This is an optimization exercise on Yosys and OpenROAD, whose aim is small area and a short achievable clock period, not a production implementation. Only simulation tests tie the RTL to the original design; equivalence was not proved. Not every run is shown, and edits may drop behaviour that the tests do not exercise. Power and IR drop assume default switching activity.

### Gate families picked out, run 1

(1.5 px per um)
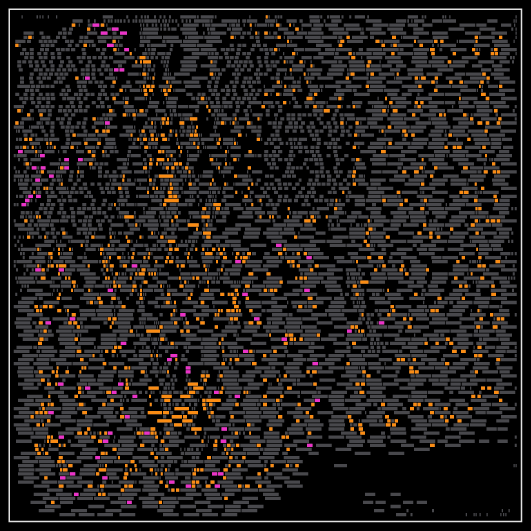
### Signal wires on met1, run 1

(1.5 px per um) Supply wires on this layer in grey.
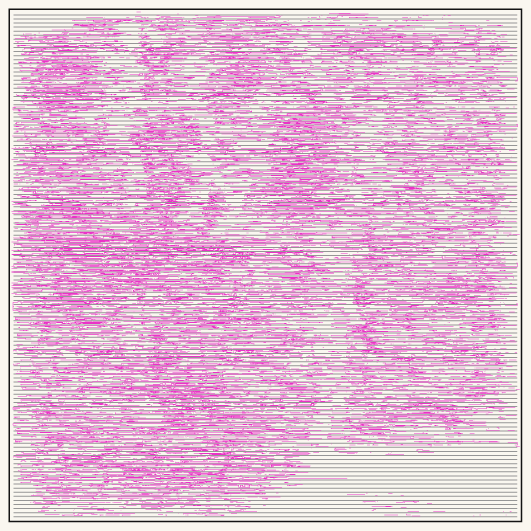
### Placement density heat map, run 1

(1 px per um) 34 x 34 tiles, from dark blue (low) to red (high), 0 to 100% covered.
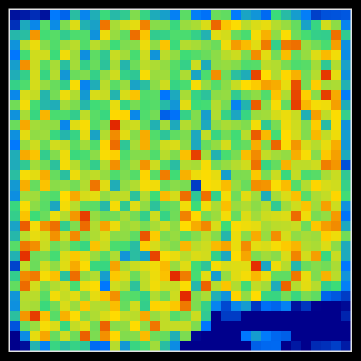
==> flow/design.v <==
localparam [31:0]
  P_ALIGN              = 32'h7B4A_4ABC,
  P_CONT               = 32'h9999_AA7C,
  P_DMAT               = 32'h3636_B57C,
  P_EOF                = 32'hD5D5_B57C,
  P_HOLD               = 32'hD5D5_AA7C,
  P_HOLDA              = 32'h9595_AA7C,
  P_PMNAK              = 32'hF5F5_957C,
  P_PMREQ_P            = 32'h1717_B57C,
  P_PMREQ_S            = 32'h7575_957C,
  P_R_ERR              = 32'h5656_B57C,
  P_R_IP               = 32'h5555_B57C,
  P_R_OK               = 32'h3535_B57C,
  P_R_RDY              = 32'h4A4A_957C,
  P_SOF                = 32'h3737_B57C,
  P_SYNC               = 32'hB5B5_957C,
  P_WTRM               = 32'h5858_B57C,
  P_X_RDY              = 32'h5757_B57C;
localparam [3:0]
  C_R_OK  = 4'h1,
  C_R_ERR = 4'h2,
  C_SYNC  = 4'h3,
  C_GOOD  = 4'h4,
  C_BAD   = 4'h5,
  C_SRCV  = 4'h6;
localparam [3:0]
  K_OTHER   = 4'd0,
  K_X_RDY   = 4'd1,
  K_PMREQ_P = 4'd2,
  K_PMREQ_S = 4'd3,
  K_SYNC    = 4'd4,
  K_R_RDY   = 4'd5,
  K_HOLD    = 4'd6,
  K_R_OK    = 4'd7,
  K_R_ERR   = 4'd8,
  K_SOF     = 4'd9,
  K_HOLDA   = 4'd10,
  K_EOF     = 4'd11,
  K_WTRM    = 4'd12;
module crc_next (
   input  [31:0] crc,
   input  [31:0] data_in,
   output [31:0] new_bit
   );
   wire [31:0] crc_bit = data_in ^ crc;
   assign new_bit[31] = crc_bit[31] ^ crc_bit[30] ^ crc_bit[29] ^
			crc_bit[28] ^ crc_bit[27] ^ crc_bit[25] ^
			crc_bit[24] ^ crc_bit[23] ^ crc_bit[15] ^
			crc_bit[11] ^ crc_bit[9]  ^ crc_bit[8]  ^ crc_bit[5];
   assign new_bit[30] = crc_bit[30] ^ crc_bit[29] ^ crc_bit[28] ^
			crc_bit[27] ^ crc_bit[26] ^ crc_bit[24] ^
			crc_bit[23] ^ crc_bit[22] ^ crc_bit[14] ^
			crc_bit[10] ^ crc_bit[8]  ^ crc_bit[7]  ^ crc_bit[4];
   assign new_bit[29] = crc_bit[31] ^ crc_bit[29] ^ crc_bit[28] ^
			crc_bit[27] ^ crc_bit[26] ^ crc_bit[25] ^
			crc_bit[23] ^ crc_bit[22] ^ crc_bit[21] ^
			crc_bit[13] ^ crc_bit[9]  ^ crc_bit[7]  ^
			crc_bit[6]  ^ crc_bit[3];
   assign new_bit[28] = crc_bit[30] ^ crc_bit[28] ^ crc_bit[27] ^
			crc_bit[26] ^ crc_bit[25] ^ crc_bit[24] ^
			crc_bit[22] ^ crc_bit[21] ^ crc_bit[20] ^
			crc_bit[12] ^ crc_bit[8]  ^ crc_bit[6]  ^
			crc_bit[5]  ^ crc_bit[2];
   assign new_bit[27] = crc_bit[29] ^ crc_bit[27] ^ crc_bit[26] ^
			crc_bit[25] ^ crc_bit[24] ^ crc_bit[23] ^
			crc_bit[21] ^ crc_bit[20] ^ crc_bit[19] ^
			crc_bit[11] ^ crc_bit[7]  ^ crc_bit[5]  ^
			crc_bit[4]  ^ crc_bit[1];
   assign new_bit[26] = crc_bit[31] ^ crc_bit[28] ^ crc_bit[26] ^
			crc_bit[25] ^ crc_bit[24] ^ crc_bit[23] ^
			crc_bit[22] ^ crc_bit[20] ^ crc_bit[19] ^
			crc_bit[18] ^ crc_bit[10] ^ crc_bit[6]  ^
			crc_bit[4]  ^ crc_bit[3]  ^ crc_bit[0];
   assign new_bit[25] = crc_bit[31] ^ crc_bit[29] ^ crc_bit[28] ^
			crc_bit[22] ^ crc_bit[21] ^ crc_bit[19] ^
			crc_bit[18] ^ crc_bit[17] ^ crc_bit[15] ^
			crc_bit[11] ^ crc_bit[8]  ^ crc_bit[3]  ^ crc_bit[2];
   assign new_bit[24] = crc_bit[30] ^ crc_bit[28] ^ crc_bit[27] ^
			crc_bit[21] ^ crc_bit[20] ^ crc_bit[18] ^
			crc_bit[17] ^ crc_bit[16] ^ crc_bit[14] ^
			crc_bit[10] ^ crc_bit[7]  ^ crc_bit[2]  ^ crc_bit[1];
   assign new_bit[23] = crc_bit[31] ^ crc_bit[29] ^ crc_bit[27] ^
			crc_bit[26] ^ crc_bit[20] ^ crc_bit[19] ^
			crc_bit[17] ^ crc_bit[16] ^ crc_bit[15] ^
			crc_bit[13] ^ crc_bit[9]  ^ crc_bit[6]  ^
			crc_bit[1]  ^ crc_bit[0];
   assign new_bit[22] = crc_bit[31] ^ crc_bit[29] ^ crc_bit[27] ^
			crc_bit[26] ^ crc_bit[24] ^ crc_bit[23] ^
			crc_bit[19] ^ crc_bit[18] ^ crc_bit[16] ^
			crc_bit[14] ^ crc_bit[12] ^ crc_bit[11] ^
			crc_bit[9]  ^ crc_bit[0];
   assign new_bit[21] = crc_bit[31] ^ crc_bit[29] ^ crc_bit[27] ^
			crc_bit[26] ^ crc_bit[24] ^ crc_bit[22] ^
			crc_bit[18] ^ crc_bit[17] ^ crc_bit[13] ^
			crc_bit[10] ^ crc_bit[9]  ^ crc_bit[5];
   assign new_bit[20] = crc_bit[30] ^ crc_bit[28] ^ crc_bit[26] ^
			crc_bit[25] ^ crc_bit[23] ^ crc_bit[21] ^
			crc_bit[17] ^ crc_bit[16] ^ crc_bit[12] ^
			crc_bit[9]  ^ crc_bit[8]  ^ crc_bit[4];
   assign new_bit[19] = crc_bit[29] ^ crc_bit[27] ^ crc_bit[25] ^
			crc_bit[24] ^ crc_bit[22] ^ crc_bit[20] ^
			crc_bit[16] ^ crc_bit[15] ^ crc_bit[11] ^
			crc_bit[8]  ^ crc_bit[7]  ^ crc_bit[3];
   assign new_bit[18] = crc_bit[31] ^ crc_bit[28] ^ crc_bit[26] ^
			crc_bit[24] ^ crc_bit[23] ^ crc_bit[21] ^
			crc_bit[19] ^ crc_bit[15] ^ crc_bit[14] ^
			crc_bit[10] ^ crc_bit[7]  ^ crc_bit[6]  ^ crc_bit[2];
   assign new_bit[17] = crc_bit[31] ^ crc_bit[30] ^ crc_bit[27] ^
			crc_bit[25] ^ crc_bit[23] ^ crc_bit[22] ^
			crc_bit[20] ^ crc_bit[18] ^ crc_bit[14] ^
			crc_bit[13] ^ crc_bit[9]  ^ crc_bit[6]  ^
			crc_bit[5]  ^ crc_bit[1];
   assign new_bit[16] = crc_bit[30] ^ crc_bit[29] ^ crc_bit[26] ^
			crc_bit[24] ^ crc_bit[22] ^ crc_bit[21] ^
			crc_bit[19] ^ crc_bit[17] ^ crc_bit[13] ^
			crc_bit[12] ^ crc_bit[8]  ^ crc_bit[5]  ^
			crc_bit[4]  ^ crc_bit[0];
   assign new_bit[15] = crc_bit[30] ^ crc_bit[27] ^ crc_bit[24] ^
			crc_bit[21] ^ crc_bit[20] ^ crc_bit[18] ^
			crc_bit[16] ^ crc_bit[15] ^ crc_bit[12] ^
			crc_bit[9]  ^ crc_bit[8]  ^ crc_bit[7]  ^
			crc_bit[5]  ^ crc_bit[4]  ^ crc_bit[3];
   assign new_bit[14] = crc_bit[29] ^ crc_bit[26] ^ crc_bit[23] ^
			crc_bit[20] ^ crc_bit[19] ^ crc_bit[17] ^
			crc_bit[15] ^ crc_bit[14] ^ crc_bit[11] ^
			crc_bit[8]  ^ crc_bit[7]  ^ crc_bit[6]  ^
			crc_bit[4]  ^ crc_bit[3]  ^ crc_bit[2];
   assign new_bit[13] = crc_bit[31] ^ crc_bit[28] ^ crc_bit[25] ^
			crc_bit[22] ^ crc_bit[19] ^ crc_bit[18] ^
			crc_bit[16] ^ crc_bit[14] ^ crc_bit[13] ^
			crc_bit[10] ^ crc_bit[7]  ^ crc_bit[6]  ^
			crc_bit[5]  ^ crc_bit[3]  ^ crc_bit[2]  ^ crc_bit[1];
   assign new_bit[12] = crc_bit[31] ^ crc_bit[30] ^ crc_bit[27] ^
			crc_bit[24] ^ crc_bit[21] ^ crc_bit[18] ^
			crc_bit[17] ^ crc_bit[15] ^ crc_bit[13] ^
			crc_bit[12] ^ crc_bit[9]  ^ crc_bit[6]  ^
			crc_bit[5]  ^ crc_bit[4]  ^ crc_bit[2]  ^
			crc_bit[1]  ^ crc_bit[0];
   assign new_bit[11] = crc_bit[31] ^ crc_bit[28] ^ crc_bit[27] ^
			crc_bit[26] ^ crc_bit[25] ^ crc_bit[24] ^
			crc_bit[20] ^ crc_bit[17] ^ crc_bit[16] ^
			crc_bit[15] ^ crc_bit[14] ^ crc_bit[12] ^
			crc_bit[9]  ^ crc_bit[4]  ^ crc_bit[3]  ^
			crc_bit[1]  ^ crc_bit[0];
   assign new_bit[10] = crc_bit[31] ^ crc_bit[29] ^ crc_bit[28] ^
			crc_bit[26] ^ crc_bit[19] ^ crc_bit[16] ^
			crc_bit[14] ^ crc_bit[13] ^ crc_bit[9] ^
			crc_bit[5]  ^ crc_bit[3]  ^ crc_bit[2] ^ crc_bit[0];
   assign new_bit[9] = crc_bit[29] ^ crc_bit[24] ^ crc_bit[23] ^
		       crc_bit[18] ^ crc_bit[13] ^ crc_bit[12] ^
		       crc_bit[11] ^ crc_bit[9]  ^ crc_bit[5]  ^
		       crc_bit[4]  ^ crc_bit[2]  ^ crc_bit[1];
   assign new_bit[8] = crc_bit[31] ^ crc_bit[28] ^ crc_bit[23] ^
		       crc_bit[22] ^ crc_bit[17] ^ crc_bit[12] ^
		       crc_bit[11] ^ crc_bit[10] ^ crc_bit[8]  ^
		       crc_bit[4]  ^ crc_bit[3]  ^ crc_bit[1]  ^ crc_bit[0];
   assign new_bit[7] = crc_bit[29] ^ crc_bit[28] ^ crc_bit[25] ^
		       crc_bit[24] ^ crc_bit[23] ^ crc_bit[22] ^
		       crc_bit[21] ^ crc_bit[16] ^ crc_bit[15] ^
		       crc_bit[10] ^ crc_bit[8]  ^ crc_bit[7]  ^
		       crc_bit[5]  ^ crc_bit[3]  ^ crc_bit[2]  ^ crc_bit[0];
   assign new_bit[6] = crc_bit[30] ^ crc_bit[29] ^ crc_bit[25] ^
		       crc_bit[22] ^ crc_bit[21] ^ crc_bit[20] ^
		       crc_bit[14] ^ crc_bit[11] ^ crc_bit[8]  ^
		       crc_bit[7]  ^ crc_bit[6]  ^ crc_bit[5]  ^
		       crc_bit[4]  ^ crc_bit[2]  ^ crc_bit[1];
   assign new_bit[5] = crc_bit[29] ^ crc_bit[28] ^ crc_bit[24] ^
		       crc_bit[21] ^ crc_bit[20] ^ crc_bit[19] ^
		       crc_bit[13] ^ crc_bit[10] ^ crc_bit[7]  ^
		       crc_bit[6]  ^ crc_bit[5]  ^ crc_bit[4]  ^
		       crc_bit[3]  ^ crc_bit[1]  ^ crc_bit[0];
   assign new_bit[4] = crc_bit[31] ^ crc_bit[30] ^ crc_bit[29] ^
		       crc_bit[25] ^ crc_bit[24] ^ crc_bit[20] ^
		       crc_bit[19] ^ crc_bit[18] ^ crc_bit[15] ^
		       crc_bit[12] ^ crc_bit[11] ^ crc_bit[8]  ^
		       crc_bit[6]  ^ crc_bit[4]  ^ crc_bit[3]  ^
		       crc_bit[2]  ^ crc_bit[0];
   assign new_bit[3] = crc_bit[31] ^ crc_bit[27] ^ crc_bit[25] ^
		       crc_bit[19] ^ crc_bit[18] ^ crc_bit[17] ^
		       crc_bit[15] ^ crc_bit[14] ^ crc_bit[10] ^
		       crc_bit[9]  ^ crc_bit[8]  ^ crc_bit[7]  ^
		       crc_bit[3]  ^ crc_bit[2]  ^ crc_bit[1];
   assign new_bit[2] = crc_bit[31] ^ crc_bit[30] ^ crc_bit[26] ^
		       crc_bit[24] ^ crc_bit[18] ^ crc_bit[17] ^
		       crc_bit[16] ^ crc_bit[14] ^ crc_bit[13] ^
		       crc_bit[9]  ^ crc_bit[8]  ^ crc_bit[7]  ^
		       crc_bit[6]  ^ crc_bit[2]  ^ crc_bit[1]  ^ crc_bit[0];
   assign new_bit[1] = crc_bit[28] ^ crc_bit[27] ^ crc_bit[24] ^
		       crc_bit[17] ^ crc_bit[16] ^ crc_bit[13] ^
		       crc_bit[12] ^ crc_bit[11] ^ crc_bit[9]  ^
		       crc_bit[7]  ^ crc_bit[6]  ^ crc_bit[1]  ^ crc_bit[0];
   assign new_bit[0] = crc_bit[31] ^ crc_bit[30] ^ crc_bit[29] ^
		       crc_bit[28] ^ crc_bit[26] ^ crc_bit[25] ^
		       crc_bit[24] ^ crc_bit[16] ^ crc_bit[12] ^
		       crc_bit[10] ^ crc_bit[9]  ^ crc_bit[6]  ^ crc_bit[0];
endmodule
module crc_next_shared (
   input  [31:0] crc,
   input  [31:0] data_in,
   output [31:0] new_bit
   );
   wire [31:0] b = data_in ^ crc;
   wire t32 = b[9] ^ b[31];
   wire t33 = b[24] ^ b[29];
   wire t34 = b[10] ^ b[28];
   wire t35 = b[27] ^ t32;
   wire t36 = b[8] ^ b[30];
   wire t37 = b[6] ^ b[7];
   wire t38 = b[22] ^ b[25];
   wire t39 = b[2] ^ b[14];
   wire t40 = b[5] ^ b[21];
   wire t41 = b[4] ^ b[20];
   wire t42 = b[19] ^ b[26];
   wire t43 = b[1] ^ b[17];
   wire t44 = b[0] ^ b[16];
   wire t45 = b[3] ^ b[15];
   wire t46 = b[13] ^ b[18];
   wire t47 = b[11] ^ t33;
   wire t48 = b[12] ^ t36;
   wire t49 = t37 ^ t39;
   wire t50 = b[23] ^ t42;
   wire t51 = b[7] ^ b[27];
   wire t52 = b[8] ^ t45;
   wire t53 = b[12] ^ t44;
   wire t54 = b[31] ^ t34;
   wire t55 = t33 ^ t34;
   wire t56 = t40 ^ t41;
   wire t57 = b[5] ^ t46;
   wire t58 = b[4] ^ b[23];
   wire t59 = b[24] ^ t43;
   wire t60 = b[26] ^ b[28];
   wire t61 = b[3] ^ t54;
   wire t62 = b[3] ^ b[13];
   wire t63 = b[1] ^ t56;
   wire t64 = b[16] ^ t51;
   wire t65 = b[2] ^ t40;
   wire t66 = b[18] ^ b[19];
   wire t67 = b[23] ^ t38;
   wire t68 = b[6] ^ b[30];
   wire t69 = b[17] ^ b[22];
   wire t70 = b[14] ^ t35;
   wire t71 = b[15] ^ t35;
   wire t72 = b[1] ^ t57;
   wire t73 = b[25] ^ t47;
   wire t74 = b[11] ^ b[29];
   wire t75 = b[26] ^ t55;
   wire t76 = b[20] ^ t64;
   wire t77 = b[24] ^ t38;
   wire t78 = b[6] ^ t48;
   wire t79 = b[7] ^ t52;
   wire t80 = b[0] ^ t41;
   wire t81 = t38 ^ t49;
   wire t82 = t53 ^ t59;
   wire t83 = t37 ^ t62;
   wire t84 = t52 ^ t74;
   wire t85 = t46 ^ t59;
   wire t86 = t32 ^ t44;
   wire t87 = b[2] ^ t66;
   wire t88 = b[5] ^ b[28];
   wire t89 = b[10] ^ t35;
   wire t90 = b[0] ^ b[12];
   wire t91 = b[9] ^ t58;
   wire t92 = b[29] ^ t42;
   wire t93 = b[18] ^ t50;
   wire t94 = b[21] ^ t60;
   wire t95 = t39 ^ t43;
   wire t96 = t33 ^ t69;
   wire t97 = b[31] ^ t87;
   wire t98 = b[22] ^ t58;
   wire t99 = t49 ^ t50;
   assign new_bit[0] = (t75 ^ (t53 ^ (t68 ^ (b[25] ^ t32))));
   assign new_bit[1] = ((((b[27] ^ b[28]) ^ t37) ^ (b[9] ^ (b[11] ^ b[13]))) ^ t82);
   assign new_bit[2] = (t85 ^ (t86 ^ ((b[26] ^ t36) ^ t49)));
   assign new_bit[3] = (t89 ^ (((b[25] ^ t66) ^ t95) ^ t79));
   assign new_bit[4] = (((t45 ^ t80) ^ t73) ^ (t78 ^ t97));
   assign new_bit[5] = (t63 ^ (t83 ^ ((b[0] ^ b[19]) ^ t55)));
   assign new_bit[6] = (t81 ^ ((t36 ^ t74) ^ t63));
   assign new_bit[7] = (t79 ^ ((t44 ^ t55) ^ (t65 ^ t67)));
   assign new_bit[8] = (t61 ^ (t98 ^ (t90 ^ ((b[11] ^ b[8]) ^ t43))));
   assign new_bit[9] = (t72 ^ (t91 ^ ((b[12] ^ b[2]) ^ t47)));
   assign new_bit[10] = ((t86 ^ t92) ^ (t88 ^ (t39 ^ t62)));
   assign new_bit[11] = (t82 ^ (((b[25] ^ t41) ^ (t45 ^ t60)) ^ t70));
   assign new_bit[12] = ((t65 ^ (t90 ^ (b[4] ^ t68))) ^ (t71 ^ t85));
   assign new_bit[13] = (((b[16] ^ b[19]) ^ t61) ^ (t72 ^ t81));
   assign new_bit[14] = (t99 ^ ((b[17] ^ t41) ^ t84));
   assign new_bit[15] = ((t48 ^ t56) ^ (t64 ^ (t45 ^ (b[9] ^ (b[18] ^ b[24])))));
   assign new_bit[16] = (((b[4] ^ (b[0] ^ b[13])) ^ (t40 ^ t42)) ^ (t48 ^ t96));
   assign new_bit[17] = (t72 ^ (((b[20] ^ t68) ^ t67) ^ t70));
   assign new_bit[18] = (((b[24] ^ (b[15] ^ b[21])) ^ t54) ^ t99);
   assign new_bit[19] = (t76 ^ (t52 ^ (t38 ^ t47)));
   assign new_bit[20] = (((b[25] ^ (b[16] ^ b[17])) ^ t48) ^ (t91 ^ t94));
   assign new_bit[21] = (t89 ^ (t96 ^ (b[26] ^ t57)));
   assign new_bit[22] = (t93 ^ ((t47 ^ t53) ^ t70));
   assign new_bit[23] = (t71 ^ (t92 ^ ((b[6] ^ (b[13] ^ b[20])) ^ (t43 ^ t44))));
   assign new_bit[24] = (t76 ^ (t95 ^ (t34 ^ (b[30] ^ (b[18] ^ b[21])))));
   assign new_bit[25] = (t97 ^ (((b[21] ^ b[28]) ^ t69) ^ t84));
   assign new_bit[26] = ((t61 ^ t93) ^ (t80 ^ (b[6] ^ t77)));
   assign new_bit[27] = (t73 ^ ((t51 ^ t50) ^ t63));
   assign new_bit[28] = (t78 ^ (t77 ^ (((b[20] ^ b[27]) ^ t60) ^ t65)));
   assign new_bit[29] = ((t67 ^ t83) ^ (t94 ^ (b[29] ^ t35)));
   assign new_bit[30] = (t75 ^ (t98 ^ (t51 ^ (b[14] ^ t36))));
   assign new_bit[31] = (t73 ^ ((t88 ^ (b[23] ^ t36)) ^ t71));
endmodule
module scrambler_next (
   input  [15:0] now,
   output [31:0] next
   );
   assign        next[31] = now[12] ^ now[10] ^ now[7] ^ now[3] ^ now[1] ^ now[0];
   assign        next[30] = now[15] ^ now[14] ^ now[12] ^ now[11] ^ now[9] ^ now[6]    ^  now[3]  ^ now[2]  ^ now[0];
   assign        next[29] = now[15] ^ now[13] ^ now[12] ^ now[11] ^ now[10] ^ now[8]   ^  now[5]  ^ now[3]  ^ now[2]  ^ now[1];
   assign        next[28] = now[14] ^ now[12] ^ now[11] ^ now[10] ^ now[9] ^ now[7]    ^  now[4]  ^ now[2]  ^ now[1]  ^ now[0];
   assign        next[27] = now[15] ^ now[14] ^ now[13] ^ now[12] ^ now[11] ^ now[10]  ^  now[9]  ^ now[8]  ^ now[6]  ^ now[1] ^ now[0];
   assign        next[26] = now[15] ^ now[13] ^ now[11] ^ now[10] ^ now[9] ^ now[8]    ^  now[7]  ^ now[5]  ^ now[3]  ^ now[0];
   assign        next[25] = now[15] ^ now[10] ^ now[9] ^ now[8] ^ now[7] ^ now[6]      ^  now[4]  ^ now[3]  ^ now[2];
   assign        next[24] = now[14] ^ now[9] ^ now[8] ^ now[7] ^ now[6] ^ now[5]       ^  now[3]  ^ now[2]  ^ now[1];
   assign        next[23] = now[13] ^ now[8] ^ now[7] ^ now[6] ^ now[5] ^ now[4]       ^  now[2]  ^ now[1]  ^ now[0];
   assign        next[22] = now[15] ^ now[14] ^ now[7] ^ now[6] ^ now[5] ^ now[4]      ^  now[1]  ^ now[0];
   assign        next[21] = now[15] ^ now[13] ^ now[12] ^ now[6] ^ now[5] ^ now[4]     ^  now[0];
   assign        next[20] = now[15] ^ now[11] ^ now[5] ^ now[4];
   assign        next[19] = now[14] ^ now[10] ^ now[4] ^ now[3];
   assign        next[18] = now[13] ^ now[9] ^ now[3] ^ now[2];
   assign        next[17] = now[12] ^ now[8] ^ now[2] ^ now[1];
   assign        next[16] = now[11] ^ now[7] ^ now[1] ^ now[0];
   assign        next[15] = now[15] ^ now[14] ^ now[12] ^ now[10] ^ now[6] ^ now[3]    ^ now[0];
   assign        next[14] = now[15] ^ now[13] ^ now[12] ^ now[11] ^ now[9] ^ now[5]    ^ now[3]   ^ now[2];
   assign        next[13] = now[14] ^ now[12] ^ now[11] ^ now[10] ^ now[8] ^ now[4]    ^ now[2]   ^ now[1];
   assign        next[12] = now[13] ^ now[11] ^ now[10] ^ now[9] ^ now[7] ^ now[3]     ^ now[1]   ^ now[0];
   assign        next[11] = now[15] ^ now[14] ^ now[10] ^ now[9] ^ now[8] ^ now[6]     ^ now[3]   ^ now[2]  ^ now[0];
   assign        next[10] = now[15] ^ now[13] ^ now[12] ^ now[9] ^ now[8] ^ now[7]     ^ now[5]   ^ now[3]  ^ now[2]  ^ now[1];
   assign        next[9] = now[14] ^ now[12] ^ now[11] ^ now[8] ^ now[7] ^ now[6]      ^ now[4]   ^ now[2]  ^ now[1]  ^ now[0];
   assign        next[8] = now[15] ^ now[14] ^ now[13] ^ now[12] ^ now[11] ^ now[10]   ^ now[7]   ^ now[6]  ^ now[5]  ^ now[1] ^ now[0];
   assign        next[7] = now[15] ^ now[13] ^ now[11] ^ now[10] ^ now[9] ^ now[6]     ^ now[5]   ^ now[4]  ^ now[3]  ^ now[0];
   assign        next[6] = now[15] ^ now[10] ^ now[9] ^ now[8] ^ now[5] ^ now[4]       ^ now[2];
   assign        next[5] = now[14] ^ now[9] ^ now[8] ^ now[7] ^ now[4] ^ now[3]        ^ now[1];
   assign        next[4] = now[13] ^ now[8] ^ now[7] ^ now[6] ^ now[3] ^ now[2]        ^ now[0];
   assign        next[3] = now[15] ^ now[14] ^ now[7] ^ now[6] ^ now[5] ^ now[3]       ^ now[2]   ^ now[1];
   assign        next[2] = now[14] ^ now[13] ^ now[6] ^ now[5] ^ now[4] ^ now[2]       ^ now[1]   ^ now[0];
   assign        next[1] = now[15] ^ now[14] ^ now[13] ^ now[5] ^ now[4] ^ now[1]      ^ now[0];
   assign        next[0] = now[15] ^ now[13] ^ now[4] ^ now[0];
endmodule
module sata_link(
   trn_rsof_n, trn_reof_n, trn_rd, trn_rsrc_rdy_n,
   trn_tdst_rdy_n, trn_tdst_dsc_n, trn_csof_n, trn_ceof_n, trn_cd,
   trn_csrc_rdy_n, trn_csrc_dsc_n, txdata, txdatak,
   phyclk, host_rst, trn_rdst_rdy_n, trn_rdst_dsc_n, trn_tsof_n,
   trn_teof_n, trn_td, trn_tsrc_rdy_n, trn_tsrc_dsc_n, trn_cdst_rdy_n,
   trn_cdst_dsc_n, txdatak_pop, rxdata, rxdatak, linkup
   );
localparam [31:0]
  P_ALIGN              = 32'h7B4A_4ABC,
  P_CONT               = 32'h9999_AA7C,
  P_DMAT               = 32'h3636_B57C,
  P_EOF                = 32'hD5D5_B57C,
  P_HOLD               = 32'hD5D5_AA7C,
  P_HOLDA              = 32'h9595_AA7C,
  P_PMNAK              = 32'hF5F5_957C,
  P_PMREQ_P            = 32'h1717_B57C,
  P_PMREQ_S            = 32'h7575_957C,
  P_R_ERR              = 32'h5656_B57C,
  P_R_IP               = 32'h5555_B57C,
  P_R_OK               = 32'h3535_B57C,
  P_R_RDY              = 32'h4A4A_957C,
  P_SOF                = 32'h3737_B57C,
  P_SYNC               = 32'hB5B5_957C,
  P_WTRM               = 32'h5858_B57C,
  P_X_RDY              = 32'h5757_B57C;
localparam [3:0]
  C_R_OK  = 4'h1,
  C_R_ERR = 4'h2,
  C_SYNC  = 4'h3,
  C_GOOD  = 4'h4,
  C_BAD   = 4'h5,
  C_SRCV  = 4'h6;
localparam [3:0]
  K_OTHER   = 4'd0,
  K_X_RDY   = 4'd1,
  K_PMREQ_P = 4'd2,
  K_PMREQ_S = 4'd3,
  K_SYNC    = 4'd4,
  K_R_RDY   = 4'd5,
  K_HOLD    = 4'd6,
  K_R_OK    = 4'd7,
  K_R_ERR   = 4'd8,
  K_SOF     = 4'd9,
  K_HOLDA   = 4'd10,
  K_EOF     = 4'd11,
  K_WTRM    = 4'd12;
   input         phyclk;
   input         host_rst;
   output        trn_rsof_n;
   output        trn_reof_n;
   output [31:0] trn_rd;
   output        trn_rsrc_rdy_n;
   input         trn_rdst_rdy_n;
   input         trn_rdst_dsc_n;
   input         trn_tsof_n;
   input         trn_teof_n;
   input [31:0]  trn_td;
   input         trn_tsrc_rdy_n;
   output        trn_tdst_rdy_n;
   input         trn_tsrc_dsc_n;
   output        trn_tdst_dsc_n;
   output        trn_csof_n;
   output        trn_ceof_n;
   output [31:0] trn_cd;
   output        trn_csrc_rdy_n;
   input         trn_cdst_rdy_n;
   output        trn_csrc_dsc_n;
   input         trn_cdst_dsc_n;
   output [31:0] txdata;
   output        txdatak;
   input         txdatak_pop;
   input [31:0]  rxdata;
   input         rxdatak;
   input         linkup;
   localparam integer NS = 28;
   localparam [NS-1:0] ONE = 1;
   localparam integer
     S_IDLE               = 0,
     S_H_SENDCHKRDY       = 1,
     S_L_SENDSOF          = 2,
     S_L_SENDDATA         = 3,
     S_L_RCVRHOLD         = 4,
     S_L_SENDHOLD         = 5,
     S_L_SENDCRC          = 6,
     S_L_SENDEOF          = 7,
     S_L_WAIT             = 8,
     S_L_SYNCESCAPE       = 9,
     S_L_RCVWAITFIFO      = 10,
     S_L_RCVCHKRDY        = 11,
     S_L_RCVDATA          = 12,
     S_L_HOLD             = 13,
     S_L_RCVHOLD          = 14,
     S_L_RCVEOF           = 15,
     S_L_GOODCRC          = 16,
     S_L_GOODEND          = 17,
     S_L_BADEND           = 18,
     S_PM_DENY            = 19,
     S_L_SEND_RCV         = 20,
     S_L_SEND_SYNC        = 21,
     S_L_SEND_RERR        = 22,
     S_L_SEND_ROK         = 23,
     S_L_RCV_SYNC         = 24,
     S_L_RCV_GOOD         = 25,
     S_L_RCV_BAD          = 26,
     S_L_RCV_ABORT        = 27;
   reg        cs_kvalid;
   reg        cs_kchar;
   reg [31:0] cs_char;
   reg        cs_cont_mask;
   reg k_xrdy, k_pmreq, k_sync, k_rrdy, k_hold, k_rok, k_rerr, k_sof,
       k_holda, k_eof, k_wtrm;
   always @(posedge phyclk)
     begin
        if (host_rst)
          begin
             cs_cont_mask <= 1'b0;
             cs_kchar     <= 1'b0;
             cs_kvalid    <= 1'b0;
             k_xrdy  <= 1'b0; k_pmreq <= 1'b0; k_sync  <= 1'b0; k_rrdy  <= 1'b0;
             k_hold  <= 1'b0; k_rok   <= 1'b0; k_rerr  <= 1'b0; k_sof   <= 1'b0;
             k_holda <= 1'b0; k_eof   <= 1'b0; k_wtrm  <= 1'b0;
          end
        else if (rxdatak && rxdata == P_CONT)
          begin
             cs_cont_mask <= 1'b1;
             cs_kvalid    <= 1'b1;
          end
        else if (rxdatak && rxdata == P_ALIGN)
          begin
             cs_kvalid    <= 1'b0;
          end
        else if (rxdatak || ~cs_cont_mask)
          begin
             cs_cont_mask <= 1'b0;
             cs_kvalid    <= 1'b1;
             cs_kchar     <= rxdatak;
             cs_char      <= rxdata;
             k_xrdy  <= rxdatak && rxdata == P_X_RDY;
             k_pmreq <= rxdatak && (rxdata == P_PMREQ_P || rxdata == P_PMREQ_S);
             k_sync  <= rxdatak && rxdata == P_SYNC;
             k_rrdy  <= rxdatak && rxdata == P_R_RDY;
             k_hold  <= rxdatak && rxdata == P_HOLD;
             k_rok   <= rxdatak && rxdata == P_R_OK;
             k_rerr  <= rxdatak && rxdata == P_R_ERR;
             k_sof   <= rxdatak && rxdata == P_SOF;
             k_holda <= rxdatak && rxdata == P_HOLDA;
             k_eof   <= rxdatak && rxdata == P_EOF;
             k_wtrm  <= rxdatak && rxdata == P_WTRM;
          end
     end
   wire k = cs_kchar;
   reg [33:0] tmem [0:15];      
   reg [3:0]  tcnt;
   reg        t_empty;          
   reg        t_low;            
   reg        t_full;           
   reg        rd_sof, rd_eof;   
   reg [NS-1:0] st, ns;
   wire rdy_low = t_low;
   wire trn_rd_rdy1 = rdy_low && rd_eof;
   wire trn_rd_rdy2 = ~rdy_low && ~rd_eof;
   wire trn_rd_rdy  = trn_rd_rdy1 || trn_rd_rdy2;
   always @(*)
     begin
        ns = {NS{1'b0}};
        if (st[S_IDLE])
          begin
             if (rd_sof && ~t_empty) ns[S_H_SENDCHKRDY] = 1'b1;
             else if (k_xrdy) ns[S_L_RCVWAITFIFO] = 1'b1;
             else if (k_pmreq) ns[S_PM_DENY] = 1'b1;
             else ns[S_IDLE] = 1'b1;
          end
        if (st[S_L_SYNCESCAPE])
          begin
             if (k_sync || k_xrdy) ns[S_IDLE] = 1'b1;
             else ns[S_L_SYNCESCAPE] = 1'b1;
          end
        if (st[S_PM_DENY])
          begin
             if (k) ns[S_IDLE] = 1'b1;
             else ns[S_PM_DENY] = 1'b1;
          end
        if (st[S_H_SENDCHKRDY])
          begin
             if (k_rrdy && ~t_empty && rd_sof) ns[S_L_SENDSOF] = 1'b1;
             else if (k_xrdy) ns[S_L_SEND_RCV] = 1'b1;
             else ns[S_H_SENDCHKRDY] = 1'b1;
          end
        if (st[S_L_SEND_RCV])
          begin
             if (~trn_cdst_rdy_n) ns[S_L_RCVWAITFIFO] = 1'b1;
             else ns[S_L_SEND_RCV] = 1'b1;
          end
        if (st[S_L_SENDSOF])
          begin
             if (k_sync) ns[S_L_SEND_SYNC] = 1'b1;
             else if (~t_empty && rd_sof && txdatak_pop) ns[S_L_SENDDATA] = 1'b1;
             else ns[S_L_SENDSOF] = 1'b1;
          end
        if (st[S_L_SENDDATA])
          begin
             if (trn_rd_rdy2 && k_hold) ns[S_L_RCVRHOLD] = 1'b1;
             else if (rdy_low && ~rd_eof && k && ~k_sync) ns[S_L_SENDHOLD] = 1'b1;
             else if (~t_empty && rd_eof && k && ~k_sync) ns[S_L_SENDCRC] = 1'b1;
             else if (k_sync) ns[S_L_SEND_SYNC] = 1'b1;
             else if (~trn_tsrc_dsc_n) ns[S_L_SYNCESCAPE] = 1'b1;
             else ns[S_L_SENDDATA] = 1'b1;
          end
        if (st[S_L_RCVRHOLD])
          begin
             if (trn_rd_rdy && k && ~k_hold && ~k_sync) ns[S_L_SENDDATA] = 1'b1;
             else if (~t_empty && k_hold) ns[S_L_RCVRHOLD] = 1'b1;
             else if (~t_empty && k_sync) ns[S_L_SEND_SYNC] = 1'b1;
             else if (~trn_tsrc_dsc_n) ns[S_L_SYNCESCAPE] = 1'b1;
             else if (k_sync) ns[S_L_SEND_SYNC] = 1'b1;
             else ns[S_L_RCVRHOLD] = 1'b1;
          end
        if (st[S_L_SEND_SYNC])
          begin
             if (~trn_cdst_rdy_n) ns[S_IDLE] = 1'b1;
             else ns[S_L_SEND_SYNC] = 1'b1;
          end
        if (st[S_L_SENDHOLD])
          begin
             if (trn_rd_rdy && k && ~k_hold && ~k_sync && txdatak_pop) ns[S_L_SENDDATA] = 1'b1;
             else if (~t_empty && k_hold) ns[S_L_RCVRHOLD] = 1'b1;
             else if (k_sync) ns[S_L_SEND_SYNC] = 1'b1;
             else if (~trn_tsrc_dsc_n) ns[S_L_SYNCESCAPE] = 1'b1;
             else ns[S_L_SENDHOLD] = 1'b1;
          end
        if (st[S_L_SENDCRC])
          begin
             if (k && ~k_sync && txdatak_pop) ns[S_L_SENDEOF] = 1'b1;
             else if (k_sync) ns[S_L_SEND_SYNC] = 1'b1;
             else ns[S_L_SENDCRC] = 1'b1;
          end
        if (st[S_L_SENDEOF])
          begin
             if (k && ~k_sync && txdatak_pop) ns[S_L_WAIT] = 1'b1;
             else if (k_sync) ns[S_L_SEND_SYNC] = 1'b1;
             else ns[S_L_SENDEOF] = 1'b1;
          end
        if (st[S_L_WAIT])
          begin
             if (k_rok) ns[S_L_SEND_ROK] = 1'b1;
             else if (k_rerr) ns[S_L_SEND_RERR] = 1'b1;
             else if (k_sync) ns[S_L_SEND_SYNC] = 1'b1;
             else ns[S_L_WAIT] = 1'b1;
          end
        if (st[S_L_SEND_RERR])
          begin
             if (~trn_cdst_rdy_n) ns[S_IDLE] = 1'b1;
             else ns[S_L_SEND_RERR] = 1'b1;
          end
        if (st[S_L_SEND_ROK])
          begin
             if (~trn_cdst_rdy_n) ns[S_IDLE] = 1'b1;
             else ns[S_L_SEND_ROK] = 1'b1;
          end
        if (st[S_L_RCVWAITFIFO])
          begin
             if (k_xrdy && ~trn_rdst_rdy_n) ns[S_L_RCVCHKRDY] = 1'b1;
             else if (k && ~k_xrdy) ns[S_IDLE] = 1'b1;
             else ns[S_L_RCVWAITFIFO] = 1'b1;
          end
        if (st[S_L_RCVCHKRDY])
          begin
             if (k_xrdy) ns[S_L_RCVCHKRDY] = 1'b1;
             else if (k_sof) ns[S_L_RCVDATA] = 1'b1;
             else if (k) ns[S_IDLE] = 1'b1;
             else ns[S_L_RCVCHKRDY] = 1'b1;
          end
        if (st[S_L_RCVDATA])
          begin
             if (k_holda) ns[S_L_RCVDATA] = 1'b1;
             else if (k_eof) ns[S_L_RCVEOF] = 1'b1;
             else if (trn_rdst_rdy_n) ns[S_L_HOLD] = 1'b1;
             else if (k_hold) ns[S_L_RCVHOLD] = 1'b1;
             else if (k_wtrm) ns[S_L_BADEND] = 1'b1;
             else if (k_sync) ns[S_L_RCV_SYNC] = 1'b1;
             else if (~trn_rdst_dsc_n) ns[S_L_RCV_ABORT] = 1'b1;
             else ns[S_L_RCVDATA] = 1'b1;
          end
        if (st[S_L_HOLD])
          begin
             if (~trn_rdst_rdy_n && k_hold) ns[S_L_RCVHOLD] = 1'b1;
             else if (k_eof) ns[S_L_RCVEOF] = 1'b1;
             else if (k_sync) ns[S_L_RCV_SYNC] = 1'b1;
             else if (~trn_rdst_dsc_n) ns[S_L_RCV_ABORT] = 1'b1;
             else if (~trn_rdst_rdy_n) ns[S_L_RCVDATA] = 1'b1;
             else ns[S_L_HOLD] = 1'b1;
          end
        if (st[S_L_RCVHOLD])
          begin
             if (k_hold) ns[S_L_RCVHOLD] = 1'b1;
             else if (k_eof) ns[S_L_RCVEOF] = 1'b1;
             else if (k_sync) ns[S_L_RCV_SYNC] = 1'b1;
             else if (~trn_rdst_dsc_n) ns[S_IDLE] = 1'b1;
             else ns[S_L_RCVDATA] = 1'b1;
          end
        if (st[S_L_RCVEOF])
          begin
             if (cs2link_crc_rdy && cs2link_crc_ok) ns[S_L_GOODCRC] = 1'b1;
             else if (cs2link_crc_rdy) ns[S_L_BADEND] = 1'b1;
             else ns[S_L_RCVEOF] = 1'b1;
          end
        if (st[S_L_GOODCRC])
          begin
             if (k_sync) ns[S_L_RCV_SYNC] = 1'b1;
             else ns[S_L_RCV_GOOD] = 1'b1;
          end
        if (st[S_L_RCV_GOOD])
          begin
             if (k_sync) ns[S_L_RCV_SYNC] = 1'b1;
             else if (~trn_cdst_rdy_n && trn_cdst_dsc_n) ns[S_L_GOODEND] = 1'b1;
             else if (~trn_cdst_rdy_n && ~trn_cdst_dsc_n) ns[S_L_RCV_ABORT] = 1'b1;
             else ns[S_L_RCV_GOOD] = 1'b1;
          end
        if (st[S_L_GOODEND])
          begin
             if (k_sync) ns[S_IDLE] = 1'b1;
             else ns[S_L_GOODEND] = 1'b1;
          end
        if (st[S_L_BADEND])
          begin
             if (k_sync) ns[S_L_RCV_BAD] = 1'b1;
             else ns[S_L_BADEND] = 1'b1;
          end
        if (st[S_L_RCV_ABORT])
          begin
             if (trn_cdst_dsc_n) ns[S_IDLE] = 1'b1;
             else ns[S_L_RCV_ABORT] = 1'b1;
          end
        if (st[S_L_RCV_SYNC])
          begin
             if (~trn_cdst_rdy_n) ns[S_IDLE] = 1'b1;
             else ns[S_L_RCV_SYNC] = 1'b1;
          end
        if (st[S_L_RCV_BAD])
          begin
             if (~trn_cdst_rdy_n) ns[S_IDLE] = 1'b1;
             else ns[S_L_RCV_BAD] = 1'b1;
          end
     end
   always @(posedge phyclk)
     if (host_rst || ~linkup)
       st <= ONE << S_IDLE;
     else
       st <= ns;
   wire st_stat = st[S_L_SEND_RCV] | st[S_L_SEND_SYNC] | st[S_L_SEND_ROK] |
                  st[S_L_SEND_RERR] | st[S_L_RCV_SYNC] | st[S_L_RCV_GOOD] |
                  st[S_L_RCV_BAD];
   reg        c_n;              
   reg [2:0]  cd;
   reg        trn_tfifo_rst;
   reg        tdst_dsc_n;
   always @(posedge phyclk)
     begin
        c_n           <= ~st_stat;
        trn_tfifo_rst <= st_stat | ~linkup;
        cd[0] <= st[S_L_SEND_ROK] | st[S_L_SEND_SYNC] | st[S_L_RCV_SYNC] | st[S_L_RCV_BAD];
        cd[1] <= st[S_L_SEND_RERR] | st[S_L_SEND_SYNC] | st[S_L_RCV_SYNC] | st[S_L_SEND_RCV];
        cd[2] <= st[S_L_RCV_GOOD] | st[S_L_RCV_BAD] | st[S_L_SEND_RCV];
        tdst_dsc_n <= ~(st[S_L_RCVWAITFIFO] | st[S_L_RCVCHKRDY] | st[S_L_RCVDATA] |
                        st[S_L_HOLD]        | st[S_L_RCVHOLD]   | st[S_L_RCVEOF]  |
                        st[S_L_GOODCRC]     | st[S_L_GOODEND]   | st[S_L_BADEND]  |
                        st[S_L_RCV_ABORT]   | st[S_L_RCV_SYNC]  | st[S_L_RCV_GOOD] |
                        st[S_L_RCV_BAD]);
     end
   assign trn_csrc_rdy_n = c_n;
   assign trn_csof_n     = c_n;
   assign trn_ceof_n     = c_n;
   assign trn_csrc_dsc_n = 1'b1;
   assign trn_cd         = {29'h0, cd};
   assign trn_tdst_dsc_n = tdst_dsc_n;
   wire ns_k = ~(ns[S_L_SENDDATA] | ns[S_L_SENDCRC]);
   reg [31:0] ns_char;
   always @(*)
     ns_char = ({32{ns[S_PM_DENY]}}      & P_PMNAK) |
               ({32{ns[S_H_SENDCHKRDY]}} & P_X_RDY) |
               ({32{ns[S_L_SENDSOF]}}    & P_SOF)   |
               ({32{ns[S_L_SENDEOF]}}    & P_EOF)   |
               ({32{ns[S_L_RCVRHOLD] | ns[S_L_RCVHOLD]}} & P_HOLDA) |
               ({32{ns[S_L_SENDHOLD] | ns[S_L_HOLD]}}    & P_HOLD)  |
               ({32{ns[S_L_WAIT]}}       & P_WTRM)  |
               ({32{ns[S_L_RCVCHKRDY]}}  & P_R_RDY) |
               ({32{ns[S_L_RCVDATA] | ns[S_L_RCVEOF] | ns[S_L_GOODCRC] | ns[S_L_RCV_GOOD]}} & P_R_IP) |
               ({32{ns[S_L_GOODEND]}}    & P_R_OK)  |
               ({32{ns[S_L_BADEND]}}     & P_R_ERR) |
               ({32{ns[S_IDLE] | ns[S_L_SYNCESCAPE] | ns[S_L_RCVWAITFIFO] |
                    ns[S_L_SEND_RCV] | ns[S_L_SEND_SYNC] | ns[S_L_SEND_RERR] |
                    ns[S_L_SEND_ROK] | ns[S_L_RCV_SYNC] | ns[S_L_RCV_BAD] |
                    ns[S_L_RCV_ABORT]}} & P_SYNC);
   wire ns_sof = ns[S_L_SENDSOF];
   wire ns_eof = ns[S_L_SENDEOF];
   reg  lk;                      
   reg  lk_sof, lk_eof;          
   reg  tx_sync;
   always @(posedge phyclk)
     begin
        lk      <= ns_k;
        lk_sof  <= ns_sof;
        lk_eof  <= ns_eof;
        tx_sync <= ns[S_L_SEND_SYNC] & ~st[S_L_SEND_SYNC];
     end
   wire cs_sof   = st[S_L_RCVCHKRDY] && k_sof;
   wire rcv_st   = st[S_L_RCVDATA] | st[S_L_HOLD] | st[S_L_RCVHOLD];
   wire cs_eof   = rcv_st && k_eof;
   wire cs_datav = rcv_st && ~k;
   reg  [15:0] rscr;
   wire [31:0] rscr_out;
   scrambler_next rx_scr (.now(rscr), .next(rscr_out));
   always @(posedge phyclk)
     if (cs_sof)
       rscr <= 16'hF0F6;
     else if (cs_datav && cs_kvalid)
       rscr <= rscr_out[31:16];
   reg [31:0] r_wr_di;
   reg        r_wr_sof, r_wr_eof, r_wr_en;
   always @(posedge phyclk)
     begin
        if (cs_sof)
          begin
             r_wr_en  <= 1'b1;
             r_wr_sof <= 1'b1;
             r_wr_eof <= 1'b0;
             r_wr_di  <= 32'h0;
          end
        else if (cs_datav && cs_kvalid)
          begin
             r_wr_en  <= 1'b1;
             r_wr_sof <= 1'b0;
             r_wr_eof <= 1'b0;
             r_wr_di  <= rscr_out ^ cs_char;
          end
        else if (cs_eof)
          begin
             r_wr_en  <= 1'b1;
             r_wr_sof <= 1'b0;
             r_wr_eof <= 1'b1;
          end
        else
          r_wr_en <= 1'b0;
     end
   reg [33:0] rmem [0:15];      
   reg [3:0]  rcnt;
   wire r_empty = rcnt == 4'hf;
   wire r_afull = rcnt == 4'hc || rcnt == 4'hd;
   wire r_full  = rcnt == 4'he;
   wire r_rd_en = r_afull | (r_wr_eof && ~r_empty);
   wire [33:0] r_dout = rmem[rcnt];
   always @(posedge phyclk)
     if (r_wr_en)
       begin : rshift
          integer i;
          for (i = 15; i > 0; i = i - 1)
            rmem[i] <= rmem[i-1];
          rmem[0] <= {r_wr_sof, r_wr_eof, r_wr_di};
       end
   always @(posedge phyclk)
     if (host_rst)
       rcnt <= 4'hf;
     else if (r_wr_en && ~r_rd_en && ~r_full)
       rcnt <= rcnt + 1'b1;
     else if (~r_wr_en && r_rd_en && ~r_empty)
       rcnt <= rcnt - 1'b1;
   reg        rd_sof1, rd_sof2, rd_sof3;
   reg [31:0] rd_do1, rd_do2;
   reg        rd_rdy1, rd_rdy2, rd_rdy3;
   reg [31:0] trn_rd_q;
   reg        rsrc_rdy_n, rsof_n, reof_n;
   reg        eof_sent;
   wire       r_rd_eof = r_dout[32];
   wire       rdy_case = rd_rdy3 && ~eof_sent;
   always @(posedge phyclk)
     begin
        rd_sof1 <= r_dout[33];
        rd_do1  <= r_dout[31:0];
        rd_rdy1 <= r_rd_en;
        rd_sof2 <= rd_sof1;
        rd_do2  <= rd_do1;
        rd_rdy2 <= rd_rdy1;
        rd_sof3 <= rd_sof2;
        rd_rdy3 <= rd_rdy2;
        if (cs_sof)
          eof_sent <= 1'b0;
        else if (rdy_case && r_rd_eof)
          eof_sent <= 1'b1;
        trn_rd_q   <= rd_do2;
        rsrc_rdy_n <= ~rdy_case;
        rsof_n     <= ~(rdy_case && rd_sof3);
        reof_n     <= ~(rdy_case && r_rd_eof);
     end
   assign trn_rd         = trn_rd_q;
   assign trn_rsrc_rdy_n = rsrc_rdy_n;
   assign trn_rsof_n     = rsof_n;
   assign trn_reof_n     = reof_n;
   reg  [31:0] rcrc;
   wire [31:0] rcrc_next;
   crc_next_shared rx_crc (.crc(rcrc), .data_in(r_wr_di), .new_bit(rcrc_next));
   always @(posedge phyclk)
     if (cs_sof)
       rcrc <= 32'h52325032;
     else if (r_wr_en && ~r_wr_sof && ~r_wr_eof)
       rcrc <= rcrc_next;
   reg cs2link_crc_ok, cs2link_crc_rdy;
   always @(posedge phyclk)
     if (cs_eof)
       begin
          cs2link_crc_ok  <= rcrc == r_wr_di;
          cs2link_crc_rdy <= 1'b1;
       end
     else if (cs_sof)
       begin
          cs2link_crc_ok  <= 1'b0;
          cs2link_crc_rdy <= 1'b0;
       end
   reg  afull_q;                        
   reg  afull_nq;                       
   assign trn_tdst_rdy_n = trn_tsrc_rdy_n | ~afull_nq;
   wire trn_xfer = ~trn_tsrc_rdy_n & ~afull_q;
   reg         txcs_rst;
   wire        tx_rst = txcs_rst || tx_sync;
   reg  [15:0] tscr;
   wire [31:0] tscr_out;
   scrambler_next tx_scr (.now(tscr), .next(tscr_out));
   always @(posedge phyclk)
     if (tx_rst)
       tscr <= 16'hF0F6;
     else if (trn_xfer)
       tscr <= tscr_out[31:16];
   reg  [31:0] tcrc;
   wire [31:0] tcrc_next;
   crc_next tx_crc (.crc(tcrc), .data_in(trn_td), .new_bit(tcrc_next));
   always @(posedge phyclk)
     if (tx_rst)
       tcrc <= 32'h52325032;
     else if (trn_xfer)
       tcrc <= tcrc_next;
   reg eof_reg, eof_reg_d;
   always @(posedge phyclk)
     begin
        eof_reg   <= trn_xfer && ~trn_teof_n;
        eof_reg_d <= eof_reg;
     end
   reg [31:0] wr_di;
   reg        wr_sof, wr_eof, wr_en;
   reg [31:0] wr_di_n;
   wire [31:0] wr_src = trn_xfer ? trn_td : tcrc;
   reg        wr_sof_n, wr_eof_n, wr_en_n, txcs_rst_n;
   always @(*)
     begin
        wr_di_n    = wr_di;
        wr_sof_n   = wr_sof;
        wr_eof_n   = wr_eof;
        wr_en_n    = 1'b0;
        txcs_rst_n = 1'b0;
        if (host_rst)
          txcs_rst_n = 1'b1;
        else if (trn_xfer)
          begin
             wr_en_n  = 1'b1;
             wr_di_n  = tscr_out ^ wr_src;
             wr_sof_n = ~trn_tsof_n;
             wr_eof_n = ~trn_teof_n;
          end
        else if (eof_reg_d)
          begin
             wr_en_n    = 1'b1;
             wr_di_n    = tscr_out ^ wr_src;
             txcs_rst_n = 1'b1;
          end
     end
   always @(posedge phyclk)
     begin
        wr_di    <= wr_di_n;
        wr_sof   <= wr_sof_n;
        wr_eof   <= wr_eof_n;
        wr_en    <= wr_en_n;
        txcs_rst <= txcs_rst_n;
     end
   reg [7:0] align_cnt;
   reg       as_q;               
   reg       c12_q;              
   reg       lk_d1, lk_d2;
   reg       prim_insert;
   reg       char_d_eof;         
   reg       trn_eof_reg;
   reg       rd_en;              
   wire di      = c12_q & ~lk_d2;             
   wire align_rst = host_rst | ~linkup;
   wire [7:0] align_cnt_n = align_rst ? 8'd1 : align_cnt + 8'd1;
   wire as_n  = align_cnt_n == 8'd0 || align_cnt_n == 8'hff;
   wire c12_n = align_cnt_n == 8'd1 || align_cnt_n == 8'd2;
   wire di_n  = c12_n & ~lk_d1;
   reg pi_n, cde_n;
   always @(*)
     begin
        pi_n  = prim_insert;
        cde_n = char_d_eof;
        if ((as_q | di) && (lk_sof | lk_eof))
          begin
             cde_n = lk_eof;
             pi_n  = 1'b1;
          end
        else if (~as_q && di && prim_insert)
          pi_n = 1'b1;
        else if (~as_q | host_rst)
          pi_n = 1'b0;
     end
   wire eofr_n = (rd_eof && rd_en) ? 1'b1 : rd_sof ? 1'b0 : trn_eof_reg;
   wire t_rst = host_rst | trn_tfifo_rst;
   wire t_inc = wr_en & ~rd_en & ~t_full;
   wire t_dec = ~wr_en & rd_en & ~t_empty;
   wire [3:0] tcnt_a = t_inc ? tcnt + 4'd1 : t_dec ? tcnt - 4'd1 : tcnt;
   wire [3:0] tcnt_n = t_rst ? 4'hf : tcnt_a;
   reg  [3:0]  tcnt_m1;         
   reg         hdec;            
   reg         hwr;             
   wire [3:0]  hidx = hdec ? tcnt_m1 : tcnt;
   wire [33:0] head_a = hwr ? {wr_eof, wr_sof, wr_di} : tmem[hidx];
   wire [33:0] head_r = wr_en ? tmem[14] : tmem[15];
   wire [33:0] head_n = t_rst ? head_r : head_a;
   wire rd_en_n = (~ns_k & ~as_n & ~pi_n) | di_n;
   wire full_n  = tcnt_n == 4'he;
   wire empty_n = tcnt_n == 4'hf;
   wire hdec_n  = wr_en_n ? (rd_en_n | full_n) : (rd_en_n & ~empty_n);
   wire hwr_n   = wr_en_n & (rd_en_n ? tcnt_n == 4'h0 : empty_n);
   always @(posedge phyclk)
     if (wr_en)
       begin : tshift
          integer i;
          for (i = 15; i > 0; i = i - 1)
            tmem[i] <= tmem[i-1];
          tmem[0] <= {wr_eof, wr_sof, wr_di};
       end
   always @(posedge phyclk)
     begin
        tcnt    <= tcnt_n;
        rd_en   <= rd_en_n;
        tcnt_m1 <= tcnt_n - 4'd1;
        hdec    <= hdec_n;
        hwr     <= hwr_n;
        t_empty <= tcnt_n == 4'hf;
        t_low   <= tcnt_n == 4'hf || tcnt_n == 4'h0 || tcnt_n == 4'h1;
        t_full  <= tcnt_n == 4'he;
        afull_q <= tcnt_n == 4'hc || tcnt_n == 4'hd || tcnt_n == 4'he;
        afull_nq <= ~(tcnt_n == 4'hc || tcnt_n == 4'hd || tcnt_n == 4'he);
        rd_sof  <= head_n[32];
        rd_eof  <= head_n[33];
     end
   wire [31:0] dat_n = eofr_n ? wr_di_n : head_n[31:0];
   wire        sel_ch = ~as_n & ~pi_n & ~di_n;          
   wire [31:0] tx_y   = as_n ? P_ALIGN :
                        (pi_n & ~di_n) ? (cde_n ? P_EOF : P_SOF) : dat_n;
   wire [31:0] txdata_n  = (sel_ch & ns_k) ? ns_char : tx_y;
   wire        txdatak_n = (ns_k | as_n | pi_n) && ~di_n;
   reg [31:0] txdata_q;
   reg        txdatak_q;
   always @(posedge phyclk)
     begin
        align_cnt   <= align_cnt_n;
        as_q        <= as_n;
        c12_q       <= c12_n;
        lk_d1       <= lk;
        lk_d2       <= lk_d1;
        prim_insert <= pi_n;
        char_d_eof  <= cde_n;
        trn_eof_reg <= eofr_n;
        txdata_q    <= txdata_n;
        txdatak_q   <= txdatak_n;
     end
   assign txdata  = txdata_q;
   assign txdatak = txdatak_q;
endmodule
==> flow/flow/run.sh <==
#!/bin/bash
# Layout flow: the standard ORFS flow (standard.sh: unchanged synthesis,
# floorplan, power grid, placement, CTS and routing) with three extra ORFS
# settings:
#  - port buffers are sky130_fd_sc_hd__buf_2 instead of the delay cell
#    buffer_ports picks by default (BUFFER_PORTS_ARGS);
#  - the resizer may change a cell's footprint (MATCH_CELL_FOOTPRINT=0), so
#    port buffers and gates on critical paths can be sized freely;
#  - CTS clusters up to 25 sinks within 100 um and adds no dummy loads
#    (CTS_ARGS; the other arguments are the ones cts.tcl uses by default).
# The full output of the run goes to standard.log in the work folder.
set -euo pipefail
bash standard.sh \
  "BUFFER_PORTS_ARGS=-buffer_cell sky130_fd_sc_hd__buf_2" \
  MATCH_CELL_FOOTPRINT=0 \
  "CTS_ARGS=-sink_clustering_enable -repair_clock_nets -sink_clustering_size 25 -sink_clustering_max_diameter 100 -dont_use_dummy_load" \
  finish > standard.log 2>&1
==> flow/standard.sh <==
#!/bin/bash
# synth_recipe.tcl (not shown) runs the flow's synth.tcl, then flattens the netlist and writes it again
# the make line also repeats each setting of config.mk as NAME=value (left out here)
make -C /OpenROAD-flow-scripts/flow DESIGN_CONFIG=/design/flow/config.mk WORK_HOME=/design/flow/orfs CLKGATE_MAP_FILE= SYNTH_SCRIPT=/design/flow/synth_recipe.tcl "${@:-finish}"
==> flow/config.mk <==
export PLATFORM = sky130hd
export DESIGN_NAME = sata_link
export DESIGN_NICKNAME = sata_link
export VERILOG_FILES = /design/flow/design.v
export SDC_FILE = /design/flow/constraint.sdc
export NUM_CORES = 4
export LEC_CHECK = 0
export CAP_MARGIN = 20
export CORE_MARGIN = 2
export CORE_UTILIZATION = 55
export CTS_CLUSTER_DIAMETER = 100
export CTS_CLUSTER_SIZE = 25
export PLACE_DENSITY = 0.65
export SETUP_SLACK_MARGIN = 3.6
export SLEW_MARGIN = 20
export TNS_END_PERCENT = 10
==> flow/constraint.sdc <==
create_clock -name core_clock -period 6.5 [get_ports {phyclk}]
set_input_delay 1.3000 -clock core_clock [delete_from_list [all_inputs] [get_ports {phyclk}]]
set_output_delay 1.3000 -clock core_clock [all_outputs]
set_load 0.01 [all_outputs]
==> qor_table.md, run 1 <==
| Metric | This run |
|:---|:---|
| Num ports | 183 |
| Number of nets in the finished design | 4797 |
| Skew final | 0.0612 ns |
| Highest net fanout along the worst path | 6 |
| Critical Path RT | 7.03 ns |
| Crit Path Class | primary input to flip-flop |
| Clock-pin slew on the worst setup and hold paths | 0.09 ns |
| Hold Worst Slack | 0.314 ns |
| Antenna violation net count after detailed routing | 0 |
| Setup repair after global routing missed its margin | yes |
| Total gr overflow | 0 |
| Number of max-slew violations in the final report | 0 |
| Capture instance of the worst register-to-register path | txdata_q[26] |
| Die Area | 116000 um^2 |
| Total area of multi-input combinational cells | 20500 um^2 |
| Die boundary height | 341 um |
| Global-route wire length before repair | 255000 um |
| Crit path max-delay cell type | sky130_fd_sc_hd__a222oi_1 |
| Worst EP arrival | 3.57 ns |
| Number of fill cells in the layout | 8889 |
| Max Cap Violations | 0 |
| Quantity of hold-fixing buffers added after cts | 0 |
| Series of cell instances along the critical path | buf_2 > inv_1 > a21o_1 > a222oi_1 > nand3_1 > or2_2 > nor2b_2 > and4b_2 > a21oi_1 |
| Aggregate global-route resource usage | 29.4% |
| Startpoint of the lowest-slack register-to-register path | t_low |
| Proportion of power drawn by flip-flops and latches | 48.3% |
| Cell internal power dissipation | 0.0163 W |
| DIE WIDTH | 341 um |
| Clk Latency, worst-skew pair | 0.67 ns |
| Vias after detailed routing | 39548 |
| Outcome | no timing/DRC/antenna violations |
| Clock power frac | 20.4% |
| Routed WL | 174000 um |
| Post-Synthesis Cell Area | 62300 um^2 |
| Per-cell routed wire length | 28.1 um |
| Type of element launching the critical path | primary input |
| Clock root buffer master | sky130_fd_sc_hd__clkbuf_16 |
| Register-to-register setup slack | 3.46 ns |
| Switching power as a share of total power | 32.4% |
| Endpoint kind of the worst setup timing path | flip-flop |
| Minimum clock period | 3.05 ns |
| Count of unresolved DRC violations after routing | 0 |
| Ratio of routed vias to standard cells | 6.37 |
| Max_slew headroom | 31.4% |
| Antenna violations before repair | 5 |
| Placer congestion estimate | 0.959 |
| Number of global-route vias before repair | 38303 |
| Finish-stage setup viols | 0 |
| Fraction of synthesis flops using an asynchronous set or reset pin | 0% |
| End of the critical path | txdata_q[3] |
| Gate count after technology mapping | 4589 |
| Final hold vios | 0 |
| Estimated wirelength of the detail-placed design | 115000 um |
| CTS tree | done |
| Power dissipated by switching net loads | 0.00782 W |
| Worst setup startpoint | trn_rdst_rdy_n |
| Number of buffers added on ports | 152 |
| Type of the worst min-delay path | flip-flop to flip-flop |
| Count of flip-flops with a built-in enable after synthesis | 1089 |
| Worst-margin pin slew | 1.02 ns |
Back to the opening pictures, 'Gate families picked out':
- aoi and oai cells: orange (cells 890; most used a22oi_1; where widely spread)
- mux cells: magenta (cells 74; most used mux2_2)
most common library cell in the layout ignoring fill and taps: sky130_fd_sc_hd__edfxtp_1
fraction of area in multi-input gates: 30.3%
final cell count without fillers: 6204

Back to the opening pictures, 'Signal wires on met1':
- longest straight run: 86.5 um
- nets with wire on the layer: 4542
- main direction: horizontal
- share of all routed wire: 42%
- wire length on this layer: 72.5 mm

Back to the opening pictures, 'Placement density heat map':
- mean over tiles: 57%
- fullest tile: 95%
- nearly empty tiles: 4.3%
starting density of the core: 55.4%
utilization after layout: 60.3%
standard cell core area: 112000 um^2

-- run 1: kinds of logic after synthesis --
family | count (synthesis) | share of synthesized area (%)
mux | 74 | 1.27
simple gates | 862 | 6.85
other cells | 2 | 0.0121
xor+xnor | 782 | 11.2
compound gates | 998 | 11.8
fa+ha+maj | 17 | 0.341
flops | 1519 | 66.3
buf+inv | 335 | 2.28
-- run 1: layer usage --
metal | wire, um | track usage [%] | up-vias | share of wire, %
met4 | 6650 | 10.3 | 8 | 3.8
met3 | 14700 | 4.38 | 294 | 8.4
met1 | 72500 | 42.1 | 19805 | 42
met5 | 55 | 0 | - | 0.032
li1 | - | - | 17379 | -
met2 | 80500 | 46.0 | 2062 | 46
-- run 1: power by group through the flow --
stage          combinational [W]  sequential, W  clock, W
2_1_floorplan            0.00551         0.0116         0
3_3_place_gp             0.00735         0.0118         0
3_5_place_dp             0.00734         0.0118         0
4_1_cts                  0.00747         0.0116   0.00501
5_1_grt                  0.00803         0.0117   0.00529
6_report                 0.00755         0.0117   0.00491
-- run 1: through the flow --
stage / worst slack (ns) / utilization [%] / area [um^2] / instances / total power, W
final: 3.45 / 60.3 / 67800 / 6204 / 0.0241
after global routing: 3.40 / 60.3 / 67800 / 6201 / 0.0250
after CTS: 3.38 / 59.9 / 67200 / 6177 / 0.0241
after detailed placement: 2.18 / 57.7 / 64900 / 6076 / 0.0192
after global placement: 2.17 / 57.7 / 64900 / 6076 / 0.0192
after floorplan: 1.03 / - / 62500 / 4617 / 0.0171
-- run 1: Yosys cell counts (all sizes together) (72+ instances only) --
master	n	share of area, %
a22oi	276	3.3
a21oi	153	1.2
o21ai	99	0.80
nand3	91	0.73
xnor2	607	8.7
a221oi	73	1.0
nor2	239	1.4
edfxtp	1089	52
clkbuf	215	1.3
dfxtp	430	14
xor2	174	2.5
nand2	205	1.2
a22o	72	1.0
-- run 1: cell type report --
class                      instances  area share [%]
timing repair inverter             1          0.0111
timing repair buffer             296            2.92
multi-input combinational       2763            30.3
inverter                          49           0.282
antenna                            3          0.0111
sequential                      1519            61.0
clock buffer                      73            2.70
tap                             1500            2.77
-- run 1: critical path, delay by kind of cell --
kind / cells / cell delay, ns
simple gates: 4 / 1.34
compound gates: 3 / 0.66
buf+inv: 2 / 0.26
-- run 1: worst min-delay path by stage --
| stage | startpoint | cells past startpoint | to |
|---|---|---|---|
| finish | rd_do1[28] | 0 | rd_do2[28] |
| CTS | rd_do1[28] | 0 | rd_do2[28] |
| detailed placement | rd_do1[10] | 0 | rd_do2[10] |
| global route | rd_do2[19] | 0 | trn_rd_q[19] |
| floorplan | eof_reg | 0 | eof_reg_d |
| global placement | rd_rdy2 | 0 | rd_rdy3 |
-- run 1: what timing repair did --
action,CTS,global route
setup buffers,27,23
pin swaps,22,12
gates cloned,1,0
gates resized for setup,86,62
setup endpoints to repair,98,117
--- run 2 (diff from run 1) ---
--- a/flow/config.mk
+++ b/flow/config.mk
@@ -14,3 +14,3 @@
 export SETUP_SLACK_MARGIN = 3.6
 export SLEW_MARGIN = 20
-export TNS_END_PERCENT = 10
+export TNS_END_PERCENT = 30
### Placement density heat map, run 2

(1 px per um) 34 x 34 tiles, from dark blue (low) to red (high), 0 to 100% covered.
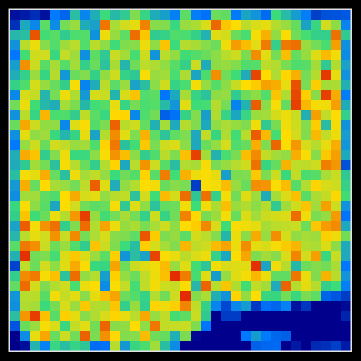
- nearly empty tiles: 4.3%
- mean over tiles: 57%
- tiles over 75% full: 16%
- emptiest ninth of the die: lower right
- fullest tile: 95%

==> run 2 against run 1 <==
Still clean; sequential cell count unchanged; die area is the same; fmax grew 1.4%; synthesized cell count did not move; sequential share of layout area hardly changed; count of clock-buffer cells in the layout unchanged; largest cell class unchanged.
==> qor_table.md, run 2 <==
| Metric | This run | Change |
|:---|:---|:---|
| Worst EP arrival | 3.54 ns | -0.03 ns |
| Max VDD drop | 0.613 mV |  |
| Crit Path Class | primary input to flip-flop |  |
| Post-route cell area | 67800 um^2 | about the same |
| Starting density of the core | 55.4% | unchanged |
| Most common library cell in the layout ignoring fill and taps | sky130_fd_sc_hd__edfxtp_1 |  |
| Routed WL | 175000 um | +0.17% |
| Placed Instance Area | 64900 um^2 | unchanged |
| Post-Synthesis Cell Area | 62300 um^2 | unchanged |
| Total Power | 0.0242 W | about the same |
| Count of unresolved DRC violations after routing | 0 | unchanged |
| DIE WIDTH | 341 um | unchanged |
| Die Area | 116000 um^2 | unchanged |
| Highest net fanout along the worst path | 4 | -2 |
| Global-route wire length before repair | 256000 um | +0.21% |
| Cell with the most instances after synthesis | sky130_fd_sc_hd__edfxtp_1 |  |
| Vias after detailed routing | 39585 | +0.094% |
| Top flop regs | rmem (544), tmem (544) |  |
| Area share of the largest cell type after synthesis | 52.5% | unchanged |
| Worst-margin pin slew | 1.02 ns | +0.00328 ns |
| Antenna Cells | 0 | -3 |
| Synth top cells by count | 1089 x sky130_fd_sc_hd__edfxtp_1, 596 x sky130_fd_sc_hd__xnor2_1, 430 x sky130_fd_sc_hd__dfxtp_1, 276 x sky130_fd_sc_hd__a22oi_1, 238 x sky130_fd_sc_hd__nor2_1 |  |
| Finish-stage setup viols | 0 | unchanged |
| Endpoint kind of the worst setup timing path | flip-flop |  |
| Main area contributors after synthesis | sky130_fd_sc_hd__edfxtp_1 52%, sky130_fd_sc_hd__dfxtp_1 14%, sky130_fd_sc_hd__xnor2_1 8.4% |  |
| Antenna violation net count after detailed routing | 0 | unchanged |
| Fraction of synthesis flops using an asynchronous set or reset pin | 0% | unchanged |
| Most area-hungry cell type in the Yosys netlist | sky130_fd_sc_hd__edfxtp_1 |  |
| Post-route setup TNS | 0 ns |  |
| CTS tree | done |  |
| Standard cell core area | 112000 um^2 | unchanged |
| Number of different library cells in the post-synthesis netlist | 94 |  |
| Estimated wirelength of the detail-placed design | 115000 um | unchanged |
| Synthesis-to-layout area growth | 8.82% |  |
| Number of global-route vias before repair | 38302 | -0.0026% |
| Final hold vios | 0 | unchanged |
| Per-cell routed wire length | 28.2 um | +0.25% |
| Total gr overflow | 0 | unchanged |
| Clk Latency, worst-skew pair | 0.68 ns | about the same |
| Quantity of hold-fixing buffers added after cts | 0 | unchanged |
| Max_slew headroom | 31.2% | -0.22 points |
| Skew final | 0.0650 ns | +0.00381 ns |
| Number of nets in the finished design | 4795 | -0.042% |
| Clock root buffer master | sky130_fd_sc_hd__clkbuf_16 |  |
| Setup repair after global routing missed its margin | yes |  |
| Placer congestion estimate | 0.959 | unchanged |
| Outcome | no timing/DRC/antenna violations |  |
| Gate count after technology mapping | 4589 | unchanged |
| Type of the worst min-delay path | flip-flop to flip-flop |  |
| Highest clock frequency the design can meet | 333 MHz |  |
| Number of warnings issued by yosys | 3 |  |
| Ratio of routed vias to standard cells | 6.39 | +0.17% |
| Antenna violations before repair | 4 | -1 |
| Clock-pin slew on the worst setup and hold paths | 0.11 ns | +0.02 ns |
| Aggregate global-route resource usage | 29.5% | +0.082 points |
| Critical Path RT | 7.04 ns | about the same |
| Num ports | 183 | unchanged |
| Number of buffers added on ports | 152 | unchanged |
| Number of max-slew violations in the final report | 0 | unchanged |
| Max Cap Violations | 0 | unchanged |
| Die boundary height | 341 um | unchanged |
| Number of fill cells in the layout | 8889 | unchanged |
| Minimum clock period | 3.01 ns | -0.0409 ns |
| Type of element launching the critical path | primary input |  |
| Count of flip-flops with a built-in enable after synthesis | 1089 | unchanged |
### Gate families picked out, run 2

(1.5 px per um)
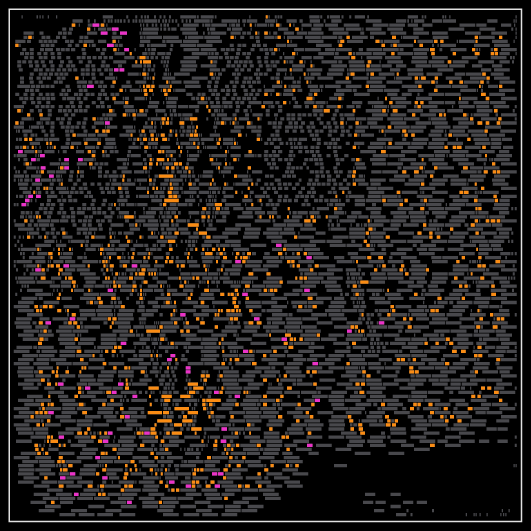
- mux cells: magenta (cells 74; most used mux2_2)
- aoi and oai cells: orange (cells 890; most used a22oi_1; where widely spread)

## run 2: cell count changes in the layout (fill, tap and decap cells not counted), sizes merged
cell / before / now
diode: 3 / 0
clkbuf: 75 / 73
buf: 294 / 293
or2: 11 / 12
## run 2: layout make-up
class | count | area, um^2 | area share (%)
well taps | 1500 | 1880 | 2.77
repair buffers | 293 | 1980 | 2.93
clock buffers | 73 | 1830 | 2.70
repair inverters | 1 | 7.51 | 0.0111
inverters | 49 | 191 | 0.282
flip-flops and latches | 1519 | 41300 | 61.0
multi-input cells | 2764 | 20500 | 30.3
## run 2: power breakdown
part / total [W] / switching (W) / leakage, nW / internal, W
registers: 0.0117 / 0.000660 / 13.6 / 0.0110
clock network: 0.00491 / 0.00289 / 0.900 / 0.00202
logic: 0.00759 / 0.00428 / 8.00 / 0.00331
total: 0.0242 / 0.00783 / 22.5 / 0.0163
## run 2: final timing paths
path	start	end	slack [ns]	depth (start not counted)
worst min register to register	rd_do1[28]	rd_do2[28]	0.31	0
worst max register to register	rd_eof	txdata_q[3]	3.50	10
worst min-delay path	rd_do1[28]	rd_do2[28]	0.31	0
worst max-delay path	trn_td[24]	tcrc[30]	3.49	7
## run 2: metrics by stage
stage	instances	utilization [%]	hold WS (ns)	setup slack [ns]
4_1_cts	6180	60.0	0.321	3.42
3_5_place_dp	6076	57.7	0.312	2.18
2_1_floorplan	4617	-	0.310	1.03
6_report	6199	60.3	0.315	3.49
3_3_place_gp	6076	57.7	0.311	2.17
5_1_grt	6199	60.3	0.322	3.44
## run 2: critical path: stages
cell,delay [ns]
sky130_fd_sc_hd__buf_2,0.12
sky130_fd_sc_hd__xnor2_1,0.63
sky130_fd_sc_hd__xnor2_1,0.38
sky130_fd_sc_hd__xnor2_1,0.51
sky130_fd_sc_hd__xnor2_1,0.18
sky130_fd_sc_hd__xnor2_1,0.29
sky130_fd_sc_hd__o211ai_1,0.12
## run 2: kinds of logic after synthesis
group / synth area share [%]
AND/OR/NAND/NOR: 6.85
AO/OA/AOI/OAI: 11.8
multiplexers: 1.27
buffers and inverters: 2.28
XOR/XNOR: 11.2
other: 0.0121
adder cells (fa/ha/maj): 0.341
flip-flops: 66.3
## run 2: metal layers
| layer | GRT usage (%) | wire length, um | share of wire, % |
|---|---|---|---|
| met5 | 0 | 39 | 0.022 |
| met4 | 9.86 | 6490 | 3.7 |
| met3 | 4.39 | 15100 | 8.7 |
| met2 | 46.3 | 80600 | 46 |
| met1 | 42.3 | 72400 | 41 |
## run 2: what timing repair did
item | CTS | global route
setup endpoints to repair | 98 | 116
pin swaps | 25 | 14
gates resized for setup | 117 | 41
buffers inserted | 29 | 18
cloned | 2 | 0
--- run 3 (diff from run 2) ---
--- a/flow/config.mk
+++ b/flow/config.mk
@@ -12,5 +12,5 @@
 export CTS_CLUSTER_SIZE = 25
 export PLACE_DENSITY = 0.65
-export SETUP_SLACK_MARGIN = 3.6
+export SETUP_SLACK_MARGIN = 3.8
 export SLEW_MARGIN = 20
 export TNS_END_PERCENT = 30
### Placement density heat map, run 3

(1 px per um) 34 x 34 tiles, from dark blue (low) to red (high), 0 to 100% covered.
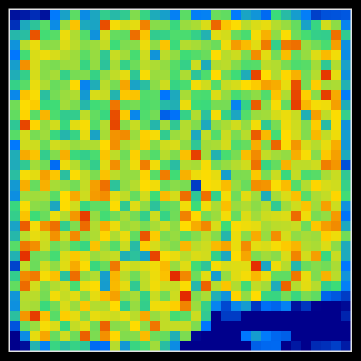
- nearly empty tiles: 4.3%
- fullest tile: 95%
- emptiest ninth of the die: lower right
- tiles over 75% full: 17%

==> run 3 against run 2 <==
Largest cell class unchanged; combinational power rose by 3%; worst setup slack got worse by 0.044 ns; count of clock-buffer cells in the layout is the same; cell count rose by 0.60%; fmax decreased by 1.4%; clock skew down 0.0066 ns; highest routed layer unchanged; synthesized cell count is the same; total power increased by 0.91%; non-clock buffer count rose by 33; clock power about the same; first-iteration DRC count is 3.7% higher; synthesized area stayed put.
==> qor_table.md, run 3 <==
| Metric | This run | Change |
|:---|:---|:---|
| Outcome | no timing/DRC/antenna violations |  |
| Most common library cell in the layout ignoring fill and taps | sky130_fd_sc_hd__edfxtp_1 |  |
| Share of synthesized cell area in full adder, half adder and majority cells | 0.341% | unchanged |
| DIE WIDTH | 341 um | unchanged |
| Clock-pin slew on the worst setup and hold paths | 0.11 ns | about the same |
| Number of different library cells in the post-synthesis netlist | 94 | unchanged |
| Total gr overflow | 0 | unchanged |
| CTS tree | done |  |
| Cell with the most instances after synthesis | sky130_fd_sc_hd__edfxtp_1 |  |
| Top library cells by usage in the layout, fill and taps aside | 1089 x sky130_fd_sc_hd__edfxtp_1, 539 x sky130_fd_sc_hd__xnor2_1, 410 x sky130_fd_sc_hd__dfxtp_1 |  |
| Number of nets in the finished design | 4828 | +0.69% |
| Post-Synthesis Cell Area | 62300 um^2 | unchanged |
| Antenna violation net count after detailed routing | 0 | unchanged |
| Fraction of synthesis flops using an asynchronous set or reset pin | 0% | unchanged |
| Register-to-register setup slack | 3.45 ns | -0.05 ns |
| Worst EP arrival | 3.58 ns | +0.04 ns |
| Capture instance of the worst register-to-register path | txdata_q[3] |  |
| Synthesis-to-layout area growth | 10.5% |  |
| Crit Path Class | flip-flop to flip-flop |  |
| Main area contributors after synthesis | sky130_fd_sc_hd__edfxtp_1 52%, sky130_fd_sc_hd__dfxtp_1 14%, sky130_fd_sc_hd__xnor2_1 8.4% |  |
| Post-route setup TNS | 0 ns | unchanged |
| Routed WL | 176000 um | +0.61% |
| Type of the worst min-delay path | flip-flop to flip-flop |  |
| Max_slew headroom | 28.3% | -2.9 points |
| Aggregate global-route resource usage | 29.6% | +0.17 points |
| Number of buffers added on ports | 152 | unchanged |
| Hold Path End | rd_do2[28] |  |
| Endpoint kind of the worst setup timing path | flip-flop |  |
| Estimated wirelength of the detail-placed design | 115000 um | unchanged |
| Multiplexer area fraction after synthesis | 1.27% | unchanged |
| Type of element launching the critical path | flip-flop |  |
| Highest clock frequency the design can meet | 328 MHz | -1.4% |
| Per-cell routed wire length | 28.2 um | about the same |
| Max Cap Violations | 0 | unchanged |
| Die Area | 116000 um^2 | unchanged |
| Number of max-slew violations in the final report | 0 | unchanged |
| Skew final | 0.0584 ns | -0.00656 ns |
| Violation count after the first detailed-route iteration | 5511 |  |
| Starting density of the core | 55.4% | unchanged |
| Die boundary height | 341 um | unchanged |
| Hold wc startpoint | rd_do1[28] |  |
| Ratio of routed vias to standard cells | 6.39 | about the same |
| Most area-hungry cell type in the Yosys netlist | sky130_fd_sc_hd__edfxtp_1 |  |
| Area fraction in compound gates after synthesis | 11.8% | unchanged |
| Final hold vios | 0 | unchanged |
| Number of warnings issued by yosys | 3 | unchanged |
| Gate count after technology mapping | 4589 | unchanged |
| Critical Path RT | 7.03 ns | about the same |
| Largest family of logic cells by synthesized area | compound AO/OA/AOI/OAI gates |  |
| Antenna violations before repair | 4 | unchanged |
| Clock root buffer master | sky130_fd_sc_hd__clkbuf_16 |  |
| Post-synthesis share of cell area spent on xor and xnor gates | 11.2% | unchanged |
| Worst Hold Depth | 0 | unchanged |
| Depth of the worst register-to-register path | 10 | unchanged |
| Area share of the largest cell type after synthesis | 52.5% | unchanged |
| Basic-gate share of the synthesized area counting and, or, nand and nor cells | 6.85% | unchanged |
| Count of unresolved DRC violations after routing | 0 | unchanged |
| Worst-margin pin slew | 1.07 ns | +0.0469 ns |
| Minimum clock period | 3.05 ns | +0.0441 ns |
| Synth top cells by count | 1089 x sky130_fd_sc_hd__edfxtp_1, 596 x sky130_fd_sc_hd__xnor2_1, 430 x sky130_fd_sc_hd__dfxtp_1, 276 x sky130_fd_sc_hd__a22oi_1, 238 x sky130_fd_sc_hd__nor2_1 |  |
| Dpl cells | 6076 | unchanged |
| Top flop regs | rmem (544), tmem (544) |  |
| Finish-stage setup viols | 0 | unchanged |
| Quantity of hold-fixing buffers added after cts | 0 | unchanged |
| Standard cell core area | 112000 um^2 | unchanged |
| Highest net fanout along the worst path | 4 | unchanged |
| Startpoint of the lowest-slack register-to-register path | rd_eof |  |
| Global-route wire length before repair | 257000 um | +0.58% |
| Clk Latency, worst-skew pair | 0.67 ns | about the same |
| Max VDD drop | 0.611 mV | -0.34% |
| Count of flip-flops with a built-in enable after synthesis | 1089 | unchanged |
| Setup repair after global routing missed its margin | yes |  |
| Placer congestion estimate | 0.959 | unchanged |
| Vias after detailed routing | 39833 | +0.63% |
| Num ports | 183 | unchanged |
### Gate families picked out, run 3

(1.5 px per um)
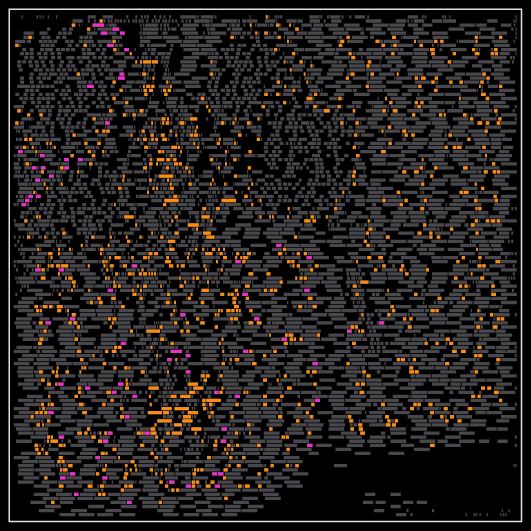
- aoi and oai cells: orange (cells 890; most used a22oi_1; where widely spread)
- mux cells: magenta (cells 74; most used mux2_2)
fraction of area in multi-input gates: 30.9%
final cell count without fillers: 6236

run 3: cell types whose count changed in the layout (fill, tap and decap cells not counted), moves of 4 or more:
cell / delta
sky130_fd_sc_hd__buf_4: +21
sky130_fd_sc_hd__buf_6: +10
sky130_fd_sc_hd__xor2_1: -6
sky130_fd_sc_hd__xnor2_4: +11
sky130_fd_sc_hd__diode_2: +4
sky130_fd_sc_hd__xnor2_1: -43
sky130_fd_sc_hd__xor2_2: +5
sky130_fd_sc_hd__xnor2_2: +32
run 3: area by class of cell:
type | count | area, um^2 | share of cell area (%)
Antenna cell | 4 | 10.0 | 0.0145
Clock buffer | 73 | 1830 | 2.65
Inverter | 49 | 191 | 0.278
Multi-Input combinational cell | 2764 | 21200 | 30.9
Sequential cell | 1519 | 41400 | 60.1
Tap cell | 1500 | 1880 | 2.73
Timing Repair Buffer | 326 | 2310 | 3.35
Timing Repair inverter | 1 | 7.51 | 0.0109
run 3: how the worst max path moves through the flow:
stage                    start      endpoint  slack, ns  cells after the start
finish                  rd_eof   txdata_q[3]       3.45                     10
global route            rd_eof  txdata_q[26]       3.41                     10
CTS                  trn_td[7]      tcrc[24]       3.50                      8
detailed placement  rxdata[30]   cs_char[27]       2.18                      8
global placement      host_rst  txdata_q[24]       2.17                      8
floorplan              r_wr_en      rcrc[29]       1.03                      3
run 3: cells by family (layout without fill, tap and decap cells):
family | after synthesis | count (layout)
adders and majority gates | 17 | 17
AOI/OAI and AO/OA | 998 | 998
and+or+nand+nor | 862 | 863
buffers and inverters | 335 | 449
DFF | 1519 | 1519
muxes | 74 | 74
xor gates and xnor gates | 782 | 782
other | 2 | 34
run 3: timing repair:
action | CTS | global route
pin swaps | 36 | 19
cloned | 2 | 0
setup buffers | 63 | 17
setup endpoints to repair | 155 | 150
resized for setup | 159 | 113
run 3: layer usage:
metal / up-vias / track usage, % / wire, um
met5: - / 0 / 39
met4: 6 / 10.4 / 6490
met3: 310 / 4.81 / 15500
met2: 2056 / 46.5 / 81200
met1: 20020 / 42.2 / 72500
li1: 17441 / - / -
run 3: where the power goes:
group          total [W]  switching, W  internal, W
Combinational    0.00778       0.00435      0.00343
Sequential        0.0117      0.000684       0.0110
Clock            0.00491       0.00289      0.00202
Total             0.0244       0.00793       0.0165
run 3: worst max-delay path: stages, from the launching register on:
cell and delay, ns:
sky130_fd_sc_hd__dfxtp_2 0.37, sky130_fd_sc_hd__inv_2 0.06, sky130_fd_sc_hd__ha_4 0.20, sky130_fd_sc_hd__or4b_4 0.53, sky130_fd_sc_hd__and2_4 0.18, sky130_fd_sc_hd__a221oi_2 0.23, sky130_fd_sc_hd__o21ai_1 0.14, sky130_fd_sc_hd__or4b_4 0.62
sky130_fd_sc_hd__nor2_4 0.17, sky130_fd_sc_hd__and4b_2 0.37, sky130_fd_sc_hd__a21oi_2 0.04
run 3: metrics by stage:
stage	instance area (um^2)	util [%]	worst slack, ns	hold slack (ns)	power [W]
floorplan	62500	-	1.03	0.310	0.0171
global route	68800	61.2	3.41	0.322	0.0253
finish	68800	61.3	3.45	0.314	0.0244
detailed placement	64900	57.7	2.18	0.312	0.0192
global placement	64900	57.7	2.17	0.311	0.0192
CTS	67900	60.5	3.50	0.321	0.0242

-- port drivers added, routing unchanged --
The flow's constraints put no driver on any port. The routed layouts listed below were extracted and timed again, unchanged, in two steps. Step 1: set_driving_cell puts a clkbuf_16 on phyclk and a buf_2 on each other input, an assumption about the parent block. Step 2 moves the port delays by t, midway between the first and last clock arrival at a register: inputs arrive t later, outputs are due t later. That takes back most of the time a late clock gives input paths. a / b / c = no drivers / after step 1 / after step 2; a / b = the first two.
| run | t, ns | setup slack, ns | hold WS [ns] | clock arrival spread, ns | pins driven straight from the clock port |
|---|---|---|---|---|---|
| run 1 | 0.732 | 3.453 / 3.437 / 2.706 | 0.314 / 0.314 / 0.314 | 0.081 / 0.081 | 1 |
| run 2 | 0.732 | 3.494 / 3.486 / 2.758 | 0.315 / 0.315 / 0.315 | 0.083 / 0.083 | 1 |
| run 3 | 0.736 | 3.450 / 3.450 / 2.825 | 0.314 / 0.314 / 0.314 | 0.083 / 0.083 | 1 |
After both steps every run listed still meets setup and hold. For run 1, which loses most, drivers alone change the setup slack by -0.016 ns; drivers and shift together by -0.747 ns.
